From an optimization exercise on the open Yosys and OpenROAD flow, aimed at small area; shortcuts taken in it are not production practice. In this exercise RTL edits were held to simulation tests only and were not proved equivalent to the original. The series may have gaps, and a smaller design here may also do less where the tests do not look. Power figures rest on the tool's default switching activity, not on a simulated workload.

**flow/flow/run.sh**
```bash
#!/bin/bash
# Layout flow: the standard synthesis, then an area-oriented re-mapping of the
# combinational logic (flip-flops kept as the standard synthesis made them), then the
# standard ORFS flow from floorplan to finish.
set -euo pipefail
WORK=$(pwd)
R=$WORK/orfs/results/$FLOW_PLATFORM/rsb_pixel_top/base
YOSYS=$(command -v yosys || echo "$FLOW_HOME/../tools/install/yosys/bin/yosys")

bash standard.sh synth > "$WORK/log_1_standard_synth.log" 2>&1

cp "$R/1_2_yosys.v" "$WORK/standard_synth.v"
SEQ=$(grep -oE '^ *sky130_fd_sc_hd__(df|edf|sdf|dl|sdl|lpflow_inputisolatch)[a-z0-9_]*' "$WORK/standard_synth.v" | sort -u | tr '\n' ' ')
sed -e "s#@IN@#$WORK/standard_synth.v#" -e "s#@OUT@#$WORK/remapped.v#" \
    -e "s#@ABC@#$WORK/flow/remap.abc#" -e "s#@TOP@#$FLOW_TOP#" \
    -e "s#@LIB@#$FLOW_HOME/platforms/sky130hd/lib/sky130_fd_sc_hd__tt_025C_1v80.lib#g" \
    -e "s#@DONTUSE@#$(cat flow/dont_use.txt | tr '\n' ' ')#" \
    -e "s#@SEQ@#$SEQ#" \
    flow/remap.ys.in > "$WORK/remap.ys"
"$YOSYS" -l "$WORK/log_2_remap.log" -s "$WORK/remap.ys" > /dev/null 2>&1

# the remapped netlist replaces the synthesis result; make rebuilds 1_synth.odb from it
cp "$WORK/remapped.v" "$R/1_2_yosys.v"
rm -f "$R/1_synth.odb" "$R/1_synth.sdc"
bash standard.sh BUFFER_PORTS_ARGS="-buffer_cell sky130_fd_sc_hd__buf_1" finish > "$WORK/log_3_standard_layout.log" 2>&1
test -s "$FLOW_OUT/final.def"
```
**flow/flow/dont_use.txt**
```
-dont_use sky130_fd_sc_hd__lpflow_bleeder_1
-dont_use sky130_fd_sc_hd__lpflow_clkbufkapwr_1
-dont_use sky130_fd_sc_hd__lpflow_clkbufkapwr_16
-dont_use sky130_fd_sc_hd__lpflow_clkbufkapwr_2
-dont_use sky130_fd_sc_hd__lpflow_clkbufkapwr_4
-dont_use sky130_fd_sc_hd__lpflow_clkbufkapwr_8
-dont_use sky130_fd_sc_hd__lpflow_clkinvkapwr_1
-dont_use sky130_fd_sc_hd__lpflow_clkinvkapwr_16
-dont_use sky130_fd_sc_hd__lpflow_clkinvkapwr_2
-dont_use sky130_fd_sc_hd__lpflow_clkinvkapwr_4
-dont_use sky130_fd_sc_hd__lpflow_clkinvkapwr_8
-dont_use sky130_fd_sc_hd__lpflow_decapkapwr_12
-dont_use sky130_fd_sc_hd__lpflow_decapkapwr_3
-dont_use sky130_fd_sc_hd__lpflow_decapkapwr_4
-dont_use sky130_fd_sc_hd__lpflow_decapkapwr_6
-dont_use sky130_fd_sc_hd__lpflow_decapkapwr_8
-dont_use sky130_fd_sc_hd__lpflow_inputiso0n_1
-dont_use sky130_fd_sc_hd__lpflow_inputiso0p_1
-dont_use sky130_fd_sc_hd__lpflow_inputiso1n_1
-dont_use sky130_fd_sc_hd__lpflow_inputiso1p_1
-dont_use sky130_fd_sc_hd__lpflow_inputisolatch_1
-dont_use sky130_fd_sc_hd__lpflow_isobufsrc_1
-dont_use sky130_fd_sc_hd__lpflow_isobufsrc_16
-dont_use sky130_fd_sc_hd__lpflow_isobufsrc_2
-dont_use sky130_fd_sc_hd__lpflow_isobufsrc_4
-dont_use sky130_fd_sc_hd__lpflow_isobufsrc_8
-dont_use sky130_fd_sc_hd__lpflow_isobufsrckapwr_16
-dont_use sky130_fd_sc_hd__lpflow_lsbuf_lh_hl_isowell_tap_1
-dont_use sky130_fd_sc_hd__lpflow_lsbuf_lh_hl_isowell_tap_2
-dont_use sky130_fd_sc_hd__lpflow_lsbuf_lh_hl_isowell_tap_4
-dont_use sky130_fd_sc_hd__lpflow_lsbuf_lh_isowell_4
-dont_use sky130_fd_sc_hd__lpflow_lsbuf_lh_isowell_tap_1
-dont_use sky130_fd_sc_hd__lpflow_lsbuf_lh_isowell_tap_2
-dont_use sky130_fd_sc_hd__lpflow_lsbuf_lh_isowell_tap_4
-dont_use sky130_fd_sc_hd__probe_p_8
-dont_use sky130_fd_sc_hd__probec_p_8
```
**flow/flow/remap.abc**
```
strash
&get -n
&deepsyn -T 600 -S 1
&put
dch
map -D 3500
topo
```
**flow/flow/remap.ys.in**
```
# Area-oriented re-mapping of the standard synthesis's combinational logic.
read_liberty -ignore_miss_func @LIB@
read_verilog @IN@
hierarchy -top @TOP@
# the flip-flops stay as they are: same cells, same instance names
blackbox @SEQ@
flatten
hierarchy -top @TOP@
opt_clean -purge
stat
abc -liberty @LIB@ @DONTUSE@ -script @ABC@
# cell port directions for the checks below
read_liberty -lib -overwrite @LIB@
opt_clean -purge
hilomap -singleton -hicell sky130_fd_sc_hd__conb_1 HI -locell sky130_fd_sc_hd__conb_1 LO
insbuf -buf sky130_fd_sc_hd__buf_4 A X
splitnets
rename -hide w:*
opt_clean -purge
check -assert
stat -liberty @LIB@
write_verilog -noattr -nohex -nodec @OUT@
```
**flow/standard.sh**
```bash
#!/bin/bash
# synth_recipe.tcl (not shown) runs the flow's synth.tcl, then flattens the netlist and writes it again
# the make line also repeats each setting of config.mk as NAME=value (left out here)
make -C /OpenROAD-flow-scripts/flow DESIGN_CONFIG=/design/flow/config.mk WORK_HOME=/design/flow/orfs CLKGATE_MAP_FILE= SYNTH_SCRIPT=/design/flow/synth_recipe.tcl "${@:-finish}"
```
**flow/config.mk**
```make
export PLATFORM = sky130hd
export DESIGN_NAME = rsb_pixel_top
export DESIGN_NICKNAME = rsb_pixel_top
export VERILOG_FILES = /design/flow/design.v
export SDC_FILE = /design/flow/constraint.sdc
export NUM_CORES = 4
export LEC_CHECK = 0
export CAP_MARGIN = 20
export CORE_MARGIN = 2
export CORE_UTILIZATION = 40
export GPL_TIMING_DRIVEN = 0
export SLEW_MARGIN = 20
```
**flow/constraint.sdc**
```tcl
create_clock -name core_clock -period 10.0 [get_ports {clock}]
set_input_delay 2.0000 -clock core_clock [delete_from_list [all_inputs] [get_ports {clock}]]
set_output_delay 2.0000 -clock core_clock [all_outputs]
set_load 0.01 [all_outputs]
```
**flow/design.v**
```verilog
module Video_Engine (
    input      [7:0] x,
    input      [8:0] y,
    input      [5:0] st,
    output reg [2:0] ci
);
    reg cA, cB, cG, kt, kb, w17, gtxt; reg [3:0] gsid; reg [7:0] gX0;
    always @* begin
        cA = 1'b0; cB = 1'b0; cG = 1'b0; kt = 1'b0; kb = 1'b0; w17 = 1'b0; gtxt = 1'b0; gsid = 4'd6; gX0 = 8'd105;
        case (st)
        6'd1: cA = 1'b1;
        6'd2, 6'd3: cB = 1'b1;
        6'd4, 6'd20: begin cG = 1'b1; gsid = 4'd4; gtxt = 1'b1; end
        6'd6, 6'd22: begin cG = 1'b1; gsid = 4'd7; gtxt = 1'b1; gX0 = 8'd95; end
        6'd8, 6'd24: begin cG = 1'b1; gsid = 4'd1; gtxt = 1'b1; end
        6'd10, 6'd26: begin cG = 1'b1; gsid = 4'd2; gtxt = 1'b1; end
        6'd5, 6'd7, 6'd9, 6'd21, 6'd23, 6'd25: cG = 1'b1;
        6'd11, 6'd27: begin cG = 1'b1; kt = 1'b1; end
        6'd12, 6'd28: begin cG = 1'b1; kb = 1'b1; end
        6'd13, 6'd29: begin cG = 1'b1; kt = 1'b1; kb = 1'b1; end
        6'd14, 6'd30: begin cG = 1'b1; kt = 1'b1; gtxt = 1'b1; end
        6'd15, 6'd31: begin cG = 1'b1; kb = 1'b1; gtxt = 1'b1; end
        6'd16, 6'd32: begin cG = 1'b1; kt = 1'b1; kb = 1'b1; gtxt = 1'b1; end
        6'd17, 6'd33: begin cG = 1'b1; w17 = 1'b1; gsid = 4'd0; gtxt = 1'b1; gX0 = 8'd80; end
        6'd18, 6'd34: begin cG = 1'b1; w17 = 1'b1; gsid = 4'd8; gtxt = 1'b1; gX0 = 8'd80; end
        default: ;
        endcase
    end
    wire bgw = cB || cG;                 
    reg [7:0] X0; reg [8:0] Y0; reg gmag, isg; reg [3:0] sid;
    always @* begin
        X0 = 8'd105; Y0 = 9'd150; gmag = 1'b0; isg = 1'b0; sid = gsid;
        if (cA) begin
            if (y >= 9'd192) begin
                isg = 1'b1; Y0 = 9'd200;
                if (x[7]) begin X0 = 8'd138; gmag = 1'b1; end
                else X0 = 8'd78;
            end
            else if (y < 9'd148) begin Y0 = 9'd130; X0 = 8'd90; sid = 4'd7; end
            else if (y < 9'd168) begin Y0 = 9'd150; X0 = 8'd95; sid = 4'd1; end
            else begin Y0 = 9'd170; X0 = 8'd105; sid = 4'd2; end
        end
        else if (cB) begin
            if (y >= 9'd144) begin
                isg = 1'b1; Y0 = 9'd150;
                if (x < 8'd96) X0 = 8'd43;
                else if (x < 8'd160) begin X0 = 8'd123; gmag = 1'b1; end
                else begin X0 = 8'd163; gmag = 1'b1; end
            end
            else begin
                Y0 = 9'd120;
                if (x[7]) begin X0 = 8'd150; sid = 4'd14; end
                else begin X0 = 8'd53; sid = 4'd9; end
            end
        end
        else begin
            if (y < 9'd128) begin isg = 1'b1; Y0 = 9'd50; X0 = 8'd108; gmag = 1'b1; end
            else if (y >= 9'd192) begin isg = 1'b1; Y0 = 9'd250; X0 = 8'd108; end
            else X0 = gX0;
        end
    end
    wire [7:0] xo = x - X0;
    wire [8:0] yo = y - Y0;
    wire       side = xo[4];
    wire [3:0] f = side ? ~xo[3:0] : xo[3:0];
    wire gin = isg && (cA || cB || cG) && (xo[7:5] == 3'd0) && (f >= 4'd3) && (yo < 9'd34);
    wire [5:0] dy = yo[5:0];
    wire [2:0] sprf; wire exm;
    spr_rom SPR (.dy(dy), .f(f), .spr(sprf));
    ex_rom  EXP (.dy(dy[3:0]), .f(f), .exm(exm));
    wire [2:0] spr = (side && f == 4'd8 && dy[5]) ? 3'd0 : sprf;
    wire hat = (dy <= 6'd10);
    wire kil = cG && (gmag ? kt : kb);
    wire tv = !isg && (cA || cB || gtxt) && (xo < 8'd90) && (yo < 9'd16);
    wire [3:0] k, cx; wire [4:0] code; wire gp;
    div10     DIV (.xr(xo[6:0]), .k(k), .cx(cx));
    str_rom   STR (.sid(sid), .k(k), .code(code));
    glyph_rom GLY (.code(code), .cy(yo[3:0]), .cx(cx), .gp(gp));
    wire txt = tv && gp;
    wire boxv = st[0] ? (x == 8'd122 || x == 8'd196) : (x == 8'd42 || x == 8'd76);
    wire boxh = st[0] ? (x >= 8'd122 && x <= 8'd196) : (x >= 8'd42 && x <= 8'd76);
    wire box  = cB && ((boxv && y >= 9'd145 && y <= 9'd188) || (boxh && (y == 9'd145 || y == 9'd188)));
    always @* begin
        if (gin && kil && hat) ci = exm ? 3'd5 : {3{bgw}};
        else if (gin) begin
            case (spr)
            3'd1: ci = {3{~bgw}};
            3'd2: ci = gmag ? 3'd6 : 3'd2;
            3'd3: ci = 3'd3;
            3'd4: ci = 3'd4;
            3'd5: ci = 3'd1;
            default: ci = {3{bgw}};
            endcase
        end
        else if (txt || box) ci = {3{~bgw}};
        else ci = {3{bgw}};
    end
endmodule
module spr_rom (
  input  [5:0] dy,
  input  [3:0] f,
  output [2:0] spr
);
  wire new_n14, new_n15, new_n16, new_n17, new_n18, new_n19, new_n20,
    new_n21, new_n22, new_n23, new_n24, new_n25, new_n26, new_n27, new_n28,
    new_n29, new_n30, new_n31, new_n32, new_n33, new_n34, new_n35, new_n36,
    new_n37, new_n38, new_n39, new_n40, new_n41, new_n42, new_n43, new_n44,
    new_n45, new_n46, new_n47, new_n48, new_n49, new_n50, new_n51, new_n52,
    new_n53, new_n54, new_n55, new_n56, new_n57, new_n58, new_n59, new_n60,
    new_n61, new_n62, new_n63, new_n64, new_n65, new_n66, new_n67, new_n68,
    new_n69, new_n70, new_n71, new_n72, new_n73, new_n74, new_n75, new_n76,
    new_n77, new_n78, new_n79, new_n80, new_n81, new_n82, new_n83, new_n84,
    new_n85, new_n86, new_n87, new_n88, new_n89, new_n90, new_n91, new_n92,
    new_n93, new_n94, new_n95, new_n96, new_n97, new_n98, new_n99,
    new_n100, new_n101, new_n102, new_n103, new_n104, new_n105, new_n106,
    new_n107, new_n108, new_n109, new_n110, new_n111, new_n112, new_n113,
    new_n114, new_n115, new_n116, new_n117, new_n118, new_n119, new_n120,
    new_n121, new_n122, new_n123, new_n124, new_n125, new_n126, new_n127,
    new_n128, new_n129, new_n130, new_n131, new_n132, new_n133, new_n134,
    new_n135, new_n136, new_n137, new_n138, new_n139, new_n140, new_n141,
    new_n142, new_n143, new_n144, new_n145, new_n146, new_n147, new_n148,
    new_n149, new_n150, new_n151, new_n152, new_n153, new_n154, new_n155,
    new_n156, new_n157, new_n158, new_n159, new_n160, new_n161, new_n162,
    new_n163, new_n164, new_n165, new_n166, new_n167, new_n168, new_n169,
    new_n170, new_n171, new_n172, new_n173, new_n174, new_n175, new_n176,
    new_n177, new_n178, new_n179, new_n180, new_n181, new_n182, new_n183,
    new_n184, new_n185, new_n186, new_n187, new_n188, new_n189, new_n190,
    new_n191, new_n192, new_n193, new_n194, new_n195, new_n196, new_n197,
    new_n198, new_n199, new_n200, new_n201, new_n202, new_n203, new_n204,
    new_n205, new_n206, new_n207, new_n208, new_n209, new_n210, new_n211,
    new_n212, new_n213, new_n214, new_n215, new_n216, new_n217, new_n218,
    new_n219, new_n220, new_n221;
  assign new_n14 = ~dy[3]  & f[3];
  assign new_n15 = ~f[1]  & ~f[0];
  assign new_n16 = f[2]  & ~new_n15;
  assign new_n17 = f[1]  & f[0];
  assign new_n18 = ~f[2]  & ~new_n17;
  assign new_n19 = ~new_n16 & ~new_n18;
  assign new_n20 = ~dy[4]  & new_n19;
  assign new_n21 = dy[1]  & ~dy[0];
  assign new_n22 = dy[4]  & ~new_n21;
  assign new_n23 = dy[2]  & ~new_n22;
  assign new_n24 = ~dy[2]  & f[2];
  assign new_n25 = dy[2]  & dy[1];
  assign new_n26 = dy[0]  & ~new_n25;
  assign new_n27 = ~new_n24 & new_n26;
  assign new_n28 = dy[0]  & ~new_n24;
  assign new_n29 = ~new_n25 & new_n28;
  assign new_n30 = ~new_n23 & ~new_n200;
  assign new_n31 = new_n17 & ~new_n30;
  assign new_n32 = ~new_n20 & ~new_n31;
  assign new_n33 = new_n14 & ~new_n32;
  assign new_n34 = ~dy[2]  & ~dy[0];
  assign new_n35 = new_n17 & ~new_n34;
  assign new_n36 = ~new_n24 & new_n35;
  assign new_n37 = ~new_n20 & ~new_n36;
  assign new_n38 = ~dy[1]  & ~dy[0];
  assign new_n39 = dy[1]  & dy[0];
  assign new_n40 = dy[2]  & new_n39;
  assign new_n41 = dy[0]  & new_n25;
  assign new_n42 = ~new_n38 & ~new_n201;
  assign new_n43 = dy[4]  & ~new_n42;
  assign new_n44 = new_n14 & ~new_n43;
  assign new_n45 = ~new_n37 & new_n44;
  assign new_n46 = ~dy[2]  & ~new_n39;
  assign new_n47 = ~dy[2]  & ~dy[1];
  assign new_n48 = ~new_n34 & ~new_n47;
  assign new_n49 = new_n16 & new_n203;
  assign new_n50 = ~new_n15 & ~new_n17;
  assign new_n51 = ~new_n38 & new_n50;
  assign new_n52 = ~new_n203 & ~new_n51;
  assign new_n53 = dy[4]  & ~dy[3];
  assign new_n54 = ~new_n52 & new_n53;
  assign new_n55 = ~new_n49 & new_n54;
  assign new_n56 = ~new_n49 & new_n53;
  assign new_n57 = ~new_n52 & new_n56;
  assign new_n58 = dy[4]  & ~dy[0];
  assign new_n59 = new_n47 & new_n58;
  assign new_n60 = ~dy[0]  & new_n47;
  assign new_n61 = ~dy[2]  & new_n38;
  assign new_n62 = ~dy[1]  & new_n34;
  assign new_n63 = dy[4]  & new_n205;
  assign new_n64 = dy[3]  & new_n206;
  assign new_n65 = dy[4]  & dy[3];
  assign new_n66 = new_n205 & new_n65;
  assign new_n67 = ~new_n50 & new_n207;
  assign new_n68 = ~new_n204 & ~new_n67;
  assign new_n69 = ~f[3]  & ~new_n68;
  assign new_n70 = ~new_n202 & ~new_n69;
  assign new_n71 = f[3]  & new_n19;
  assign new_n72 = new_n65 & new_n71;
  assign new_n73 = f[2]  & new_n14;
  assign new_n74 = ~dy[1]  & new_n73;
  assign new_n75 = new_n15 & new_n74;
  assign new_n76 = ~dy[1]  & new_n15;
  assign new_n77 = new_n73 & new_n76;
  assign new_n78 = ~new_n72 & ~new_n208;
  assign new_n79 = dy[0]  & ~new_n78;
  assign new_n80 = ~dy[0]  & ~new_n47;
  assign new_n81 = dy[4]  & new_n80;
  assign new_n82 = ~new_n47 & new_n58;
  assign new_n83 = new_n71 & new_n209;
  assign new_n84 = f[2]  & new_n17;
  assign new_n85 = ~f[3]  & new_n84;
  assign new_n86 = ~new_n18 & ~new_n85;
  assign new_n87 = ~dy[3]  & new_n201;
  assign new_n88 = ~dy[4]  & dy[1];
  assign new_n89 = dy[2]  & new_n88;
  assign new_n90 = ~dy[4]  & new_n25;
  assign new_n91 = ~new_n87 & ~new_n210;
  assign new_n92 = ~new_n206 & new_n91;
  assign new_n93 = ~new_n206 & ~new_n87;
  assign new_n94 = ~new_n210 & new_n93;
  assign new_n95 = ~new_n206 & ~new_n210;
  assign new_n96 = ~new_n87 & new_n95;
  assign new_n97 = ~new_n86 & ~new_n211;
  assign new_n98 = ~new_n83 & ~new_n97;
  assign new_n99 = ~new_n201 & new_n203;
  assign new_n100 = ~new_n88 & ~new_n99;
  assign new_n101 = ~new_n17 & new_n73;
  assign new_n102 = ~new_n100 & new_n101;
  assign new_n103 = dy[5]  & new_n18;
  assign new_n104 = ~new_n21 & ~new_n47;
  assign new_n105 = ~dy[4]  & f[3];
  assign new_n106 = dy[3]  & new_n105;
  assign new_n107 = new_n84 & new_n106;
  assign new_n108 = ~new_n104 & new_n107;
  assign new_n109 = ~new_n103 & ~new_n108;
  assign new_n110 = dy[2]  & ~new_n38;
  assign new_n111 = ~f[2]  & ~new_n110;
  assign new_n112 = new_n50 & new_n65;
  assign new_n113 = new_n111 & new_n112;
  assign new_n114 = ~new_n15 & new_n65;
  assign new_n115 = new_n18 & ~new_n110;
  assign new_n116 = new_n114 & new_n115;
  assign new_n117 = ~f[2]  & new_n65;
  assign new_n118 = new_n50 & new_n117;
  assign new_n119 = ~new_n110 & new_n118;
  assign new_n120 = new_n25 & new_n105;
  assign new_n121 = ~dy[0]  & new_n120;
  assign new_n122 = ~dy[0]  & new_n105;
  assign new_n123 = new_n25 & new_n122;
  assign new_n124 = ~dy[0]  & new_n25;
  assign new_n125 = new_n105 & new_n124;
  assign new_n126 = ~new_n212 & ~new_n213;
  assign new_n127 = new_n109 & new_n126;
  assign new_n128 = ~new_n102 & new_n127;
  assign new_n129 = new_n98 & new_n128;
  assign new_n130 = ~new_n79 & new_n129;
  assign new_n131 = new_n70 & new_n130;
  assign new_n132 = ~new_n83 & new_n109;
  assign new_n133 = ~new_n102 & new_n126;
  assign new_n134 = ~new_n97 & new_n133;
  assign new_n135 = ~new_n202 & new_n134;
  assign new_n136 = new_n132 & new_n135;
  assign new_n137 = ~new_n103 & ~new_n212;
  assign new_n138 = ~new_n83 & new_n137;
  assign new_n139 = ~new_n107 & ~new_n213;
  assign new_n140 = ~new_n104 & ~new_n139;
  assign new_n141 = ~new_n102 & ~new_n140;
  assign new_n142 = new_n138 & new_n141;
  assign new_n143 = ~new_n202 & ~new_n97;
  assign new_n144 = new_n142 & new_n143;
  assign new_n145 = ~new_n69 & ~new_n79;
  assign new_n146 = new_n214 & new_n145;
  assign new_n147 = new_n53 & ~new_n86;
  assign new_n148 = ~new_n18 & new_n106;
  assign new_n149 = ~new_n147 & ~new_n148;
  assign new_n150 = new_n201 & ~new_n149;
  assign new_n151 = new_n84 & ~new_n110;
  assign new_n152 = new_n16 & ~new_n203;
  assign new_n153 = ~new_n18 & new_n205;
  assign new_n154 = ~new_n152 & ~new_n153;
  assign new_n155 = ~new_n151 & new_n154;
  assign new_n156 = ~new_n84 & ~new_n153;
  assign new_n157 = ~new_n110 & ~new_n156;
  assign new_n158 = ~new_n205 & ~new_n84;
  assign new_n159 = ~new_n18 & ~new_n110;
  assign new_n160 = ~new_n158 & new_n159;
  assign new_n161 = ~new_n152 & ~new_n216;
  assign new_n162 = f[3]  & new_n53;
  assign new_n163 = ~new_n217 & new_n162;
  assign new_n164 = ~f[2]  & ~f[0];
  assign new_n165 = ~new_n85 & ~new_n164;
  assign new_n166 = new_n207 & ~new_n165;
  assign new_n167 = ~new_n212 & ~new_n166;
  assign new_n168 = ~new_n163 & new_n167;
  assign new_n169 = ~new_n150 & new_n168;
  assign new_n170 = ~new_n163 & ~new_n166;
  assign new_n171 = ~new_n212 & ~new_n150;
  assign new_n172 = new_n170 & new_n171;
  assign new_n173 = f[3]  & ~new_n217;
  assign new_n174 = new_n201 & ~new_n86;
  assign new_n175 = ~new_n173 & ~new_n174;
  assign new_n176 = new_n53 & ~new_n175;
  assign new_n177 = ~new_n18 & new_n201;
  assign new_n178 = new_n106 & new_n177;
  assign new_n179 = ~new_n212 & ~new_n178;
  assign new_n180 = ~new_n166 & new_n179;
  assign new_n181 = ~new_n176 & new_n180;
  assign new_n182 = f[3]  & ~f[2];
  assign new_n183 = new_n17 & new_n182;
  assign new_n184 = ~new_n73 & ~new_n183;
  assign new_n185 = dy[4]  & new_n201;
  assign new_n186 = ~new_n184 & new_n185;
  assign new_n187 = dy[3]  & f[2];
  assign new_n188 = dy[4]  & f[3];
  assign new_n189 = ~new_n187 & new_n188;
  assign new_n190 = new_n177 & new_n189;
  assign new_n191 = f[2]  & new_n207;
  assign new_n192 = new_n206 & new_n187;
  assign new_n193 = dy[5]  & ~new_n16;
  assign new_n194 = ~new_n220 & ~new_n193;
  assign new_n195 = f[3]  & ~new_n194;
  assign new_n196 = ~new_n72 & ~new_n195;
  assign new_n197 = ~new_n219 & new_n196;
  assign new_n198 = ~new_n72 & ~new_n219;
  assign new_n199 = ~new_n195 & new_n198;
  assign new_n200 = new_n29 | new_n27;
  assign new_n201 = new_n41 | new_n40;
  assign new_n202 = new_n45 | new_n33;
  assign new_n203 = new_n48 | ~new_n46;
  assign new_n204 = new_n57 | new_n55;
  assign new_n205 = new_n60 | new_n62 | new_n61;
  assign new_n206 = new_n63 | new_n59;
  assign new_n207 = new_n66 | new_n64;
  assign new_n208 = new_n77 | new_n75;
  assign new_n209 = new_n82 | new_n81;
  assign new_n210 = new_n90 | new_n89;
  assign new_n211 = new_n92 | new_n96 | new_n94;
  assign new_n212 = new_n113 | new_n119 | new_n116;
  assign new_n213 = new_n121 | new_n125 | new_n123;
  assign new_n214 = new_n144 | new_n136;
  assign new_n215 = new_n146 | new_n131;
  assign new_n216 = new_n160 | new_n157;
  assign new_n217 = new_n161 | new_n155;
  assign new_n218 = new_n169 | new_n181 | new_n172;
  assign new_n219 = new_n190 | new_n186;
  assign new_n220 = new_n192 | new_n191;
  assign new_n221 = new_n199 | new_n197;
  assign spr[0]  = ~new_n215;
  assign spr[1]  = ~new_n218;
  assign spr[2]  = ~new_n221;
endmodule
module ex_rom (
  input  [3:0] dy,
  input  [3:0] f,
  output exm
);
  wire new_n10, new_n11, new_n12, new_n13, new_n14, new_n15, new_n16,
    new_n17, new_n18, new_n19, new_n20, new_n21, new_n22, new_n24, new_n25;
  assign new_n10 = ~dy[2]  & f[1];
  assign new_n11 = f[2]  & ~new_n10;
  assign new_n12 = dy[1]  & f[1];
  assign new_n13 = dy[0]  & new_n12;
  assign new_n14 = dy[1]  & dy[0];
  assign new_n15 = f[1]  & new_n14;
  assign new_n16 = ~f[2]  & new_n10;
  assign new_n17 = ~new_n24 & ~new_n16;
  assign new_n18 = ~new_n11 & new_n17;
  assign new_n19 = f[2]  & new_n10;
  assign new_n20 = ~f[2]  & ~new_n10;
  assign new_n21 = ~new_n19 & ~new_n20;
  assign new_n22 = ~new_n24 & ~new_n21;
  assign exm = f[3]  & ~new_n25;
  assign new_n24 = new_n15 | new_n13;
  assign new_n25 = new_n22 | new_n18;
endmodule
module div10 (
  input  [6:0] xr,
  output [3:0] k,
  output [3:0] cx
);
  wire new_n16, new_n17, new_n18, new_n19, new_n20, new_n21, new_n22,
    new_n23, new_n24, new_n25, new_n26, new_n27, new_n28, new_n29, new_n30,
    new_n31, new_n32, new_n33, new_n34, new_n35, new_n36, new_n37, new_n38,
    new_n39, new_n40, new_n41, new_n42, new_n43, new_n44, new_n45, new_n46,
    new_n47, new_n48, new_n49, new_n50, new_n51, new_n52, new_n53, new_n54,
    new_n55, new_n56, new_n57, new_n58, new_n59, new_n60, new_n61, new_n63,
    new_n64, new_n65, new_n66, new_n67, new_n68, new_n69, new_n70, new_n71,
    new_n72, new_n73, new_n74, new_n75, new_n76, new_n77, new_n78, new_n79,
    new_n80, new_n81, new_n82, new_n83, new_n84, new_n85, new_n86, new_n87,
    new_n88, new_n89, new_n90, new_n91, new_n92, new_n93, new_n94, new_n95,
    new_n96, new_n97, new_n98, new_n99, new_n100, new_n101, new_n102,
    new_n103, new_n104, new_n105, new_n106, new_n107, new_n108, new_n109,
    new_n110, new_n111, new_n112, new_n113, new_n114, new_n115, new_n116,
    new_n117, new_n118, new_n119, new_n120, new_n121, new_n122, new_n123,
    new_n124, new_n125, new_n126, new_n127, new_n128, new_n129, new_n130,
    new_n131, new_n132, new_n133, new_n134, new_n135, new_n136, new_n137,
    new_n138, new_n139, new_n140, new_n141, new_n142, new_n143, new_n144,
    new_n145, new_n146, new_n147, new_n148, new_n149, new_n150, new_n151,
    new_n152, new_n153, new_n154, new_n155, new_n156, new_n157, new_n158,
    new_n159, new_n160, new_n161, new_n162, new_n163, new_n164, new_n165,
    new_n166, new_n168, new_n169, new_n170, new_n171, new_n172, new_n173,
    new_n174, new_n175;
  assign new_n16 = xr[6]  & xr[2];
  assign new_n17 = xr[1]  & new_n16;
  assign new_n18 = ~xr[4]  & new_n17;
  assign new_n19 = xr[4]  & ~xr[2];
  assign new_n20 = ~xr[5]  & ~new_n19;
  assign new_n21 = ~xr[6]  & ~xr[5];
  assign new_n22 = new_n19 & ~new_n21;
  assign new_n23 = ~new_n20 & ~new_n22;
  assign new_n24 = ~xr[3]  & ~new_n23;
  assign new_n25 = ~xr[4]  & xr[2];
  assign new_n26 = ~xr[1]  & ~new_n25;
  assign new_n27 = new_n20 & ~new_n26;
  assign new_n28 = xr[5]  & ~xr[2];
  assign new_n29 = xr[4]  & new_n28;
  assign new_n30 = xr[5]  & new_n19;
  assign new_n31 = xr[6]  & ~xr[4];
  assign new_n32 = ~new_n160 & ~new_n31;
  assign new_n33 = xr[3]  & new_n32;
  assign new_n34 = xr[3]  & ~new_n31;
  assign new_n35 = ~new_n160 & new_n34;
  assign new_n36 = ~new_n27 & new_n161;
  assign new_n37 = ~new_n24 & ~new_n36;
  assign new_n38 = ~xr[3]  & xr[1];
  assign new_n39 = xr[5]  & new_n38;
  assign new_n40 = ~new_n37 & ~new_n39;
  assign new_n41 = ~new_n18 & new_n40;
  assign new_n42 = ~new_n18 & ~new_n39;
  assign new_n43 = ~new_n37 & new_n42;
  assign new_n44 = ~xr[3]  & ~xr[2];
  assign new_n45 = xr[4]  & ~new_n44;
  assign new_n46 = new_n21 & new_n45;
  assign new_n47 = xr[4]  & new_n21;
  assign new_n48 = ~new_n44 & new_n47;
  assign new_n49 = xr[4]  & xr[2];
  assign new_n50 = xr[3]  & new_n49;
  assign new_n51 = ~xr[4]  & ~xr[3];
  assign new_n52 = xr[5]  & new_n51;
  assign new_n53 = ~new_n50 & ~new_n52;
  assign new_n54 = ~new_n163 & new_n53;
  assign new_n55 = ~new_n31 & new_n54;
  assign new_n56 = ~new_n31 & new_n53;
  assign new_n57 = ~new_n31 & ~new_n52;
  assign new_n58 = ~new_n50 & new_n57;
  assign new_n59 = ~new_n163 & new_n164;
  assign new_n60 = xr[5]  & ~new_n51;
  assign new_n61 = ~new_n31 & ~new_n60;
  assign k[3]  = xr[6]  & xr[4];
  assign new_n63 = xr[3]  & ~xr[1];
  assign new_n64 = new_n160 & ~new_n63;
  assign new_n65 = new_n19 & new_n38;
  assign new_n66 = ~xr[4]  & ~xr[2];
  assign new_n67 = new_n63 & new_n66;
  assign new_n68 = ~new_n65 & ~new_n67;
  assign new_n69 = ~xr[6]  & ~new_n68;
  assign new_n70 = ~new_n64 & ~new_n69;
  assign new_n71 = ~xr[3]  & ~xr[1];
  assign new_n72 = xr[6]  & new_n71;
  assign new_n73 = ~new_n39 & ~new_n72;
  assign new_n74 = ~xr[5]  & ~xr[4];
  assign new_n75 = ~new_n28 & ~new_n74;
  assign new_n76 = new_n63 & new_n75;
  assign new_n77 = new_n63 & ~new_n74;
  assign new_n78 = ~new_n28 & new_n77;
  assign new_n79 = xr[3]  & xr[1];
  assign new_n80 = ~new_n71 & ~new_n79;
  assign new_n81 = new_n20 & ~new_n80;
  assign new_n82 = ~new_n166 & ~new_n81;
  assign new_n83 = ~new_n18 & new_n82;
  assign new_n84 = new_n73 & new_n83;
  assign new_n85 = new_n70 & new_n84;
  assign new_n86 = ~new_n18 & ~new_n69;
  assign new_n87 = new_n73 & ~new_n166;
  assign new_n88 = ~new_n64 & ~new_n81;
  assign new_n89 = new_n87 & new_n88;
  assign new_n90 = new_n86 & new_n89;
  assign new_n91 = ~new_n64 & ~new_n166;
  assign new_n92 = new_n73 & new_n91;
  assign new_n93 = ~new_n18 & ~new_n81;
  assign new_n94 = ~new_n69 & new_n93;
  assign new_n95 = new_n92 & new_n94;
  assign new_n96 = ~new_n16 & ~new_n160;
  assign new_n97 = new_n63 & ~new_n96;
  assign new_n98 = new_n21 & new_n25;
  assign new_n99 = xr[1]  & new_n98;
  assign new_n100 = xr[1]  & new_n21;
  assign new_n101 = new_n25 & new_n100;
  assign new_n102 = ~xr[6]  & ~xr[1];
  assign new_n103 = ~new_n79 & ~new_n102;
  assign new_n104 = ~xr[5]  & new_n19;
  assign new_n105 = ~new_n103 & new_n104;
  assign new_n106 = ~new_n168 & ~new_n105;
  assign new_n107 = ~new_n97 & new_n106;
  assign new_n108 = ~xr[2]  & ~new_n79;
  assign new_n109 = ~xr[3]  & new_n102;
  assign new_n110 = xr[5]  & xr[3];
  assign new_n111 = new_n25 & ~new_n110;
  assign new_n112 = ~new_n109 & new_n111;
  assign new_n113 = ~xr[6]  & ~new_n25;
  assign new_n114 = ~new_n112 & ~new_n113;
  assign new_n115 = ~new_n108 & new_n114;
  assign new_n116 = xr[6]  & new_n79;
  assign new_n117 = ~new_n16 & ~new_n25;
  assign new_n118 = ~new_n116 & new_n117;
  assign new_n119 = ~new_n108 & ~new_n113;
  assign new_n120 = ~new_n112 & new_n169;
  assign new_n121 = new_n31 & new_n44;
  assign new_n122 = ~new_n49 & ~new_n66;
  assign new_n123 = ~new_n19 & ~new_n25;
  assign new_n124 = new_n39 & new_n171;
  assign new_n125 = ~new_n121 & ~new_n124;
  assign new_n126 = ~new_n170 & new_n125;
  assign new_n127 = new_n107 & new_n126;
  assign new_n128 = ~new_n170 & ~new_n124;
  assign new_n129 = ~new_n105 & ~new_n121;
  assign new_n130 = ~new_n168 & new_n129;
  assign new_n131 = ~new_n97 & new_n130;
  assign new_n132 = new_n128 & new_n131;
  assign new_n133 = ~new_n168 & ~new_n121;
  assign new_n134 = ~new_n105 & ~new_n124;
  assign new_n135 = new_n133 & new_n134;
  assign new_n136 = ~new_n97 & ~new_n170;
  assign new_n137 = new_n135 & new_n136;
  assign new_n138 = new_n21 & ~new_n68;
  assign new_n139 = ~new_n38 & new_n64;
  assign new_n140 = new_n160 & ~new_n80;
  assign new_n141 = ~new_n138 & ~new_n173;
  assign new_n142 = new_n49 & new_n63;
  assign new_n143 = ~xr[5]  & new_n142;
  assign new_n144 = ~xr[5]  & new_n63;
  assign new_n145 = new_n49 & new_n144;
  assign new_n146 = ~xr[5]  & new_n49;
  assign new_n147 = new_n63 & new_n146;
  assign new_n148 = ~new_n17 & ~k[3];
  assign new_n149 = xr[3]  & ~new_n148;
  assign new_n150 = new_n25 & ~new_n73;
  assign new_n151 = ~new_n149 & ~new_n150;
  assign new_n152 = ~new_n174 & new_n151;
  assign new_n153 = new_n141 & new_n152;
  assign new_n154 = ~new_n138 & ~new_n149;
  assign new_n155 = ~new_n173 & ~new_n174;
  assign new_n156 = ~new_n150 & new_n155;
  assign new_n157 = new_n154 & new_n156;
  assign new_n158 = ~new_n138 & new_n155;
  assign new_n159 = new_n151 & new_n158;
  assign new_n160 = new_n30 | new_n29;
  assign new_n161 = new_n35 | new_n33;
  assign new_n162 = new_n43 | new_n41;
  assign new_n163 = new_n48 | new_n46;
  assign new_n164 = new_n58 | new_n56;
  assign new_n165 = new_n59 | new_n55;
  assign new_n166 = new_n78 | new_n76;
  assign cx[1]  = new_n85 | new_n95 | new_n90;
  assign new_n168 = new_n101 | new_n99;
  assign new_n169 = new_n119 | ~new_n118;
  assign new_n170 = new_n120 | new_n115;
  assign new_n171 = new_n123 | ~new_n122;
  assign new_n172 = new_n127 | new_n137 | new_n132;
  assign new_n173 = new_n140 | new_n139;
  assign new_n174 = new_n143 | new_n147 | new_n145;
  assign new_n175 = new_n153 | new_n159 | new_n157;
  assign k[0]  = ~new_n162;
  assign k[1]  = ~new_n165;
  assign k[2]  = ~new_n61;
  assign cx[0]  = xr[0];
  assign cx[2]  = ~new_n172;
  assign cx[3]  = ~new_n175;
endmodule
module str_rom (
  input  [3:0] sid,
  input  [3:0] k,
  output [4:0] code
);
  wire new_n14, new_n15, new_n16, new_n17, new_n18, new_n19, new_n20,
    new_n21, new_n22, new_n23, new_n24, new_n25, new_n26, new_n27, new_n28,
    new_n29, new_n30, new_n31, new_n32, new_n33, new_n34, new_n35, new_n36,
    new_n37, new_n38, new_n39, new_n40, new_n41, new_n42, new_n43, new_n44,
    new_n45, new_n46, new_n47, new_n48, new_n49, new_n50, new_n51, new_n52,
    new_n53, new_n54, new_n55, new_n56, new_n57, new_n58, new_n59, new_n60,
    new_n61, new_n62, new_n63, new_n64, new_n65, new_n66, new_n67, new_n68,
    new_n69, new_n70, new_n71, new_n72, new_n73, new_n74, new_n75, new_n76,
    new_n77, new_n78, new_n79, new_n80, new_n81, new_n82, new_n83, new_n84,
    new_n85, new_n86, new_n87, new_n88, new_n89, new_n90, new_n91, new_n92,
    new_n93, new_n94, new_n95, new_n96, new_n97, new_n98, new_n99,
    new_n100, new_n101, new_n102, new_n103, new_n104, new_n105, new_n106,
    new_n107, new_n108, new_n109, new_n110, new_n111, new_n112, new_n113,
    new_n114, new_n115, new_n116, new_n117, new_n118, new_n119, new_n120,
    new_n121, new_n122, new_n123, new_n124, new_n125, new_n126, new_n127,
    new_n128, new_n129, new_n130, new_n131, new_n132, new_n133, new_n134,
    new_n135, new_n136, new_n137, new_n138, new_n139, new_n140, new_n141,
    new_n142, new_n143, new_n144, new_n145, new_n146, new_n147, new_n148,
    new_n149, new_n150, new_n151, new_n152, new_n153, new_n154, new_n155,
    new_n156, new_n157, new_n158, new_n159, new_n160, new_n161, new_n162,
    new_n163, new_n164, new_n165, new_n166, new_n167, new_n169;
  assign new_n14 = sid[1]  & k[0];
  assign new_n15 = ~sid[2]  & new_n14;
  assign new_n16 = ~k[2]  & ~new_n15;
  assign new_n17 = k[1]  & ~new_n16;
  assign new_n18 = ~sid[2]  & ~sid[1];
  assign new_n19 = ~sid[1]  & ~k[0];
  assign new_n20 = ~sid[0]  & ~new_n19;
  assign new_n21 = k[2]  & new_n20;
  assign new_n22 = ~new_n18 & new_n21;
  assign new_n23 = k[2]  & ~new_n18;
  assign new_n24 = ~new_n19 & new_n23;
  assign new_n25 = ~sid[0]  & new_n24;
  assign new_n26 = ~sid[0]  & k[2];
  assign new_n27 = ~new_n18 & ~new_n19;
  assign new_n28 = new_n26 & new_n27;
  assign new_n29 = ~k[3]  & ~new_n158;
  assign new_n30 = k[1]  & ~k[0];
  assign new_n31 = ~k[1]  & k[0];
  assign new_n32 = ~new_n30 & ~new_n31;
  assign new_n33 = sid[0]  & k[0];
  assign new_n34 = sid[2]  & sid[1];
  assign new_n35 = ~new_n33 & new_n34;
  assign new_n36 = ~new_n32 & new_n35;
  assign new_n37 = ~k[2]  & ~k[1];
  assign new_n38 = ~sid[1]  & new_n37;
  assign new_n39 = sid[0]  & ~k[0];
  assign new_n40 = ~new_n38 & new_n39;
  assign new_n41 = ~new_n36 & ~new_n40;
  assign new_n42 = ~new_n32 & new_n34;
  assign new_n43 = sid[0]  & ~new_n38;
  assign new_n44 = ~new_n42 & ~new_n43;
  assign new_n45 = ~new_n33 & ~new_n44;
  assign new_n46 = sid[3]  & sid[1];
  assign new_n47 = sid[3]  & sid[0];
  assign new_n48 = ~new_n46 & ~new_n47;
  assign new_n49 = ~sid[2]  & ~sid[0];
  assign new_n50 = ~k[0]  & new_n49;
  assign new_n51 = ~k[1]  & new_n50;
  assign new_n52 = new_n48 & ~new_n51;
  assign new_n53 = ~new_n159 & new_n52;
  assign new_n54 = new_n29 & new_n53;
  assign new_n55 = ~new_n17 & new_n54;
  assign new_n56 = new_n29 & new_n52;
  assign new_n57 = ~new_n17 & ~new_n159;
  assign new_n58 = new_n56 & new_n57;
  assign new_n59 = ~new_n17 & new_n56;
  assign new_n60 = ~new_n159 & new_n59;
  assign new_n61 = ~sid[3]  & new_n34;
  assign new_n62 = ~sid[0]  & ~k[2];
  assign new_n63 = k[1]  & new_n62;
  assign new_n64 = new_n61 & new_n63;
  assign new_n65 = k[0]  & new_n64;
  assign new_n66 = sid[2]  & new_n19;
  assign new_n67 = ~sid[3]  & new_n39;
  assign new_n68 = ~new_n66 & ~new_n67;
  assign new_n69 = ~k[1]  & ~new_n68;
  assign new_n70 = k[1]  & k[0];
  assign new_n71 = ~sid[0]  & new_n70;
  assign new_n72 = new_n18 & new_n71;
  assign new_n73 = ~sid[1]  & new_n70;
  assign new_n74 = new_n49 & new_n73;
  assign new_n75 = ~new_n69 & ~new_n161;
  assign new_n76 = k[2]  & ~new_n75;
  assign new_n77 = ~new_n65 & ~new_n76;
  assign new_n78 = new_n38 & new_n50;
  assign new_n79 = ~k[3]  & new_n37;
  assign new_n80 = ~sid[3]  & new_n14;
  assign new_n81 = new_n79 & ~new_n80;
  assign new_n82 = ~new_n61 & new_n81;
  assign new_n83 = ~new_n61 & ~new_n80;
  assign new_n84 = new_n79 & new_n83;
  assign new_n85 = ~new_n78 & ~new_n162;
  assign new_n86 = new_n77 & new_n85;
  assign new_n87 = ~new_n65 & ~new_n162;
  assign new_n88 = ~new_n78 & new_n87;
  assign new_n89 = ~new_n76 & new_n88;
  assign new_n90 = new_n18 & new_n26;
  assign new_n91 = new_n70 & new_n90;
  assign new_n92 = ~new_n78 & ~new_n91;
  assign new_n93 = ~new_n65 & new_n92;
  assign new_n94 = k[2]  & ~k[1];
  assign new_n95 = ~new_n68 & new_n94;
  assign new_n96 = ~new_n162 & ~new_n95;
  assign new_n97 = new_n93 & new_n96;
  assign new_n98 = ~new_n14 & new_n49;
  assign new_n99 = new_n79 & new_n98;
  assign new_n100 = new_n19 & new_n79;
  assign new_n101 = k[2]  & new_n31;
  assign new_n102 = sid[0]  & new_n101;
  assign new_n103 = k[2]  & new_n33;
  assign new_n104 = ~k[1]  & new_n103;
  assign new_n105 = new_n33 & new_n94;
  assign new_n106 = ~new_n100 & ~new_n164;
  assign new_n107 = ~sid[3]  & ~new_n106;
  assign new_n108 = ~new_n64 & ~new_n107;
  assign new_n109 = ~new_n99 & new_n108;
  assign new_n110 = ~new_n64 & ~new_n99;
  assign new_n111 = ~new_n107 & new_n110;
  assign new_n112 = new_n31 & new_n48;
  assign new_n113 = sid[3]  & new_n19;
  assign new_n114 = k[3]  & ~new_n113;
  assign new_n115 = ~new_n112 & ~new_n114;
  assign new_n116 = k[2]  & ~new_n70;
  assign new_n117 = k[1]  & new_n46;
  assign new_n118 = sid[0]  & ~new_n31;
  assign new_n119 = ~new_n117 & ~new_n118;
  assign new_n120 = ~new_n116 & new_n119;
  assign new_n121 = ~new_n116 & ~new_n118;
  assign new_n122 = ~new_n117 & new_n121;
  assign new_n123 = ~sid[2]  & ~k[1];
  assign new_n124 = ~k[2]  & ~new_n123;
  assign new_n125 = sid[1]  & new_n124;
  assign new_n126 = sid[1]  & ~k[2];
  assign new_n127 = ~new_n123 & new_n126;
  assign new_n128 = ~new_n18 & ~new_n167;
  assign new_n129 = new_n166 & ~new_n128;
  assign new_n130 = new_n115 & new_n129;
  assign new_n131 = ~new_n112 & ~new_n128;
  assign new_n132 = ~new_n114 & new_n166;
  assign new_n133 = new_n131 & new_n132;
  assign new_n134 = ~new_n114 & ~new_n128;
  assign new_n135 = ~new_n112 & new_n134;
  assign new_n136 = new_n166 & new_n135;
  assign new_n137 = new_n14 & new_n123;
  assign new_n138 = new_n29 & ~new_n137;
  assign new_n139 = ~new_n30 & ~new_n47;
  assign new_n140 = k[2]  & ~new_n139;
  assign new_n141 = ~k[2]  & new_n66;
  assign new_n142 = ~sid[3]  & ~new_n37;
  assign new_n143 = new_n39 & ~new_n142;
  assign new_n144 = ~new_n33 & ~new_n46;
  assign new_n145 = ~new_n31 & ~new_n144;
  assign new_n146 = ~new_n143 & ~new_n145;
  assign new_n147 = ~new_n141 & new_n146;
  assign new_n148 = ~new_n140 & new_n147;
  assign new_n149 = new_n138 & new_n148;
  assign new_n150 = ~new_n137 & ~new_n140;
  assign new_n151 = new_n29 & new_n147;
  assign new_n152 = new_n150 & new_n151;
  assign new_n153 = ~new_n140 & ~new_n143;
  assign new_n154 = ~new_n141 & new_n153;
  assign new_n155 = ~new_n137 & ~new_n145;
  assign new_n156 = new_n29 & new_n155;
  assign new_n157 = new_n154 & new_n156;
  assign new_n158 = new_n22 | new_n28 | new_n25;
  assign new_n159 = new_n45 | ~new_n41;
  assign new_n160 = new_n55 | new_n60 | new_n58;
  assign new_n161 = new_n74 | new_n72;
  assign new_n162 = new_n84 | new_n82;
  assign new_n163 = new_n86 | new_n97 | new_n89;
  assign new_n164 = new_n102 | new_n105 | new_n104;
  assign new_n165 = new_n111 | new_n109;
  assign new_n166 = new_n122 | new_n120;
  assign new_n167 = new_n127 | new_n125;
  assign code[3]  = new_n130 | new_n136 | new_n133;
  assign new_n169 = new_n149 | new_n157 | new_n152;
  assign code[0]  = ~new_n160;
  assign code[1]  = ~new_n163;
  assign code[2]  = ~new_n165;
  assign code[4]  = ~new_n169;
endmodule
module glyph_rom (
  input  [4:0] code,
  input  [3:0] cy,
  input  [3:0] cx,
  output gp
);
  wire new_n15, new_n16, new_n17, new_n18, new_n19, new_n20, new_n21,
    new_n22, new_n23, new_n24, new_n25, new_n26, new_n27, new_n28, new_n29,
    new_n30, new_n31, new_n32, new_n33, new_n34, new_n35, new_n36, new_n37,
    new_n38, new_n39, new_n40, new_n41, new_n42, new_n43, new_n44, new_n45,
    new_n46, new_n47, new_n48, new_n49, new_n50, new_n51, new_n52, new_n53,
    new_n54, new_n55, new_n56, new_n57, new_n58, new_n59, new_n60, new_n61,
    new_n62, new_n63, new_n64, new_n65, new_n66, new_n67, new_n68, new_n69,
    new_n70, new_n71, new_n72, new_n73, new_n74, new_n75, new_n76, new_n77,
    new_n78, new_n79, new_n80, new_n81, new_n82, new_n83, new_n84, new_n85,
    new_n86, new_n87, new_n88, new_n89, new_n90, new_n91, new_n92, new_n93,
    new_n94, new_n95, new_n96, new_n97, new_n98, new_n99, new_n100,
    new_n101, new_n102, new_n103, new_n104, new_n105, new_n106, new_n107,
    new_n108, new_n109, new_n110, new_n111, new_n112, new_n113, new_n114,
    new_n115, new_n116, new_n117, new_n118, new_n119, new_n120, new_n121,
    new_n122, new_n123, new_n124, new_n125, new_n126, new_n127, new_n128,
    new_n129, new_n130, new_n131, new_n132, new_n133, new_n134, new_n135,
    new_n136, new_n137, new_n138, new_n139, new_n140, new_n141, new_n142,
    new_n143, new_n144, new_n145, new_n146, new_n147, new_n148, new_n149,
    new_n150, new_n151, new_n152, new_n153, new_n154, new_n155, new_n156,
    new_n157, new_n158, new_n159, new_n160, new_n161, new_n162, new_n163,
    new_n164, new_n165, new_n166, new_n167, new_n168, new_n169, new_n170,
    new_n171, new_n172, new_n173, new_n174, new_n175, new_n176, new_n177,
    new_n178, new_n179, new_n180, new_n181, new_n182, new_n183, new_n184,
    new_n185, new_n186, new_n187, new_n188, new_n189, new_n190, new_n191,
    new_n192, new_n193, new_n194, new_n195, new_n196, new_n197, new_n198,
    new_n199, new_n200, new_n201, new_n202, new_n203, new_n204, new_n205,
    new_n206, new_n207, new_n208, new_n209, new_n210, new_n211, new_n212,
    new_n213, new_n214, new_n215, new_n216, new_n217, new_n218, new_n219,
    new_n220, new_n221, new_n222, new_n223, new_n224, new_n225, new_n226,
    new_n227, new_n228, new_n229, new_n230, new_n231, new_n232, new_n233,
    new_n234, new_n235, new_n236, new_n237, new_n238, new_n239, new_n240,
    new_n241, new_n242, new_n243, new_n244, new_n245, new_n246, new_n247,
    new_n248, new_n249, new_n250, new_n251, new_n252, new_n253, new_n254,
    new_n255, new_n256, new_n257, new_n258, new_n259, new_n260, new_n261,
    new_n262, new_n263, new_n264, new_n265, new_n266, new_n267, new_n268,
    new_n269, new_n270, new_n271, new_n272, new_n273, new_n274, new_n275,
    new_n276, new_n277, new_n278, new_n279, new_n280, new_n281, new_n282,
    new_n283, new_n284, new_n285, new_n286, new_n287, new_n288, new_n289,
    new_n290, new_n291, new_n292, new_n293, new_n294, new_n295, new_n296,
    new_n297, new_n298, new_n299, new_n300, new_n301, new_n302, new_n303,
    new_n304, new_n305, new_n306, new_n307, new_n308, new_n309, new_n310,
    new_n311, new_n312, new_n313, new_n314, new_n315, new_n316, new_n317,
    new_n318, new_n319, new_n320, new_n321, new_n322, new_n323, new_n324,
    new_n325, new_n326, new_n327, new_n328, new_n329, new_n330, new_n331,
    new_n332, new_n333, new_n334, new_n335, new_n336, new_n337, new_n338,
    new_n339, new_n340, new_n341, new_n342, new_n343, new_n344, new_n345,
    new_n346, new_n347, new_n348, new_n349, new_n350, new_n351, new_n352,
    new_n353, new_n354, new_n355, new_n356, new_n357, new_n358, new_n359,
    new_n360, new_n361, new_n362, new_n363, new_n364, new_n365, new_n366,
    new_n367, new_n368, new_n369, new_n370, new_n371, new_n372, new_n373,
    new_n374, new_n375, new_n376, new_n377, new_n378, new_n379, new_n380,
    new_n381, new_n382, new_n383, new_n384, new_n385, new_n386, new_n387,
    new_n388, new_n389, new_n390, new_n391, new_n392, new_n393, new_n394,
    new_n395, new_n396, new_n397, new_n398, new_n399, new_n400, new_n401,
    new_n402, new_n403, new_n404, new_n405, new_n406, new_n407, new_n408,
    new_n409, new_n410, new_n411, new_n412, new_n413, new_n414, new_n415,
    new_n416, new_n417, new_n418, new_n419, new_n420, new_n421, new_n422,
    new_n423, new_n424, new_n425, new_n426, new_n427, new_n428, new_n429,
    new_n430;
  assign new_n15 = cy[1]  & cy[0];
  assign new_n16 = code[2]  & cy[2];
  assign new_n17 = cx[2]  & ~cx[0];
  assign new_n18 = ~cx[1]  & new_n17;
  assign new_n19 = cx[2]  & ~cx[1];
  assign new_n20 = ~cx[0]  & new_n19;
  assign new_n21 = ~cx[3]  & ~cx[2];
  assign new_n22 = code[0]  & new_n21;
  assign new_n23 = ~new_n392 & ~new_n22;
  assign new_n24 = new_n16 & ~new_n23;
  assign new_n25 = new_n15 & new_n24;
  assign new_n26 = new_n15 & new_n16;
  assign new_n27 = ~new_n23 & new_n26;
  assign new_n28 = cx[2]  & cx[0];
  assign new_n29 = code[2]  & code[0];
  assign new_n30 = ~cx[1]  & new_n29;
  assign new_n31 = new_n28 & new_n30;
  assign new_n32 = cx[0]  & new_n30;
  assign new_n33 = cx[2]  & new_n32;
  assign new_n34 = ~cy[1]  & cy[0];
  assign new_n35 = ~cy[3]  & ~cy[2];
  assign new_n36 = new_n34 & new_n35;
  assign new_n37 = ~cy[1]  & ~cy[0];
  assign new_n38 = cy[3]  & ~cy[2];
  assign new_n39 = new_n37 & new_n38;
  assign new_n40 = cy[1]  & ~cy[0];
  assign new_n41 = cy[2]  & new_n40;
  assign new_n42 = ~new_n39 & ~new_n41;
  assign new_n43 = ~new_n36 & new_n42;
  assign new_n44 = ~new_n36 & ~new_n39;
  assign new_n45 = ~new_n41 & new_n44;
  assign new_n46 = ~new_n36 & ~new_n41;
  assign new_n47 = ~new_n39 & new_n46;
  assign new_n48 = new_n394 & ~new_n395;
  assign new_n49 = cx[1]  & ~cx[0];
  assign new_n50 = new_n29 & new_n49;
  assign new_n51 = cx[2]  & new_n50;
  assign new_n52 = new_n34 & ~new_n35;
  assign new_n53 = new_n51 & new_n52;
  assign new_n54 = ~new_n48 & ~new_n53;
  assign new_n55 = ~new_n393 & new_n54;
  assign new_n56 = ~new_n393 & ~new_n53;
  assign new_n57 = ~new_n48 & new_n56;
  assign new_n58 = ~code[3]  & ~new_n396;
  assign new_n59 = cx[1]  & new_n28;
  assign new_n60 = code[3]  & code[1];
  assign new_n61 = code[0]  & new_n60;
  assign new_n62 = ~code[2]  & cy[3];
  assign new_n63 = new_n61 & ~new_n62;
  assign new_n64 = code[4]  & ~code[0];
  assign new_n65 = cy[3]  & new_n64;
  assign new_n66 = ~code[1]  & ~code[0];
  assign new_n67 = cy[2]  & new_n15;
  assign new_n68 = new_n62 & ~new_n67;
  assign new_n69 = new_n66 & ~new_n68;
  assign new_n70 = ~new_n65 & ~new_n69;
  assign new_n71 = ~code[2]  & code[0];
  assign new_n72 = ~code[4]  & new_n71;
  assign new_n73 = ~cy[3]  & cy[2];
  assign new_n74 = ~code[3]  & new_n38;
  assign new_n75 = ~new_n73 & ~new_n74;
  assign new_n76 = new_n72 & ~new_n75;
  assign new_n77 = code[1]  & new_n76;
  assign new_n78 = new_n70 & ~new_n77;
  assign new_n79 = cy[2]  & new_n37;
  assign new_n80 = ~cy[2]  & new_n15;
  assign new_n81 = cy[1]  & new_n38;
  assign new_n82 = ~new_n80 & ~new_n81;
  assign new_n83 = ~new_n79 & new_n82;
  assign new_n84 = ~new_n79 & ~new_n80;
  assign new_n85 = ~new_n81 & new_n84;
  assign new_n86 = ~cy[2]  & ~cy[1];
  assign new_n87 = ~new_n37 & ~new_n38;
  assign new_n88 = ~new_n86 & ~new_n87;
  assign new_n89 = ~new_n80 & ~new_n88;
  assign new_n90 = new_n29 & ~new_n397;
  assign new_n91 = code[1]  & new_n90;
  assign new_n92 = new_n78 & ~new_n91;
  assign new_n93 = ~new_n63 & new_n92;
  assign new_n94 = ~new_n76 & ~new_n90;
  assign new_n95 = code[1]  & ~new_n94;
  assign new_n96 = ~new_n63 & ~new_n69;
  assign new_n97 = ~new_n63 & ~new_n66;
  assign new_n98 = ~new_n68 & ~new_n97;
  assign new_n99 = ~new_n65 & ~new_n398;
  assign new_n100 = ~new_n95 & new_n99;
  assign new_n101 = new_n59 & ~new_n399;
  assign new_n102 = ~cx[3]  & new_n15;
  assign new_n103 = new_n16 & new_n66;
  assign new_n104 = ~code[3]  & code[1];
  assign new_n105 = ~code[4]  & ~code[3];
  assign new_n106 = ~code[2]  & code[1];
  assign new_n107 = ~new_n105 & ~new_n106;
  assign new_n108 = ~new_n104 & ~new_n107;
  assign new_n109 = ~new_n64 & ~new_n108;
  assign new_n110 = new_n73 & ~new_n109;
  assign new_n111 = ~code[1]  & ~new_n72;
  assign new_n112 = cy[3]  & cy[2];
  assign new_n113 = ~code[4]  & code[1];
  assign new_n114 = new_n112 & ~new_n113;
  assign new_n115 = ~new_n111 & new_n114;
  assign new_n116 = ~new_n110 & ~new_n115;
  assign new_n117 = ~new_n103 & new_n116;
  assign new_n118 = ~new_n103 & ~new_n115;
  assign new_n119 = ~new_n110 & new_n118;
  assign new_n120 = new_n102 & ~new_n400;
  assign new_n121 = code[3]  & new_n66;
  assign new_n122 = ~new_n37 & new_n121;
  assign new_n123 = cx[1]  & new_n122;
  assign new_n124 = ~code[1]  & ~new_n37;
  assign new_n125 = ~new_n15 & ~new_n124;
  assign new_n126 = ~cx[2]  & cx[1];
  assign new_n127 = new_n29 & new_n126;
  assign new_n128 = ~new_n125 & new_n127;
  assign new_n129 = ~new_n123 & ~new_n128;
  assign new_n130 = cx[0]  & new_n73;
  assign new_n131 = ~new_n129 & new_n130;
  assign new_n132 = ~new_n120 & ~new_n131;
  assign new_n133 = ~new_n101 & new_n132;
  assign new_n134 = ~new_n58 & new_n133;
  assign new_n135 = ~cx[1]  & new_n21;
  assign new_n136 = new_n122 & new_n135;
  assign new_n137 = new_n21 & new_n32;
  assign new_n138 = cx[0]  & new_n135;
  assign new_n139 = new_n29 & new_n138;
  assign new_n140 = ~new_n51 & ~new_n401;
  assign new_n141 = new_n124 & ~new_n140;
  assign new_n142 = new_n40 & new_n51;
  assign new_n143 = ~code[3]  & new_n142;
  assign new_n144 = ~new_n141 & ~new_n143;
  assign new_n145 = ~new_n136 & new_n144;
  assign new_n146 = ~code[3]  & new_n40;
  assign new_n147 = new_n51 & new_n146;
  assign new_n148 = ~new_n136 & ~new_n147;
  assign new_n149 = ~new_n141 & new_n148;
  assign new_n150 = new_n35 & ~new_n402;
  assign new_n151 = ~code[3]  & ~code[2];
  assign new_n152 = cy[3]  & new_n79;
  assign new_n153 = new_n37 & new_n112;
  assign new_n154 = new_n151 & new_n403;
  assign new_n155 = ~code[1]  & ~new_n154;
  assign new_n156 = ~code[4]  & ~code[0];
  assign new_n157 = ~new_n155 & new_n156;
  assign new_n158 = new_n15 & new_n73;
  assign new_n159 = ~cy[3]  & new_n67;
  assign new_n160 = code[3]  & new_n38;
  assign new_n161 = ~cy[1]  & new_n160;
  assign new_n162 = ~new_n404 & ~new_n161;
  assign new_n163 = ~new_n71 & ~new_n162;
  assign new_n164 = new_n40 & new_n112;
  assign new_n165 = ~new_n36 & ~new_n164;
  assign new_n166 = new_n104 & ~new_n165;
  assign new_n167 = ~code[2]  & new_n166;
  assign new_n168 = new_n151 & ~new_n165;
  assign new_n169 = code[1]  & new_n168;
  assign new_n170 = code[1]  & new_n151;
  assign new_n171 = ~new_n165 & new_n170;
  assign new_n172 = ~new_n163 & ~new_n405;
  assign new_n173 = ~new_n157 & new_n172;
  assign new_n174 = ~new_n157 & ~new_n405;
  assign new_n175 = ~new_n156 & ~new_n405;
  assign new_n176 = ~new_n155 & ~new_n175;
  assign new_n177 = ~new_n163 & ~new_n406;
  assign new_n178 = new_n392 & ~new_n407;
  assign new_n179 = ~new_n150 & ~new_n178;
  assign new_n180 = cy[1]  & cx[0];
  assign new_n181 = code[0]  & new_n104;
  assign new_n182 = code[4]  & new_n181;
  assign new_n183 = new_n35 & new_n182;
  assign new_n184 = new_n29 & new_n160;
  assign new_n185 = ~new_n183 & ~new_n184;
  assign new_n186 = ~cx[0]  & new_n37;
  assign new_n187 = ~new_n185 & ~new_n186;
  assign new_n188 = ~new_n180 & new_n187;
  assign new_n189 = ~new_n180 & ~new_n186;
  assign new_n190 = ~cx[0]  & ~new_n37;
  assign new_n191 = ~cy[1]  & cx[0];
  assign new_n192 = ~new_n190 & ~new_n191;
  assign new_n193 = ~new_n185 & ~new_n408;
  assign new_n194 = ~code[2]  & new_n66;
  assign new_n195 = new_n105 & new_n194;
  assign new_n196 = new_n15 & new_n38;
  assign new_n197 = new_n195 & new_n196;
  assign new_n198 = cx[0]  & new_n197;
  assign new_n199 = ~new_n409 & ~new_n198;
  assign new_n200 = cy[0]  & cx[0];
  assign new_n201 = new_n81 & new_n200;
  assign new_n202 = cx[0]  & new_n15;
  assign new_n203 = new_n38 & new_n202;
  assign new_n204 = new_n195 & new_n410;
  assign new_n205 = ~new_n409 & ~new_n204;
  assign new_n206 = new_n126 & ~new_n411;
  assign new_n207 = ~code[1]  & cx[2];
  assign new_n208 = ~code[0]  & cx[1];
  assign new_n209 = new_n207 & new_n208;
  assign new_n210 = cx[2]  & cx[1];
  assign new_n211 = new_n66 & new_n210;
  assign new_n212 = ~new_n50 & ~new_n412;
  assign new_n213 = new_n15 & ~new_n212;
  assign new_n214 = ~new_n30 & ~new_n66;
  assign new_n215 = new_n28 & ~new_n214;
  assign new_n216 = ~new_n37 & new_n215;
  assign new_n217 = new_n28 & ~new_n37;
  assign new_n218 = ~new_n214 & new_n217;
  assign new_n219 = new_n32 & new_n102;
  assign new_n220 = ~new_n413 & ~new_n219;
  assign new_n221 = ~new_n213 & new_n220;
  assign new_n222 = ~cx[3]  & new_n32;
  assign new_n223 = new_n212 & ~new_n222;
  assign new_n224 = new_n15 & ~new_n223;
  assign new_n225 = ~new_n213 & ~new_n219;
  assign new_n226 = ~new_n413 & new_n414;
  assign new_n227 = new_n160 & ~new_n415;
  assign new_n228 = ~cy[1]  & new_n73;
  assign new_n229 = new_n15 & new_n35;
  assign new_n230 = ~new_n228 & ~new_n229;
  assign new_n231 = new_n121 & ~new_n230;
  assign new_n232 = ~cx[2]  & new_n231;
  assign new_n233 = ~cx[2]  & new_n121;
  assign new_n234 = ~new_n230 & new_n233;
  assign new_n235 = ~cx[2]  & ~new_n38;
  assign new_n236 = cx[2]  & ~new_n112;
  assign new_n237 = ~new_n235 & ~new_n236;
  assign new_n238 = cx[2]  & new_n112;
  assign new_n239 = ~cx[2]  & new_n38;
  assign new_n240 = ~new_n238 & ~new_n239;
  assign new_n241 = new_n40 & ~new_n417;
  assign new_n242 = new_n195 & new_n241;
  assign new_n243 = ~new_n416 & ~new_n242;
  assign new_n244 = new_n195 & ~new_n417;
  assign new_n245 = new_n40 & new_n244;
  assign new_n246 = ~new_n416 & ~new_n245;
  assign new_n247 = new_n40 & new_n195;
  assign new_n248 = ~new_n417 & new_n247;
  assign new_n249 = ~new_n416 & ~new_n248;
  assign new_n250 = new_n49 & ~new_n418;
  assign new_n251 = ~new_n227 & ~new_n250;
  assign new_n252 = ~new_n206 & new_n251;
  assign new_n253 = new_n179 & new_n252;
  assign new_n254 = new_n134 & new_n253;
  assign new_n255 = ~cy[1]  & new_n35;
  assign new_n256 = ~cy[3]  & new_n86;
  assign new_n257 = ~new_n37 & new_n112;
  assign new_n258 = ~new_n419 & ~new_n257;
  assign new_n259 = ~code[1]  & new_n258;
  assign new_n260 = new_n29 & ~new_n259;
  assign new_n261 = cy[3]  & new_n61;
  assign new_n262 = ~new_n194 & ~new_n261;
  assign new_n263 = ~cy[3]  & ~new_n113;
  assign new_n264 = ~code[0]  & new_n263;
  assign new_n265 = ~code[0]  & ~cy[3];
  assign new_n266 = ~new_n113 & new_n265;
  assign new_n267 = ~new_n72 & ~new_n420;
  assign new_n268 = new_n262 & new_n267;
  assign new_n269 = ~new_n72 & ~new_n194;
  assign new_n270 = ~new_n261 & new_n269;
  assign new_n271 = ~new_n420 & new_n270;
  assign new_n272 = ~new_n420 & new_n269;
  assign new_n273 = ~new_n261 & new_n272;
  assign new_n274 = ~new_n260 & new_n421;
  assign new_n275 = ~cx[0]  & new_n21;
  assign new_n276 = ~new_n274 & new_n275;
  assign new_n277 = new_n72 & new_n104;
  assign new_n278 = new_n28 & new_n112;
  assign new_n279 = new_n277 & new_n278;
  assign new_n280 = new_n21 & new_n38;
  assign new_n281 = ~new_n278 & ~new_n280;
  assign new_n282 = new_n195 & ~new_n281;
  assign new_n283 = ~new_n279 & ~new_n282;
  assign new_n284 = new_n34 & ~new_n283;
  assign new_n285 = new_n35 & new_n40;
  assign new_n286 = new_n28 & new_n285;
  assign new_n287 = new_n28 & new_n35;
  assign new_n288 = new_n40 & new_n287;
  assign new_n289 = new_n277 & new_n422;
  assign new_n290 = ~new_n284 & ~new_n289;
  assign new_n291 = ~new_n276 & new_n290;
  assign new_n292 = ~cx[1]  & ~new_n291;
  assign new_n293 = code[4]  & ~cx[0];
  assign new_n294 = ~new_n21 & ~new_n293;
  assign new_n295 = new_n15 & new_n181;
  assign new_n296 = ~new_n294 & new_n295;
  assign new_n297 = new_n15 & ~new_n294;
  assign new_n298 = new_n181 & new_n297;
  assign new_n299 = new_n21 & new_n181;
  assign new_n300 = ~cx[0]  & new_n182;
  assign new_n301 = ~new_n299 & ~new_n300;
  assign new_n302 = new_n15 & ~new_n301;
  assign new_n303 = new_n140 & ~new_n412;
  assign new_n304 = code[3]  & ~cy[1];
  assign new_n305 = ~new_n303 & new_n304;
  assign new_n306 = ~new_n423 & ~new_n305;
  assign new_n307 = new_n112 & ~new_n306;
  assign new_n308 = ~new_n392 & ~new_n21;
  assign new_n309 = new_n29 & ~new_n308;
  assign new_n310 = ~code[3]  & new_n309;
  assign new_n311 = ~code[3]  & new_n29;
  assign new_n312 = ~new_n308 & new_n311;
  assign new_n313 = ~new_n21 & ~new_n207;
  assign new_n314 = new_n72 & ~new_n313;
  assign new_n315 = code[3]  & new_n71;
  assign new_n316 = ~new_n64 & ~new_n315;
  assign new_n317 = ~new_n60 & ~new_n151;
  assign new_n318 = ~code[0]  & ~new_n317;
  assign new_n319 = new_n316 & ~new_n318;
  assign new_n320 = ~code[0]  & ~cx[0];
  assign new_n321 = new_n60 & new_n320;
  assign new_n322 = cx[3]  & ~new_n321;
  assign new_n323 = ~new_n319 & ~new_n322;
  assign new_n324 = cx[3]  & cx[0];
  assign new_n325 = new_n60 & ~new_n324;
  assign new_n326 = ~cx[3]  & new_n151;
  assign new_n327 = ~new_n325 & ~new_n326;
  assign new_n328 = ~code[0]  & ~new_n327;
  assign new_n329 = ~cx[3]  & ~new_n316;
  assign new_n330 = ~new_n328 & ~new_n329;
  assign new_n331 = ~new_n314 & new_n425;
  assign new_n332 = ~new_n424 & new_n331;
  assign new_n333 = ~new_n424 & ~new_n314;
  assign new_n334 = new_n425 & new_n333;
  assign new_n335 = new_n419 & ~new_n426;
  assign new_n336 = ~cy[0]  & new_n335;
  assign new_n337 = ~cy[0]  & new_n419;
  assign new_n338 = new_n35 & new_n37;
  assign new_n339 = ~new_n426 & new_n427;
  assign new_n340 = cx[2]  & ~new_n80;
  assign new_n341 = new_n50 & ~new_n340;
  assign new_n342 = ~new_n394 & ~new_n341;
  assign new_n343 = ~new_n80 & ~new_n228;
  assign new_n344 = ~new_n342 & ~new_n343;
  assign new_n345 = code[2]  & ~new_n258;
  assign new_n346 = ~new_n62 & ~new_n345;
  assign new_n347 = new_n59 & ~new_n151;
  assign new_n348 = ~new_n346 & new_n347;
  assign new_n349 = ~new_n344 & ~new_n348;
  assign new_n350 = ~code[1]  & ~new_n349;
  assign new_n351 = new_n135 & ~new_n230;
  assign new_n352 = cx[0]  & new_n351;
  assign new_n353 = new_n138 & ~new_n230;
  assign new_n354 = ~new_n392 & ~new_n429;
  assign new_n355 = new_n182 & ~new_n354;
  assign new_n356 = new_n404 & new_n315;
  assign new_n357 = ~new_n403 & ~new_n229;
  assign new_n358 = new_n49 & new_n277;
  assign new_n359 = ~new_n357 & new_n358;
  assign new_n360 = ~new_n356 & ~new_n359;
  assign new_n361 = cx[2]  & ~new_n360;
  assign new_n362 = ~new_n355 & ~new_n361;
  assign new_n363 = ~new_n350 & new_n362;
  assign new_n364 = ~new_n428 & new_n363;
  assign new_n365 = ~new_n307 & new_n364;
  assign new_n366 = ~new_n292 & new_n365;
  assign new_n367 = new_n254 & new_n366;
  assign new_n368 = ~new_n178 & ~new_n350;
  assign new_n369 = ~new_n250 & ~new_n361;
  assign new_n370 = ~new_n150 & new_n369;
  assign new_n371 = new_n368 & new_n370;
  assign new_n372 = ~new_n292 & new_n371;
  assign new_n373 = ~new_n101 & ~new_n307;
  assign new_n374 = ~new_n206 & ~new_n227;
  assign new_n375 = ~new_n131 & ~new_n355;
  assign new_n376 = ~new_n58 & new_n375;
  assign new_n377 = ~new_n120 & ~new_n428;
  assign new_n378 = new_n376 & new_n377;
  assign new_n379 = new_n374 & new_n378;
  assign new_n380 = new_n373 & new_n379;
  assign new_n381 = new_n372 & new_n380;
  assign new_n382 = ~new_n292 & new_n373;
  assign new_n383 = ~new_n150 & ~new_n350;
  assign new_n384 = ~new_n178 & ~new_n206;
  assign new_n385 = new_n383 & new_n384;
  assign new_n386 = ~new_n227 & ~new_n428;
  assign new_n387 = ~new_n120 & new_n386;
  assign new_n388 = new_n369 & new_n376;
  assign new_n389 = new_n387 & new_n388;
  assign new_n390 = new_n385 & new_n389;
  assign new_n391 = new_n382 & new_n390;
  assign new_n392 = new_n20 | new_n18;
  assign new_n393 = new_n27 | new_n25;
  assign new_n394 = new_n33 | new_n31;
  assign new_n395 = new_n43 | new_n47 | new_n45;
  assign new_n396 = new_n57 | new_n55;
  assign new_n397 = new_n83 | new_n89 | new_n85;
  assign new_n398 = new_n98 | ~new_n96;
  assign new_n399 = new_n100 | new_n93;
  assign new_n400 = new_n119 | new_n117;
  assign new_n401 = new_n139 | new_n137;
  assign new_n402 = new_n149 | new_n145;
  assign new_n403 = new_n153 | new_n152;
  assign new_n404 = new_n159 | new_n158;
  assign new_n405 = new_n167 | new_n171 | new_n169;
  assign new_n406 = new_n176 | ~new_n174;
  assign new_n407 = new_n177 | new_n173;
  assign new_n408 = new_n192 | ~new_n189;
  assign new_n409 = new_n193 | new_n188;
  assign new_n410 = new_n203 | new_n201;
  assign new_n411 = new_n205 | new_n199;
  assign new_n412 = new_n211 | new_n209;
  assign new_n413 = new_n218 | new_n216;
  assign new_n414 = new_n225 | ~new_n224;
  assign new_n415 = new_n226 | new_n221;
  assign new_n416 = new_n234 | new_n232;
  assign new_n417 = new_n240 | ~new_n237;
  assign new_n418 = new_n243 | new_n249 | new_n246;
  assign new_n419 = new_n256 | new_n255;
  assign new_n420 = new_n266 | new_n264;
  assign new_n421 = new_n268 | new_n273 | new_n271;
  assign new_n422 = new_n288 | new_n286;
  assign new_n423 = new_n296 | new_n302 | new_n298;
  assign new_n424 = new_n312 | new_n310;
  assign new_n425 = new_n330 | ~new_n323;
  assign new_n426 = new_n334 | new_n332;
  assign new_n427 = new_n338 | new_n337;
  assign new_n428 = new_n339 | new_n336;
  assign new_n429 = new_n353 | new_n352;
  assign new_n430 = new_n367 | new_n391 | new_n381;
  assign gp = ~new_n430;
endmodule
module rsb_pixel_top (
    input             clock,
    input             reset,         
    input             pixel_ready,   
    input      [ 7:0] x_addr,
    input      [ 8:0] y_addr,
    input      [ 5:0] game_state,
    output reg [15:0] pixel_data
);
    wire [2:0] ci;
    Video_Engine VIDEO_GENERATOR (.x(x_addr), .y(y_addr), .st(game_state), .ci(ci));
    reg [2:0] pix;
    always @ (posedge clock or posedge reset) begin
        if (reset)
            pix <= 3'd0;
        else if (pixel_ready)
            pix <= ci;
    end
    always @* begin
        case (pix)
        3'd0: pixel_data = 16'h0000;
        3'd1: pixel_data = 16'h001F;
        3'd2: pixel_data = 16'h07E0;
        3'd3: pixel_data = 16'hA516;
        3'd4: pixel_data = 16'hDA22;
        3'd5: pixel_data = 16'hF800;
        3'd6: pixel_data = 16'hF81F;
        default: pixel_data = 16'hFFFF;
        endcase
    end
endmodule
```
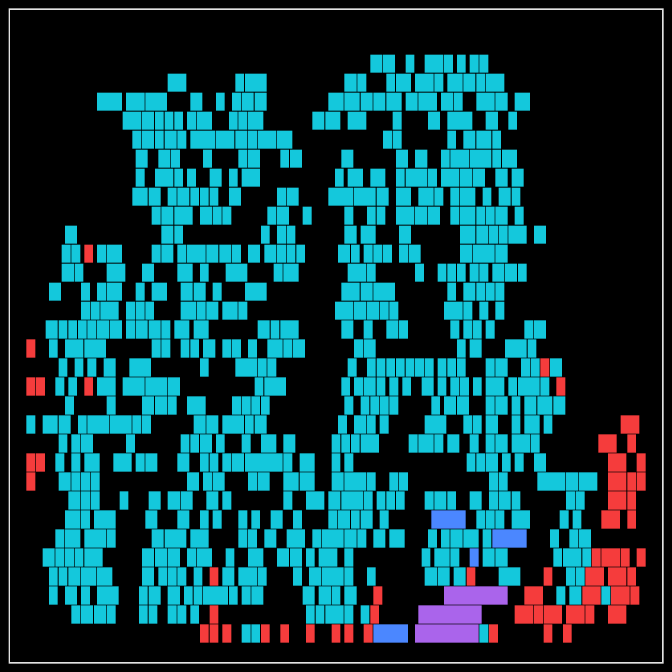
**Above:** run 1 (placement by cell class).
colour	class	cells	share of their area
cyan	combinational and other logic	619	88%
blue	clock drivers and dummy loads	4	1.3%
red	remaining buffers and delay cells	57	8.0%
purple	sequential cells	3	2.2%
FP Rows: 32
Final Util: 0.457
post-route cell area: 3530 µm²
Seq area share: 0.0212

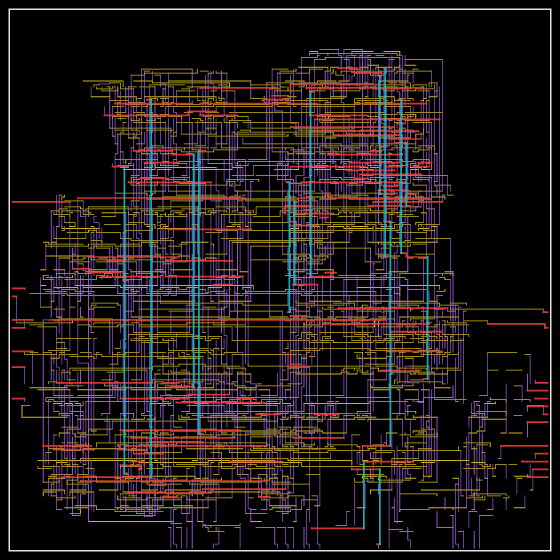
**Above:** run 1 (routed metal, one colour a layer).
colour	layer	wire length
red	metal 3	1060 µm
yellow	metal 1	5140 µm
cyan	metal 4	451 µm
purple	metal 2	5320 µm
Routed WL: 12.0 mm
Tot GR Track Use: 0.276

==> notes.md, run 1 <==
- Outcome: complete, no violations
- CP max stage delay: roughly 0.47 ns
- Layout cells sized above 1: 0.0425
- Most common cell after layout, fill and taps aside: nand2_1
- Final worst path period share: 0.921
- CTS tree: built
- Final setup fails: 0
- Sink Count: 3
- Fmax: between 0.1 and 0.15 GHz
- Largest Register: pix
- Gate Count Post-Synth: 638
- Initial antenna violation count: 0
- Commonest cells after routing, fill and taps aside: nand2_1, clkinv_1, nor2_1
- Pin count of the biggest net entering global routing: 17
- Vias in the first global route: 4047
- Least-Margin Pin Slew: 1.08 ns
- Max Cap Viol: 0
- Slowest stage cell, crit path: a21oi_1
- CP max FO: 10
- Max reg flops: 3
- Initial core utilization: 0.413
- Hold Path Class: register to register
- Metal-1 WL: 5.14 mm
- H-tree Lvls: 1
- Post-DP HPWL: 9.92 mm
- CP required: 10.14 ns
- Avg Cell Area, Syn: 5.01 µm²
- Max clock buf depth: 2
- Ant. Diodes: 0
- Drt drc: 0
- Clock-pin slew on the worst setup and hold paths: approximately 0.030 ns
- Top Metal Used: met4
- # IOs: between 40 and 50
- Final ANT Viol Nets: 0
- Clock Latency Late Sink: ~0.22 ns
- CTS buffer count: 3
- Leakage power: 1.37 nW
- Post-CTS Setup Inserts: 0
- Mapped cell area: 3190 µm²
- Via density: 6.02
- Fin crit period: 9.21 ns
- Filler cells: a little under 900
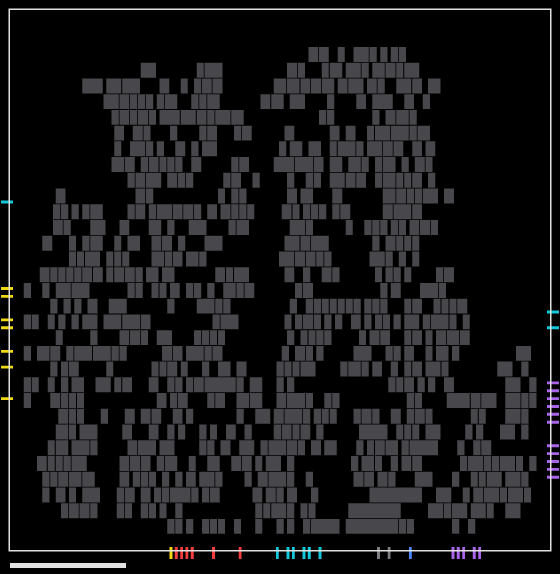
**Above:** run 1 (ports around the boundary).
Bar = 20 µm. Pins as bars across the die edge, other pins in grey.
colour	port	pins	direction	edge
cyan	`y_addr`	9	input	6 south, 2 east, 1 west
red	`game_state`	6	input	south
blue	`reset`	1	input	south
purple	`pixel_data`	16	output	11 east, 5 south
yellow	`x_addr`	8	input	7 west, 1 south
all pins by edge	21 south, 13 east, 8 west

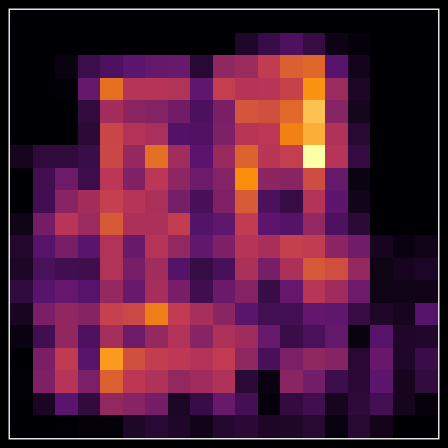
**Above:** run 1 (wire density map).
The die is cut into 19 by 19 equal tiles; black is low, pale yellow is high, scaled to the fullest tile. Values are wire area over tile area, all layers added.
emptiest ninth of the die	north-west
tiles over half the peak	12%
fullest tile	0.96
densest ninth of the die	centre
wire per inst: 15.2 µm
vias: 4725

## run 1: cell type report
type / count / area, µm² / area share
Buffer: 16 / 120 / 0.0340
Clock buffer: 4 / 45.0 / 0.0127
Inverter: 95 / 357 / 0.101
Multi-Input combinational cell: 524 / 2660 / 0.752
Sequential cell: 3 / 75.1 / 0.0212
Tap cell: 102 / 128 / 0.0361
Timing Repair Buffer: 41 / 154 / 0.0435
## run 1: routing by layer
metal / track usage / vias to the layer above
met5: 0 / -
met4: 0.0993 / 0
met3: 0.0290 / 31
met2: 0.441 / 253
met1: 0.383 / 2131
li1: - / 2310
## run 1: critical path, delay by kind of cell
family / cells / cell delay, ns
AND/OR/NAND/NOR: 16 / 3.40
AO/OA/AOI/OAI: 14 / 3.35
buffers and inverters: 3 / 0.59
## run 1: final timing paths
path,startpoint,to,slack (ns),cells after the start
worst max-delay path,game_state[5],pix[1],0.79,33
worst min-delay path,pix[1],pix[1],0.66,2
worst max register to register,pix[2],pix[2],9.14,2
worst min register to register,pix[1],pix[1],0.66,2
max in group asynchronous,reset,pix[2],8.29,2
min in group asynchronous,reset,pix[0],1.60,2
## run 1: where the power goes
group          internal [mW]  total (mW)  switching (mW)
Clock                 0.0272      0.0353         0.00815
Sequential            0.0137      0.0161         0.00237
Combinational          0.126       0.406           0.280
Total                  0.167       0.458           0.291
## run 1: per-stage QoR
stage	total power, mW	setup WS (ns)	instance area [µm²]	instances
after CTS	0.446	0.376	3520	785
after global placement	0.407	0.206	3480	781
final	0.458	0.788	3530	785
after detailed placement	0.408	0.195	3480	781
after global routing	0.503	0.0140	3530	785
after floorplan	0.307	2.36	3190	638
==> run 1 -> run 2 <==
==> flow/flow/remap.abc (replaced) <==
strash
&get -n
&deepsyn -T 600 -S 1
&put
dch
map -D 5000
topo
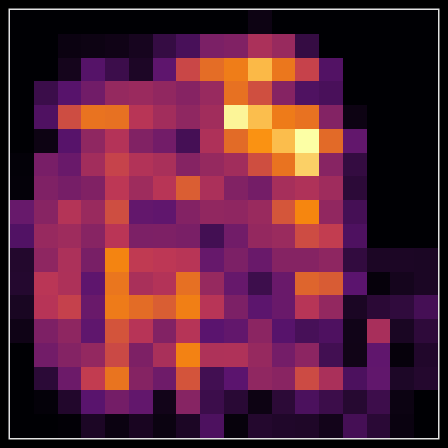
**Above:** run 2 (wire density map).
The die is cut into 18 by 18 equal tiles; black is low, pale yellow is high, scaled to the fullest tile. Values are wire area over tile area, all layers added.
mean over tiles	0.22
fullest tile	0.79
emptiest ninth of the die	north-east
nearly empty tiles	21%
Tot GR Track Use: 0.266
Routed WL: 10.5 mm

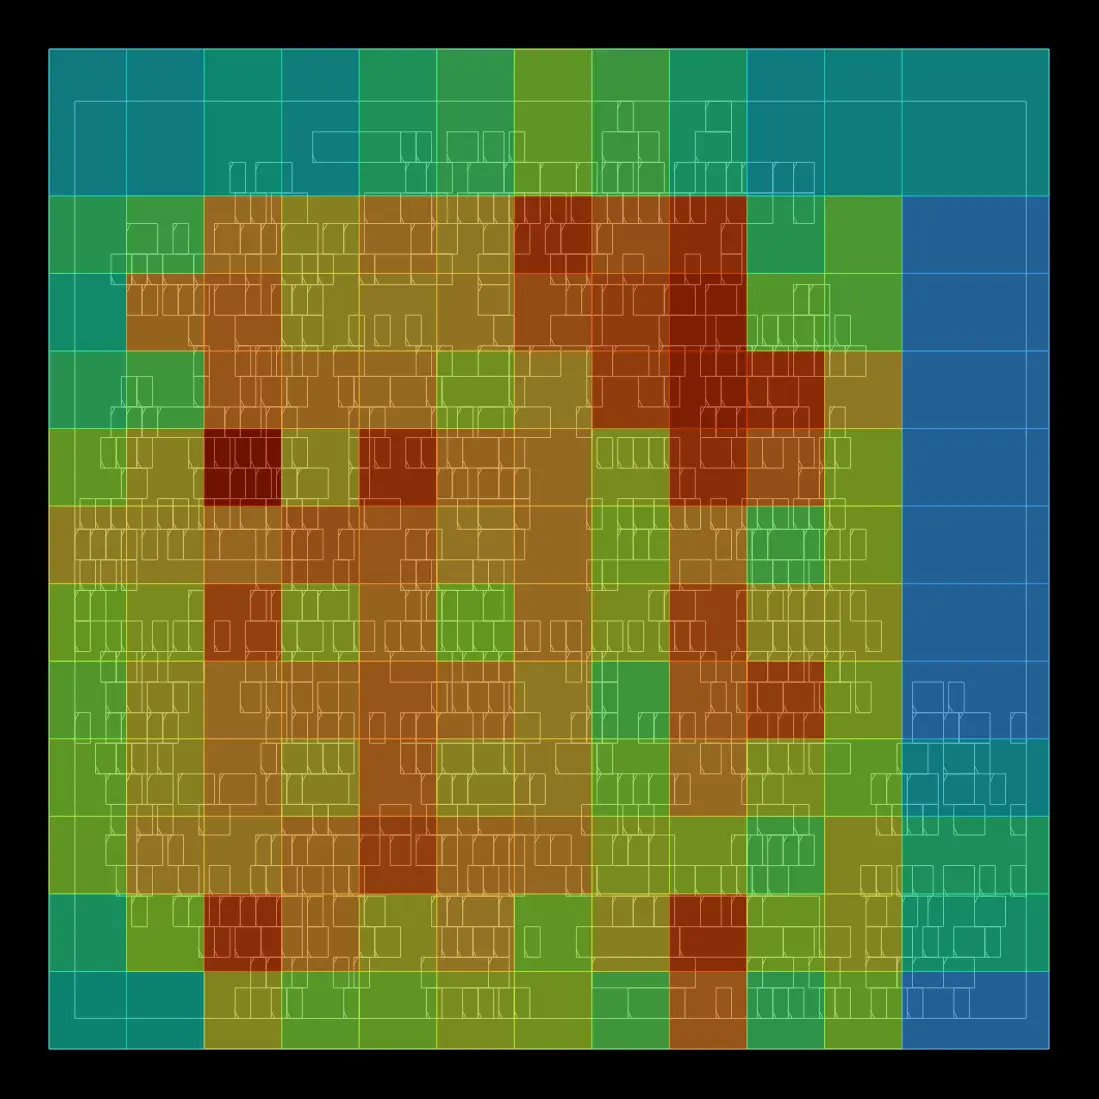
**Above:** run 2 (track usage over the die).
met2 Track Usage GR: 0.451
met3 GRT Util: 0.0277

==> run 2 against run 1 <==
Net effect:
- still clean
- non-clock buffer count is 4 higher
- critical path depth is 13 higher
- global-route usage is 1.0 points lower
- routed wire length is 13% lower
- count of clock-buffer cells in the layout stayed put
- critical endpoint unchanged
- largest cell class unchanged
- largest power group unchanged
==> notes.md, run 2 <==
- Outcome: complete, no violations (unchanged)
- Post-route cell area: 3370 µm² (was 3530 µm²)
- Gp weighted congestion: 0.966 (was 1.01)
- CTS buffer count: 3 (unchanged)
- Reg-to-Reg Start: pix[2] (unchanged)
- Vias: 4227 (was 4725)
- Busiest grt layer: met2 (unchanged)
- Largest regs: pix: 3 flops (unchanged)
- Ant. Diodes: 0 (unchanged)
- Pwr per Cell Area: 134 nW/µm² (was 129 nW/µm²)
- Die area: 7910 µm² (was 8720 µm²)
- Largest Register: pix (unchanged)
- Worst path most repeated cell: nand2_1 (unchanged)
- M1 GR Usage: 0.370 (was 0.383)
- CP max stage delay: 0.37 ns (was 0.47 ns)
- Worst VDD drop: 74.1 µV (was 46.4 µV)
- Slowest stage cell, crit path: o31ai_1 (was a21oi_1)
- Fmax: 0.107 GHz (was 0.109 GHz)
- Layout cells sized above 1: 0.0913 (was 0.0425)
- Wire per inst: 14.3 µm (was 15.2 µm)
- Initial antenna violation count: 0 (unchanged)
- CP max FO: 6 (was 10)
- Placed cell count: 723 (was 781)
- Final setup fails: 0 (unchanged)
- Avg Cell Area, Syn: 4.93 µm² (was 5.01 µm²)
- Filler cells: 785 (was 877)
- Max Cap Viol: 0 (unchanged)
- Commonest cells after routing, fill and taps aside: nand2_1, nor2_1, clkinv_1 (was nand2_1, clkinv_1, nor2_1)
- Cell Count, Final, Fillers Out: 731 (was 785)
- Max clock buf depth: 2 (unchanged)
- Final worst path period share: 0.939 (was 0.921)
- Crit path from: game_state[3] (was game_state[5])
- Pin count of the biggest net entering global routing: 19 (was 17)
- Chip Width: 89.0 µm (was 93.4 µm)
- Sink Count: 3 (unchanged)
- Initial core utilization: 0.418 (was 0.413)
- Clock-pin slew on the worst setup and hold paths: 0.03 ns (about the same)
- Sequential cell area: 75.1 µm² (unchanged)
- Multi-input logic area: 2450 µm² (was 2660 µm²)
- CP required: 10.10 ns (was 10.14 ns)
- H-tree Lvls: 1 (unchanged)
- Hold Path Class: register to register (unchanged)
- YS warnings: 2 (unchanged)
- Setup TNS: 0 ns (unchanged)
- Final count of pins violating max slew: 0 (unchanged)
- Nets: 662 (was 710)
- # IOs: 42 (unchanged)
- Most common cell after layout, fill and taps aside: nand2_1 (unchanged)
- Worst Setup End Kind: register (unchanged)
- Fin crit period: 9.39 ns (was 9.21 ns)
- Pwr Total: 451 µW (was 458 µW)
- First drt pass iteration count: 7 (was 5)
- CTS tree: built (unchanged)
- Clock Latency Late Sink: 0.22 ns (about the same)
- Data arrival, critical path: 9.49 ns (was 9.35 ns)
- Mapped cell area: 2890 µm² (was 3190 µm²)
- Placed cell area: 3160 µm² (was 3480 µm²)
- Worst clock skew: 0 ns (unchanged)
- Least-Margin Pin Slew: 0.957 ns (was 1.08 ns)
- Drt drc: 0 (unchanged)
- Port bufs: 41 (unchanged)
- Final ANT Viol Nets: 0 (unchanged)
- Relative slew margins: 0.357 (was 0.274)
- Grt total ovfl: 0 (unchanged)
- Gate Count Post-Synth: 586 (was 638)
- Max reg flops: 3 (unchanged)
- Startpoint Class: input pin (unchanged)
- CTS root buf: clkbuf_8 (unchanged)
- FP Rows: 30 (was 32)
- Hold Vio Cnt, Final: 0 (unchanged)
- Hold Crit Start: pix[1] (unchanged)
- Starting DRT DRC Count: 348 (was 451)
- Number of hold-repair buffers added at the cts stage: 0 (unchanged)
- CP Class: input pin to register (unchanged)
- Via density: 5.78 (was 6.02)
- Area delta synth->final: 16.7% (was 10.7%)
- First-pass GRT wire length: 17.0 mm (was 19.6 mm)
- Vias in the first global route: 3653 (was 4047)
- Core Region: 6910 µm² (was 7730 µm²)
- Synthesized Nets: 612 (was 664)
- DIE HEIGHT: 89.0 µm (was 93.4 µm)
- Post-DP HPWL: 8.56 mm (was 9.92 mm)
- Leakage power: 1.23 nW (was 1.37 nW)
==> run 2: per-stage QoR <==
stage	hold slack [ns]	util	worst slack, ns
2_1_floorplan	0.579	-	1.26
3_3_place_gp	0.659	0.458	-1.15
3_5_place_dp	0.647	0.458	-1.18
4_1_cts	0.658	0.469	0.0125
5_1_grt	0.724	0.488	-0.0840
6_report	0.664	0.488	0.611
==> run 2: worst max-delay path, delay by kind of cell <==
kind / cells / cell delay [ns]
and+or+nand+nor: 22 / 3.00
AOI/OAI and AO/OA: 19 / 3.60
xor gates and xnor gates: 1 / 0.36
buffers and inverters: 4 / 0.55
==> run 2: final cells by class <==
cell class,count,area share
Sequential cell,3,0.0223
Tap cell,96,0.0356
Buffer,16,0.0356
Inverter,99,0.110
Timing Repair Buffer,45,0.0546
Clock buffer,4,0.0134
Multi-Input combinational cell,468,0.728
==> run 2: power by group <==
group / internal (mW) / switching [mW]
combinational: 0.132 / 0.265
clock: 0.0273 / 0.00959
sequential: 0.0137 / 0.00248
==> run 2: path summary, 6_finish.rpt <==
check / to / slack, ns / cells past startpoint
max in group asynchronous: pix[2] / 8.29 / 2
setup / recovery: pix[1] / 0.61 / 46
hold / removal: pix[1] / 0.66 / 2
hold reg to reg: pix[1] / 0.66 / 2
setup reg to reg: pix[2] / 9.15 / 2
min in group asynchronous: pix[1] / 1.60 / 2
==> run 2: timing repair <==
| action | 4_1_cts | 5_1_grt |
|---|---|---|
| resized for setup | 9 | 26 |
| buffers inserted | 0 | 4 |
| pin swaps | 0 | 1 |
| endpoints found under the setup margin | 3 | 3 |
==> run 2: per-layer routing <==
layer,part of all wire,vias to the layer above
met2,0.47,217
met4,0.013,0
li1,-,2097
met1,0.44,1893
met3,0.080,20
met5,0,-
## Run 3: large edit since run 2, in outline
flow/design.v: 1263 -> 1290 lines; modules unchanged: 5
  Video_Engine: edited, 98 -> 93 lines
  spr_rom: edited, 246 -> 278 lines
==> module Video_Engine as of run 3 <==
module Video_Engine (
    input      [7:0] x,
    input      [8:0] y,
    input      [5:0] st,
    output reg [2:0] ci
);
    reg cA, cB, cG, kt, kb, w17, gtxt; reg [3:0] gsid; reg [7:0] gX0;
    always @* begin
        cA = 1'b0; cB = 1'b0; cG = 1'b0; kt = 1'b0; kb = 1'b0; w17 = 1'b0; gtxt = 1'b0; gsid = 4'd6; gX0 = 8'd105;
        case (st)
        6'd1: cA = 1'b1;
        6'd2, 6'd3: cB = 1'b1;
        6'd4, 6'd20: begin cG = 1'b1; gsid = 4'd4; gtxt = 1'b1; end
        6'd6, 6'd22: begin cG = 1'b1; gsid = 4'd7; gtxt = 1'b1; gX0 = 8'd95; end
        6'd8, 6'd24: begin cG = 1'b1; gsid = 4'd1; gtxt = 1'b1; end
        6'd10, 6'd26: begin cG = 1'b1; gsid = 4'd2; gtxt = 1'b1; end
        6'd5, 6'd7, 6'd9, 6'd21, 6'd23, 6'd25: cG = 1'b1;
        6'd11, 6'd27: begin cG = 1'b1; kt = 1'b1; end
        6'd12, 6'd28: begin cG = 1'b1; kb = 1'b1; end
        6'd13, 6'd29: begin cG = 1'b1; kt = 1'b1; kb = 1'b1; end
        6'd14, 6'd30: begin cG = 1'b1; kt = 1'b1; gtxt = 1'b1; end
        6'd15, 6'd31: begin cG = 1'b1; kb = 1'b1; gtxt = 1'b1; end
        6'd16, 6'd32: begin cG = 1'b1; kt = 1'b1; kb = 1'b1; gtxt = 1'b1; end
        6'd17, 6'd33: begin cG = 1'b1; w17 = 1'b1; gsid = 4'd0; gtxt = 1'b1; gX0 = 8'd80; end
        6'd18, 6'd34: begin cG = 1'b1; w17 = 1'b1; gsid = 4'd8; gtxt = 1'b1; gX0 = 8'd80; end
        default: ;
        endcase
    end
    wire bgw = cB || cG;                 
    reg [7:0] X0; reg [8:0] Y0; reg gmag, isg; reg [3:0] sid;
    always @* begin
        X0 = 8'd105; Y0 = 9'd150; gmag = 1'b0; isg = 1'b0; sid = gsid;
        if (cA) begin
            if (y >= 9'd192) begin
                isg = 1'b1; Y0 = 9'd200;
                if (x[7]) begin X0 = 8'd138; gmag = 1'b1; end
                else X0 = 8'd78;
            end
            else if (y < 9'd148) begin Y0 = 9'd130; X0 = 8'd90; sid = 4'd7; end
            else if (y < 9'd168) begin Y0 = 9'd150; X0 = 8'd95; sid = 4'd1; end
            else begin Y0 = 9'd170; X0 = 8'd105; sid = 4'd2; end
        end
        else if (cB) begin
            if (y >= 9'd144) begin
                isg = 1'b1; Y0 = 9'd150;
                if (x < 8'd96) X0 = 8'd43;
                else if (x < 8'd160) begin X0 = 8'd123; gmag = 1'b1; end
                else begin X0 = 8'd163; gmag = 1'b1; end
            end
            else begin
                Y0 = 9'd120;
                if (x[7]) begin X0 = 8'd150; sid = 4'd14; end
                else begin X0 = 8'd53; sid = 4'd9; end
            end
        end
        else begin
            if (y < 9'd128) begin isg = 1'b1; Y0 = 9'd50; X0 = 8'd108; gmag = 1'b1; end
            else if (y >= 9'd192) begin isg = 1'b1; Y0 = 9'd250; X0 = 8'd108; end
            else X0 = gX0;
        end
    end
    wire [7:0] xo = x - X0;
    wire [8:0] yo = y - Y0;
    wire       side = xo[4];
    wire [3:0] f = side ? ~xo[3:0] : xo[3:0];
    wire gin = isg && (cA || cB || cG) && (xo[7:5] == 3'd0) && (f >= 4'd3) && (yo < 9'd34);
    wire [5:0] dy = yo[5:0];
    wire [2:0] sprf; wire exm;
    spr_rom SPR (.dy(dy), .f(f), .spr(sprf));
    ex_rom  EXP (.dy(dy[3:0]), .f(f), .exm(exm));
    wire [2:0] spr = (side && f == 4'd8 && dy[5]) ? 3'd0 : sprf;
    wire hat = (dy <= 6'd10);
    wire kil = cG && (gmag ? kt : kb);
    wire tv = !isg && (cA || cB || gtxt) && (xo < 8'd90) && (yo < 9'd16);
    wire [3:0] k, cx; wire [4:0] code; wire gp;
    div10     DIV (.xr(xo[6:0]), .k(k), .cx(cx));
    str_rom   STR (.sid(sid), .k(k), .code(code));
    glyph_rom GLY (.code(code), .cy(yo[3:0]), .cx(cx), .gp(gp));
    wire txt = tv && gp;
    wire boxv = st[0] ? (x == 8'd122 || x == 8'd196) : (x == 8'd42 || x == 8'd76);
    wire boxh = st[0] ? (x >= 8'd122 && x <= 8'd196) : (x >= 8'd42 && x <= 8'd76);
    wire box  = cB && ((boxv && y >= 9'd145 && y <= 9'd188) || (boxh && (y == 9'd145 || y == 9'd188)));
    always @* begin
        if (gin && kil && hat) ci = exm ? 3'd5 : {3{bgw}};
        else if (gin) begin
            if (spr == 3'd0 || spr == 3'd7) ci = spr ^ {3{bgw}};
            else if (spr == 3'd2 && gmag) ci = 3'd6;
            else ci = spr;
        end
        else if (txt || box) ci = {3{~bgw}};
        else ci = {3{bgw}};
    end
endmodule
--- a/flow/flow/remap.ys.in
+++ b/flow/flow/remap.ys.in
@@ -7,4 +7,6 @@
 flatten
 hierarchy -top @TOP@
+# internal net names go private, so the output ports keep their own nets
+rename -hide w:*
 opt_clean -purge
 stat
@@ -14,5 +16,5 @@
 opt_clean -purge
 hilomap -singleton -hicell sky130_fd_sc_hd__conb_1 HI -locell sky130_fd_sc_hd__conb_1 LO
-insbuf -buf sky130_fd_sc_hd__buf_4 A X
+insbuf -buf sky130_fd_sc_hd__buf_1 A X
 splitnets
 rename -hide w:*
==> run 3 against run 2 <==
Net effect:
- still clean
- die area fell by 8.0%
- worst setup slack got worse by 0.097 ns
- clock power shrank 3%
- clock skew is the same
- first-iteration DRC count fell by 1.7%
- routed wire length fell by 1.1%
- critical path type unchanged
- critical endpoint unchanged
- largest power group unchanged
==> notes.md, run 3 <==
- Outcome: complete, no violations (unchanged)
- CTS buffer count: 3 (unchanged)
- Synthesized Nets: 570 (was 612)
- Most common cell after layout, fill and taps aside: nor2_1 (was nand2_1)
- Number of hold-repair buffers added at the cts stage: 0 (unchanged)
- Avg Cell Area, Syn: 4.87 µm² (was 4.93 µm²)
- Final setup fails: 0 (unchanged)
- Worst Setup End Kind: register (unchanged)
- Final Util: 0.485 (was 0.488)
- Sink Count: 3 (unchanged)
- Commonest cells after routing, fill and taps aside: nor2_1, clkinv_1, nand2_1 (was nand2_1, nor2_1, clkinv_1)
- Drt drc: 0 (unchanged)
- Hold Vio Cnt, Final: 0 (unchanged)
- Core Region: 6390 µm² (was 6910 µm²)
- CP max stage delay: 0.49 ns (was 0.37 ns)
- Nets: 620 (was 662)
- Fmax: 0.105 GHz (was 0.107 GHz)
- Worst path most repeated cell: clkinv_1 (was nand2_1)
- Max clock buf depth: 2 (unchanged)
- Data arrival, critical path: 9.60 ns (was 9.49 ns)
- Least-Margin Pin Slew: 1.17 ns (was 0.957 ns)
- Area delta synth->final: 16.9% (was 16.7%)
- First drt pass iteration count: 5 (was 7)
- Startpoint Class: input pin (unchanged)
- Max reg flops: 3 (unchanged)
- Placed cell count: 662 (was 723)
- CP Class: input pin to register (unchanged)
- Post-route cell area: 3100 µm² (was 3370 µm²)
- Slowest stage cell, crit path: o41ai_1 (was o31ai_1)
- Cell Count, Final, Fillers Out: 670 (was 731)
- Fin crit period: 9.49 ns (was 9.39 ns)
- Leakage power: 1.10 nW (was 1.23 nW)
- Hold Path Class: register to register (unchanged)
- Grt total ovfl: 0 (unchanged)
- CP required: 10.12 ns (was 10.10 ns)
- FP Rows: 29 (was 30)
- First-pass GRT wire length: 16.5 mm (was 17.0 mm)
- Worst clock skew: 0 ns (unchanged)
- Setup ws final: 0.514 ns (was 0.611 ns)
- Reg2Reg Depth: 2 (unchanged)
- Wire per inst: 15.4 µm (was 14.3 µm)
- CP max FO: 9 (was 6)
- Relative slew margins: 0.213 (was 0.357)
- Via density: 6.04 (was 5.78)
- # IOs: 42 (unchanged)
- Reg-to-Reg Start: pix[2] (unchanged)
- Routed WL: 10.3 mm (was 10.5 mm)
- Starting DRT DRC Count: 342 (was 348)
- Largest regs: pix: 3 flops (unchanged)
- Placed cell area: 2900 µm² (was 3160 µm²)
- Layout cells sized above 1: 0.0776 (was 0.0913)
- Ant. Diodes: 0 (unchanged)
- Final ANT Viol Nets: 0 (unchanged)
- Mapped cell area: 2650 µm² (was 2890 µm²)
- Pwr Total: 347 µW (was 451 µW)
- CTS root buf: clkbuf_8 (unchanged)
- Initial core utilization: 0.415 (was 0.418)
- CTS tree: built (unchanged)
- Clock-pin slew on the worst setup and hold paths: 0.03 ns (about the same)
- Setup TNS: 0 ns (unchanged)
- Vias: 4047 (was 4227)
- Hold Crit Start: pix[0] (was pix[1])
run 3: changes by cell type in the layout (fill, tap and decap cells not counted), sizes merged, moves of 5 or more:
cell / delta
buf: -10
nor2: +8
nand2: -46
nor3: +5
o211ai: -7
a31oi: -8
run 3: layout make-up:
cell class,instances,area [µm²]
Fill cell,700,3290
Multi-Input combinational cell,428,2270
Inverter,106,400
Timing Repair Buffer,45,185
Tap cell,77,96.3
Sequential cell,3,75.1
Clock buffer,4,45.0
Buffer,7,26.3
run 3: repair_timing:
item,4_1_cts,5_1_grt
endpoints found under the setup margin,3,3
buffers inserted,0,4
pin swaps,0,4
cloned,0,0
resized for setup,8,28
run 3: per-layer routing:
metal,global-route usage,wire (µm),vias up
met2,0.484,4860,205
met4,0.0664,205,0
met1,0.359,4480,1853
met3,0.0195,787,23
met5,0,0,-
li1,-,-,1966
run 3: worst max-delay path by stage:
stage / start / endpoint / slack [ns] / cells past startpoint
2_1_floorplan: game_state[2] / pix[0] / 1.33 / 41
3_3_place_gp: game_state[3] / pix[0] / -1.01 / 47
3_5_place_dp: game_state[2] / pix[0] / -1.04 / 45
4_1_cts: game_state[2] / pix[1] / 0.02 / 47
5_1_grt: y_addr[7] / pix[0] / 0.05 / 46
6_report: game_state[2] / pix[1] / 0.51 / 43
run 3: critical path, delay by kind of cell:
kind,cells,cell delay [ns]
simple gates,22,3.59
compound gates,13,2.95
buf+inv,8,1.01
run 3: report_power, final:
group          total, mW  internal (mW)  switching [mW]
logic              0.295         0.0894           0.206
registers         0.0161         0.0137         0.00244
clock network     0.0359         0.0272         0.00871
total              0.347          0.130           0.217
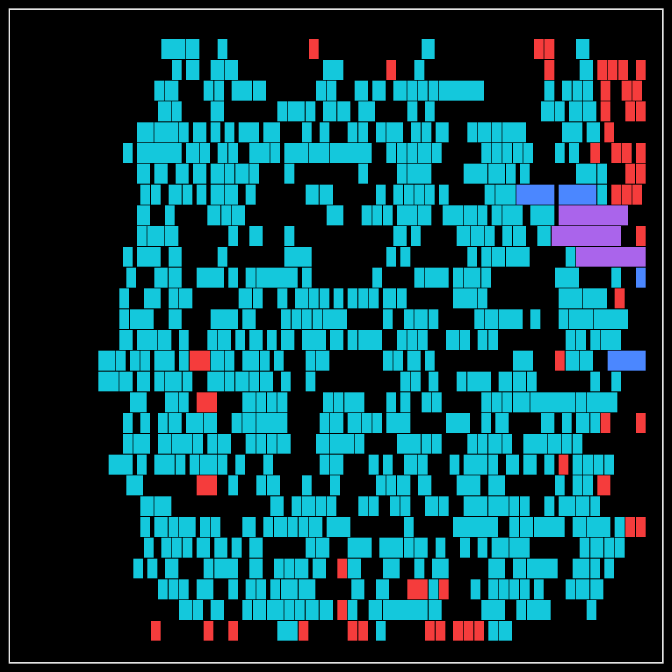
**Above:** run 3 (placement by cell class).
colour	class	cells	share of their area
red	remaining buffers and delay cells	52	7.1%
cyan	combinational and other logic	534	89%
blue	clock drivers and dummy loads	4	1.5%
purple	sequential cells	3	2.5%

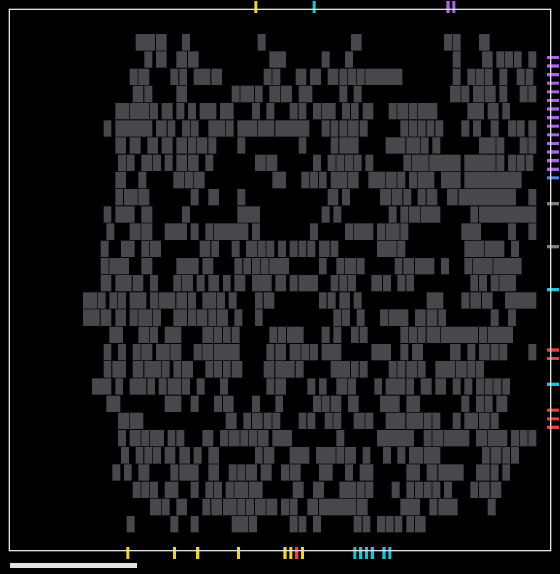
**Above:** run 3 (ports around the boundary).
Bar = 20 µm. Pins as bars across the die edge, other pins in grey.
colour	port	pins	direction	edge
purple	`pixel_data`	16	output	14 east, 2 north
red	`game_state`	6	input	5 east, 1 south
yellow	`x_addr`	8	input	7 south, 1 north
cyan	`y_addr`	9	input	6 south, 2 east, 1 north
blue	`reset`	1	input	east
all pins by edge	24 east, 14 south, 4 north
DIE HEIGHT: 85.4 µm
Chip Width: 85.4 µm
port bufs: 41

==> run 3 -> run 4 <==
==> flow/flow/remap.abc (replaced) <==
strash
&get -n
&deepsyn -T 600 -S 1
&put
dch
map -D 4000
topo
==> run 4 against run 3 <==
Net effect:
- non-clock buffer count down 4
- global-route usage up 0.20 points
- core utilization shrank 3.1 points
- routed wire length decreased by 1.5%
- still clean on timing, DRC and antenna
- worst setup slack better by 0.12 ns
- critical path depth decreased by 10
==> notes.md, run 4 <==
- Hold Vio Cnt, Final: 0 (unchanged)
- Die area: 7470 µm² (was 7290 µm²)
- Worst VDD drop: 30.4 µV (was 120 µV)
- Vias in the first global route: 3619 (was 3539)
- Sink Count: 3 (unchanged)
- CP Class: input pin to register (unchanged)
- Initial antenna violation count: 0 (unchanged)
- Gate Count Post-Synth: 553 (was 544)
- Placed cell area: 2970 µm² (was 2900 µm²)
- Synthesized Nets: 579 (was 570)
- CTS buffer count: 3 (unchanged)
- Post-DP HPWL: 8.41 mm (was 8.34 mm)
- Post-route cell area: 3030 µm² (was 3100 µm²)
- CP max stage delay: 0.72 ns (was 0.49 ns)
- Ant. Diodes: 0 (unchanged)
- Filler cells: 769 (was 700)
- Initial core utilization: 0.407 (was 0.415)
- Most common cell after layout, fill and taps aside: nor2_1 (unchanged)
- Slowest stage cell, crit path: o21ai_0 (was o41ai_1)
- Worst path most repeated cell: nor2_1 (was clkinv_1)
- CTS tree: built (unchanged)
- WL met3: 795 µm (was 787 µm)
- Final count of pins violating max slew: 0 (unchanged)
- FP Rows: 30 (was 29)
- Relative slew margins: 0.410 (was 0.213)
- Routed WL: 10.2 mm (was 10.3 mm)
- YS warnings: 2 (unchanged)
- CP required: 10.11 ns (was 10.12 ns)
- Startpoint Class: input pin (unchanged)
- Via density: 6.00 (was 6.04)
- Avg Cell Area, Syn: 4.91 µm² (was 4.87 µm²)
- Max clock buf depth: 2 (unchanged)
- Least-Margin Pin Slew: 0.876 ns (was 1.17 ns)
- Area delta synth->final: 11.5% (was 16.9%)
- CTS root buf: clkbuf_8 (unchanged)
- Metal-1 WL: 4.45 mm (was 4.48 mm)
- CP max FO: 9 (unchanged)
- Worst Setup End Kind: register (unchanged)
- Clock-pin slew on the worst setup and hold paths: 0.03 ns (about the same)
- Final worst path period share: 0.936 (was 0.949)
- First drt pass iteration count: 7 (was 5)
- Largest Register: pix (unchanged)
- Core Region: 6680 µm² (was 6390 µm²)
- Vias: 4065 (was 4047)
- # IOs: 42 (unchanged)
- Fin crit period: 9.36 ns (was 9.49 ns)
- Top Metal Used: met4 (unchanged)
- Final Util: 0.453 (was 0.485)
- Final setup fails: 0 (unchanged)
- Worst clock skew: 0 ns (unchanged)
- Grt total ovfl: 0 (unchanged)
- Mapped cell area: 2720 µm² (was 2650 µm²)
- Leakage power: 1.09 nW (was 1.10 nW)
- Max reg flops: 3 (unchanged)
- Largest regs: pix: 3 flops (unchanged)
- Gp weighted congestion: 0.952 (was 0.996)
- Outcome: complete, no violations (unchanged)
- Clock Latency Late Sink: 0.21 ns (was 0.22 ns)
- Commonest cells after routing, fill and taps aside: nor2_1, clkinv_1, nand2_1 (unchanged)
- Met2 WL: 4.58 mm (was 4.86 mm)
- Fmax: 0.107 GHz (was 0.105 GHz)
- First-pass GRT wire length: 17.0 mm (was 16.5 mm)
- Final ANT Viol Nets: 0 (unchanged)
- Data arrival, critical path: 9.47 ns (was 9.60 ns)
- Nets: 625 (was 620)
- Max Cap Viol: 0 (unchanged)
- Port bufs: 41 (unchanged)
- Hold Path Class: register to register (unchanged)
- Pwr per Cell Area: 115 nW/µm² (was 112 nW/µm²)
- Drt drc: 0 (unchanged)
- Layout cells sized above 1: 0.0251 (was 0.0776)
- Pin count of the biggest net entering global routing: 16 (was 13)
- Starting DRT DRC Count: 329 (was 342)
- Tot GR Track Use: 0.275 (was 0.273)
- H-tree Lvls: 1 (unchanged)
- Wire per inst: 15.0 µm (was 15.4 µm)
[run 4: changes by cell type in the layout (fill, tap and decap cells not counted), moves of 4 or more]
cell and delta:
nand2_1 +22, clkinv_1 -11, a21oi_1 -6, a31oi_1 +6, nand3_1 +6, buf_4 -4, nand2_2 -4
[run 4: per-layer routing]
metal	track usage	up-vias
li1	-	2019
met1	0.372	1819
met2	0.467	202
met3	0.0133	25
met4	0.0923	0
met5	0	-
[run 4: final timing paths]
path / end / slack [ns] / cells after the start / startpoint
min in group asynchronous: pix[0] / 1.60 / 2 / reset
max: pix[0] / 0.64 / 33 / game_state[1]
min: pix[0] / 0.72 / 2 / pix[0]
max in group asynchronous: pix[1] / 8.29 / 2 / reset
max reg2reg: pix[1] / 9.09 / 2 / pix[1]
min reg2reg: pix[0] / 0.72 / 2 / pix[0]
[run 4: critical path: cells and delay by family]
kind / cells / cell delay [ns]
AND/OR/NAND/NOR: 13 / 2.55
buffers and inverters: 4 / 0.98
AO/OA/AOI/OAI: 16 / 3.91
[run 4: what timing repair did]
item / CTS / global route
gates resized for setup: 1 / 4
endpoints found under the setup margin: 2 / 3
setup buffers: 0 / 0
hold buffers: 0 / 0
[run 4: stage by stage]
stage	total power, mW	setup WS [ns]	hold slack, ns	instances	TNS [ns]
after floorplan	0.227	2.27	0.629	553	0
after global placement	0.301	-0.0788	0.671	674	-0.136
after detailed placement	0.304	-0.249	0.699	674	-0.619
after CTS	0.341	0.166	0.707	678	0
after global routing	0.385	-0.00800	0.754	678	-0.00924
final	0.348	0.636	0.715	678	0
[run 4: report_power, final]
part	internal [mW]	switching, mW	leakage (nW)
Clock	0.0271	0.00754	0.0228
Sequential	0.0137	0.00283	0.0332
Combinational	0.0900	0.207	1.03
Total	0.131	0.217	1.09
[run 4: area by class of cell]
| class | count | area (µm²) | area share |
|---|---|---|---|
| timing repair buffer | 41 | 154 | 0.0508 |
| sequential | 3 | 75.1 | 0.0248 |
| clock buffer | 4 | 45.0 | 0.0149 |
| buffer | 7 | 26.3 | 0.00867 |
| inverter | 91 | 342 | 0.113 |
| tap | 80 | 100 | 0.0330 |
| multi-input combinational | 452 | 2290 | 0.755 |
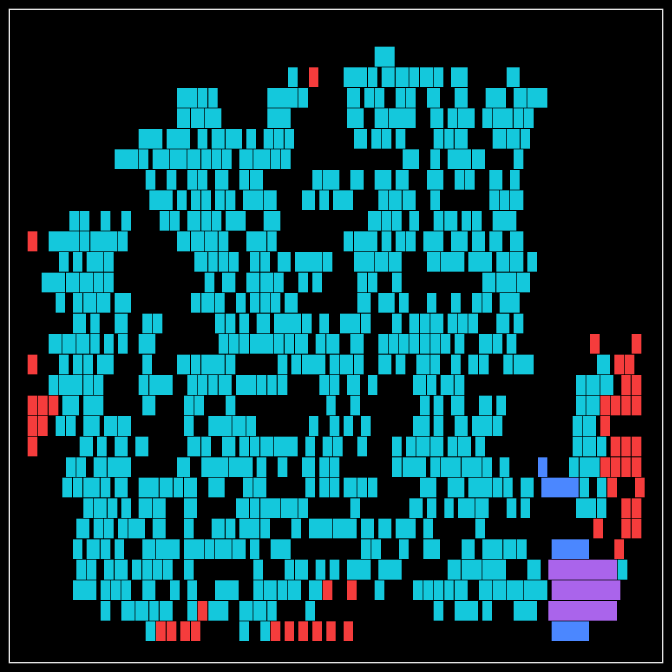
**Above:** run 4 (placement by cell class).
colour	class	cells	share of their area
purple	sequential cells	3	2.6%
blue	clock drivers and dummy loads	4	1.5%
red	remaining buffers and delay cells	48	6.2%
cyan	combinational and other logic	543	90%

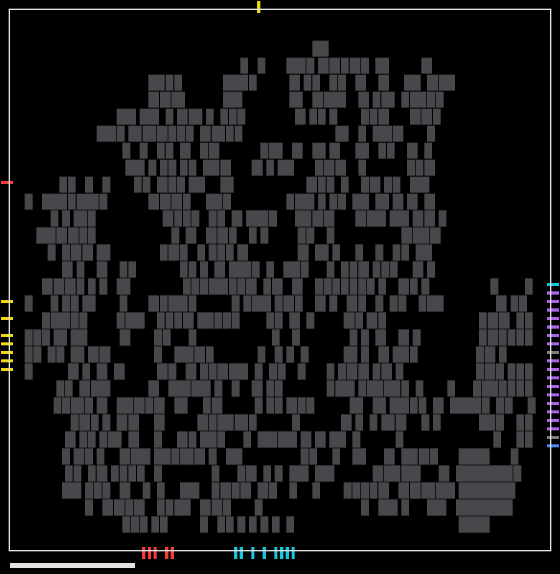
**Above:** run 4 (ports around the boundary).
Bar = 20 µm. Pins as bars across the die edge, other pins in grey.
colour	port	pins	direction	edge
purple	`pixel_data`	16	output	east
cyan	`y_addr`	9	input	8 south, 1 east
blue	`reset`	1	input	east
yellow	`x_addr`	8	input	7 west, 1 north
red	`game_state`	6	input	5 south, 1 west
all pins by edge	20 east, 13 south, 8 west, 1 north
Chip Width: 86.4 µm
DIE HEIGHT: 86.4 µm

==> run 4 -> run 5 <==
==> flow/flow/remap.abc (replaced) <==
strash
&get -n
&deepsyn -T 1500 -S 1
&put
dch
map -D 4000
topo
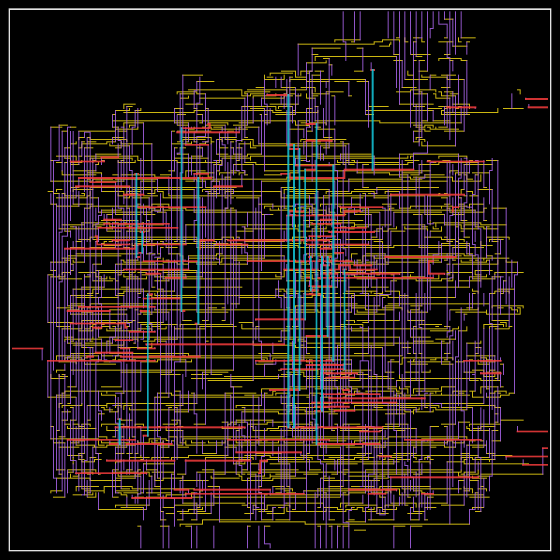
**Above:** run 5 (routed metal, one colour a layer).
colour	layer	wire length
yellow	metal 1	5060 µm
purple	metal 2	5240 µm
cyan	metal 4	423 µm
red	metal 3	887 µm
vias: 4254
wire per inst: 16.1 µm
Tot GR Track Use: 0.297
Routed WL: 11.6 mm

==> run 5 against run 4 <==
Net effect:
- still clean on timing, DRC and antenna
- sequential power decreased by 5%
- sequential share of layout area fell by 0.12 points
- routed wire length increased by 14%
- non-clock buffer count unchanged
- synthesized cell count up 4.5%
- clock power is 9.5% higher
- first-iteration DRC count rose by 21%
- critical path type unchanged
- largest cell class unchanged
==> notes.md, run 5 <==
- Outcome: complete, no violations (unchanged)
- Synthesized Nets: 604 (was 579)
- Commonest cells after routing, fill and taps aside: nand2_1, clkinv_1, nor2_1 (was nor2_1, clkinv_1, nand2_1)
- CTS root buf: clkbuf_8 (unchanged)
- Worst VDD drop: 35.2 µV (was 30.4 µV)
- Worst r2r dst: pix[2] (was pix[1])
- Reg-to-Reg Start: pix[2] (was pix[1])
- Pwr per Cell Area: 111 nW/µm² (was 115 nW/µm²)
- Max Cap Viol: 0 (unchanged)
- FP Rows: 30 (unchanged)
- Clk pwr share: 0.108 (was 0.100)
- Top Metal Used: met4 (unchanged)
- Grt total ovfl: 0 (unchanged)
- Clock-pin slew on the worst setup and hold paths: 0.03 ns (about the same)
- Largest Register: pix (unchanged)
- Hold Path Class: register to register (unchanged)
- Avg Cell Area, Syn: 4.92 µm² (was 4.91 µm²)
- Starting DRT DRC Count: 398 (was 329)
- Max reg flops: 3 (unchanged)
- Reg power frac: 0.044 (was 0.048)
- H-tree Lvls: 1 (unchanged)
- Initial core utilization: 0.417 (was 0.407)
- Chip Width: 88.4 µm (was 86.4 µm)
- Mapped cell area: 2850 µm² (was 2720 µm²)
- First drt pass iteration count: 5 (was 7)
- Placed cell area: 3120 µm² (was 2970 µm²)
- Nets: 650 (was 625)
- Worst Hold Depth: 2 (unchanged)
- CP max stage delay: 0.41 ns (was 0.72 ns)
- Hold Vio Cnt, Final: 0 (unchanged)
- # IOs: 42 (unchanged)
- Gp weighted congestion: 1.07 (was 0.952)
- Port bufs: 41 (unchanged)
- Initial antenna violation count: 0 (unchanged)
- DIE HEIGHT: 88.4 µm (was 86.4 µm)
- Die area: 7810 µm² (was 7470 µm²)
- Cell Int Power: 130 µW (was 131 µW)
- Post-route cell area: 3180 µm² (was 3030 µm²)
- Hold Path End: pix[0] (unchanged)
- Sink Count: 3 (unchanged)
- Area delta synth->final: 11.9% (was 11.5%)
- CTS buffer count: 3 (unchanged)
- CP Class: input pin to register (unchanged)
- Worst path most repeated cell: nand2_1 (was nor2_1)
- Multi-input logic area: 2400 µm² (was 2290 µm²)
- Largest regs: pix: 3 flops (unchanged)
- Reg2Reg Depth: 2 (unchanged)
- Final setup fails: 0 (unchanged)
- Layout cells sized above 1: 0.0353 (was 0.0251)
- Final ANT Viol Nets: 0 (unchanged)
- Post-CTS Setup Inserts: 0 (unchanged)
- Ant. Diodes: 0 (unchanged)
- Filler cells: 800 (was 769)
- Setup TNS: 0 ns (unchanged)
- CP delay by family, top: compound AO/OA/AOI/OAI gates (unchanged)
- Sw frac: 0.631 (was 0.624)
- CP required: 10.13 ns (was 10.11 ns)
- YS warnings: 2 (unchanged)
- Startpoint Class: input pin (unchanged)
- Clock Latency Late Sink: 0.23 ns (was 0.21 ns)
- Worst clock skew: 0 ns (unchanged)
- Sequential cell area: 75.1 µm² (unchanged)
- Final worst path period share: 0.913 (was 0.936)
- Data arrival, critical path: 9.26 ns (was 9.47 ns)
- Hold Crit Start: pix[0] (unchanged)
- Number of hold-repair buffers added at the cts stage: 0 (unchanged)
- DP Worst Slack: 0.290 ns (was -0.249 ns)
- Post-DP HPWL: 9.53 mm (was 8.41 mm)
- Flop-to-flop setup slack: 9.19 ns (was 9.09 ns)
- Logic gate share of total power: 0.848 (was 0.853)
- Gate Count Post-Synth: 578 (was 553)
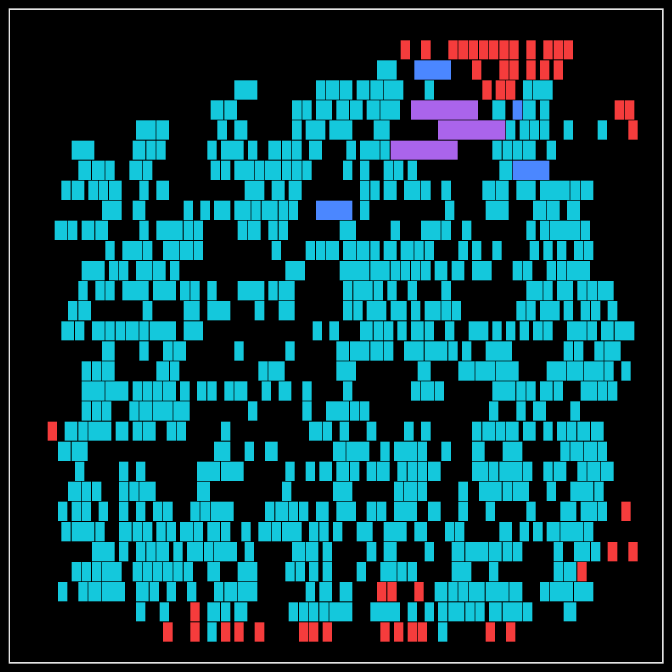
**Above:** run 5 (placement by cell class).
colour	class	cells	share of their area
purple	sequential cells	3	2.4%
cyan	combinational and other logic	568	90%
red	remaining buffers and delay cells	48	5.9%
blue	clock drivers and dummy loads	4	1.5%
Core Region: 6830 µm²
Final Util: 0.466

-- run 5: metrics by stage --
step           std cells  utilization  power, mW  hold slack [ns]
2_1_floorplan        578            -      0.221            0.603
3_3_place_gp         715        0.457      0.303            0.635
3_5_place_dp         715        0.457      0.303            0.656
4_1_cts              719        0.463      0.343            0.659
5_1_grt              719        0.466      0.384            0.699
6_report             719        0.466      0.353            0.660
-- run 5: repair_timing --
item                                    in CTS  in global routing
endpoints found under the setup margin       0                  3
resized for setup                            0                  5
endpoints found under the hold margin        0                  0
-- run 5: power by group through the flow --
| stage | Clock, mW | Combinational (mW) | Sequential (mW) |
|---|---|---|---|
| floorplan | 0 | 0.206 | 0.0154 |
| global placement | 0 | 0.287 | 0.0157 |
| detailed placement | 0 | 0.287 | 0.0158 |
| CTS | 0.0383 | 0.289 | 0.0157 |
| global route | 0.0388 | 0.329 | 0.0161 |
| finish | 0.0380 | 0.300 | 0.0156 |
-- run 5: layout make-up --
| class | instances | share of cell area |
|---|---|---|
| inverters | 97 | 0.114 |
| flip-flops and latches | 3 | 0.0236 |
| multi-input cells | 471 | 0.754 |
| plain buffers | 7 | 0.00825 |
| clock buffers | 4 | 0.0141 |
| well taps | 96 | 0.0377 |
| repair buffers | 41 | 0.0483 |
-- run 5: routing by layer --
| metal | vias up | track usage |
|---|---|---|
| li1 | 2087 | - |
| met1 | 1884 | 0.413 |
| met2 | 247 | 0.490 |
| met3 | 36 | 0.0177 |
| met4 | 0 | 0.0950 |
| met5 | - | 0 |
-- run 5: how the worst max path moves through the flow --
stage              to  cells past startpoint          start
2_1_floorplan  pix[0]                     34  game_state[2]
3_3_place_gp   pix[0]                     37  game_state[2]
3_5_place_dp   pix[1]                     35  game_state[2]
4_1_cts        pix[1]                     35  game_state[2]
5_1_grt        pix[1]                     39  game_state[3]
6_report       pix[1]                     37  game_state[2]
-- run 5: worst register-to-register path: cells and delay by family, from the launching register on --
kind	cells	cell delay, ns
flops	1	0.44
compound gates	2	0.25
==> run 5 -> run 6 <==
==> flow/flow/remap.abc (replaced) <==
strash
&get -n
&deepsyn -T 1500 -S 1
&put
dch
map -D 4500
topo
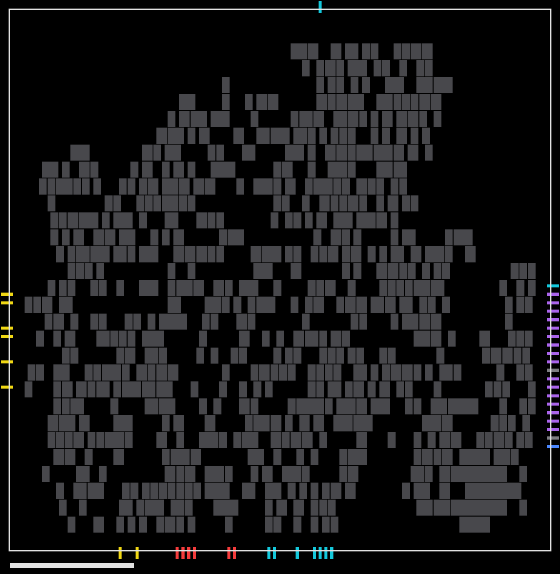
**Above:** run 6 (ports around the boundary).
Bar = 20 µm. Pins as bars across the die edge, other pins in grey.
colour	port	pins	direction	edge
cyan	`y_addr`	9	input	7 south, 1 north, 1 east
purple	`pixel_data`	16	output	east
red	`game_state`	6	input	south
yellow	`x_addr`	8	input	6 west, 2 south
blue	`reset`	1	input	east

==> run 6 against run 5 <==
Net effect:
- sequential share of layout area rose by 0.075 points
- final cell count decreased by 4.5%
- core utilization fell by 0.67 points
- register-to-register slack lost 0.05 ns
- largest cell class unchanged
- highest routed layer unchanged
- still clean on timing, DRC and antenna
- largest power group unchanged
- combinational power fell by 4%
==> notes.md, run 6 <==
- Cell Int Power: 127 µW (was 130 µW)
- Cell Count, Final, Fillers Out: 687 (was 719)
- Hold Crit Start: pix[2] (was pix[0])
- Gp weighted congestion: 1.03 (was 1.07)
- First drt pass iteration count: 5 (unchanged)
- Reg-to-Reg Start: pix[1] (was pix[2])
- Startpoint Class: input pin (unchanged)
- CTS root buf: clkbuf_8 (unchanged)
- Placed cell area: 3000 µm² (was 3120 µm²)
- Data arrival, critical path: 9.48 ns (was 9.26 ns)
- Slowest stage cell, crit path: and3_2 (was o21ai_0)
- Largest Register: pix (unchanged)
- CTS tree: built (unchanged)
- Initial core utilization: 0.409 (was 0.417)
- CP Class: input pin to register (unchanged)
- Initial antenna violation count: 0 (unchanged)
- Clk pwr share: 0.105 (was 0.108)
- Area delta synth->final: 12.3% (was 11.9%)
- Final count of pins violating max slew: 0 (unchanged)
- Synthesized Nets: 588 (was 604)
- H-tree Lvls: 1 (unchanged)
- CP required: 10.11 ns (was 10.13 ns)
- Logic gate share of total power: 0.849 (was 0.848)
- Worst path most repeated cell: nand2_1 (unchanged)
- Max clock buf depth: 2 (unchanged)
- Most common cell after layout, fill and taps aside: nand2_1 (unchanged)
- Sw frac: 0.624 (was 0.631)
- Pwr per Cell Area: 109 nW/µm² (was 111 nW/µm²)
- Final setup fails: 0 (unchanged)
- Post-route cell area: 3090 µm² (was 3180 µm²)
- Reg power frac: 0.046 (was 0.044)
- Layout cells sized above 1: 0.0395 (was 0.0353)
- Number of hold-repair buffers added at the cts stage: 0 (unchanged)
- Vias: 4112 (was 4254)
- Final worst path period share: 0.936 (was 0.913)
- Routed WL: 10.5 mm (was 11.6 mm)
- Crit path from: game_state[2] (unchanged)
- Max reg flops: 3 (unchanged)
- Outcome: complete, no violations (unchanged)
- Grt total ovfl: 0 (unchanged)
- Clock-pin slew on the worst setup and hold paths: 0.03 ns (about the same)
- Fin crit period: 9.36 ns (was 9.13 ns)
- Worst Setup End Kind: register (unchanged)
- Max Cap Viol: 0 (unchanged)
- CP max FO: 8 (was 9)
- Final ANT Viol Nets: 0 (unchanged)
- Worst VDD drop: 49.8 µV (was 35.2 µV)
- Wire per inst: 15.3 µm (was 16.1 µm)
- Largest regs: pix: 3 flops (unchanged)
- Commonest cells after routing, fill and taps aside: nand2_1, clkinv_1, nor2_1 (unchanged)
- YS warnings: 2 (unchanged)
- Leakage power: 1.16 nW (was 1.22 nW)
- Filler cells: 777 (was 800)
- Final Util: 0.459 (was 0.466)
- Drt drc: 0 (unchanged)
- Hold Vio Cnt, Final: 0 (unchanged)
- Vias in the first global route: 3531 (was 3693)
- Gate Count Post-Synth: 562 (was 578)
- Port bufs: 41 (unchanged)
- Hold Path Class: register to register (unchanged)
- Net Switching: 211 µW (was 223 µW)
- Via density: 5.99 (was 5.92)
- Avg Cell Area, Syn: 4.89 µm² (was 4.92 µm²)
- CP max stage delay: 0.32 ns (was 0.41 ns)
- DIE HEIGHT: 86.9 µm (was 88.4 µm)
- Least-Margin Pin Slew: 0.640 ns (was 0.791 ns)
- Die area: 7550 µm² (was 7810 µm²)
- Mapped cell area: 2750 µm² (was 2850 µm²)
- Setup ws final: 0.637 ns (was 0.870 ns)
- Ant. Diodes: 0 (unchanged)
- Sink Count: 3 (unchanged)
- Relative slew margins: 0.572 (was 0.467)
- Starting DRT DRC Count: 511 (was 398)
- FP Rows: 30 (unchanged)
- Fmax: 0.107 GHz (was 0.110 GHz)
- Clock Latency Late Sink: 0.21 ns (was 0.23 ns)
- Post-DP HPWL: 8.68 mm (was 9.53 mm)
- Nets: 634 (was 650)
- Pin count of the biggest net entering global routing: 14 (was 15)
- Placed cell count: 683 (was 715)
- DP Worst Slack: -0.186 ns (was 0.290 ns)
- # IOs: 42 (unchanged)
- Tot GR Track Use: 0.277 (was 0.297)
- Chip Width: 86.9 µm (was 88.4 µm)
- Core Region: 6720 µm² (was 6830 µm²)
- Worst clock skew: 0 ns (unchanged)
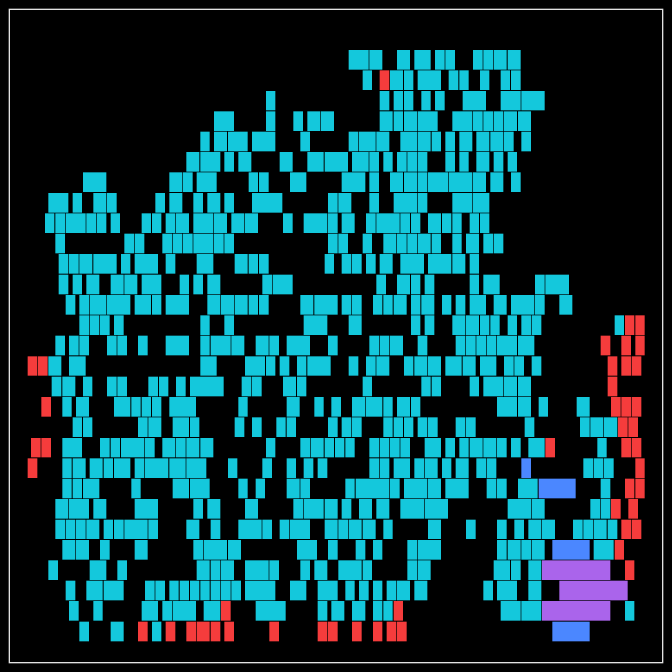
**Above:** run 6 (placement by cell class).
colour	class	cells	share of their area
purple	sequential cells	3	2.5%
cyan	combinational and other logic	552	90%
blue	clock drivers and dummy loads	4	1.5%
red	remaining buffers and delay cells	48	6.1%

run 6: cell count changes in the layout (fill, tap and decap cells not counted), sizes merged, moves of 3 or more:
cell,change
nand2,-21
nor2,+7
a22oi,-5
clkinv,+4
o21bai,-4
o211ai,+3
o21ai,+3
run 6: path summary, 6_finish.rpt:
kind	end	slack [ns]	depth (start not counted)
max in group asynchronous	pix[0]	8.29	2
hold / removal	pix[2]	0.71	2
setup reg to reg	pix[1]	9.14	2
min in group asynchronous	pix[2]	1.60	2
setup / recovery	pix[0]	0.64	39
hold reg to reg	pix[2]	0.71	2
run 6: worst max-delay path: cells and delay by family:
kind | cells | cell delay (ns)
AO/OA/AOI/OAI | 19 | 4.06
buffers and inverters | 3 | 0.44
AND/OR/NAND/NOR | 17 | 2.94
run 6: per-stage QoR:
stage / TNS, ns / hold slack [ns] / total power [mW]
after CTS: 0 / 0.707 / 0.324
after floorplan: 0 / 0.603 / 0.212
after detailed placement: -0.395 / 0.698 / 0.287
after global routing: 0 / 0.744 / 0.369
final: 0 / 0.706 / 0.338
after global placement: -0.678 / 0.661 / 0.286
run 6: timing repair:
action,CTS,global route
endpoints found under the setup margin,1,3
gates resized for setup,1,16
setup buffers,0,0
run 6: cell type report:
type                            instances  area, µm²  area share
Clock buffer                            4       45.0      0.0146
Inverter                              101        379       0.123
Buffer                                  7       26.3     0.00851
Timing Repair Buffer                   41        155      0.0503
Sequential cell                         3       75.1      0.0243
Multi-Input combinational cell        451       2310       0.747
Tap cell                               80        100      0.0324
run 6: metal layers:
layer | global-route usage | wire length [µm]
met1 | 0.384 | 4600
met2 | 0.430 | 4600
met3 | 0.0313 | 922
met4 | 0.118 | 384
met5 | 0 | 0
run 6: power groups by stage:
stage / registers (mW) / logic [mW] / clock network (mW)
after floorplan: 0.0154 / 0.197 / 0
after global placement: 0.0158 / 0.270 / 0
after detailed placement: 0.0157 / 0.271 / 0
after CTS: 0.0156 / 0.273 / 0.0356
after global routing: 0.0158 / 0.316 / 0.0371
final: 0.0156 / 0.287 / 0.0353

==> re-timing with driven ports <==
The flow's constraints put no driver on any port. The routed layouts listed below were extracted and timed again, unchanged, in two steps.
Step 1 assumes that a clkbuf_16 drives the clock port and a buf_2 every other input.
Step 2 also shifts input and output timing later by t, the mid clock arrival at the registers, as if the neighbouring blocks saw the same clock.
a / b / c = ideal / step 1 / step 2; a / b = the first two.
run	t (ns)	slack for setup (ns)	worst slew at a driven data input, ns
run 1	0.236	0.788 / 0.789 / 0.553	0.04
run 2	0.240	0.611 / 0.609 / 0.368	0.03
run 3	0.238	0.514 / 0.511 / 0.272	0.03
run 4	0.232	0.636 / 0.633 / 0.401	0.04
run 5	0.242	0.870 / 0.862 / 0.619	0.03
run 6	0.233	0.637 / 0.634 / 0.401	0.03
After both steps setup and hold are still met in every run listed. For run 5, which loses most, drivers alone change the setup slack by -0.008 ns; drivers and shift together by -0.251 ns.
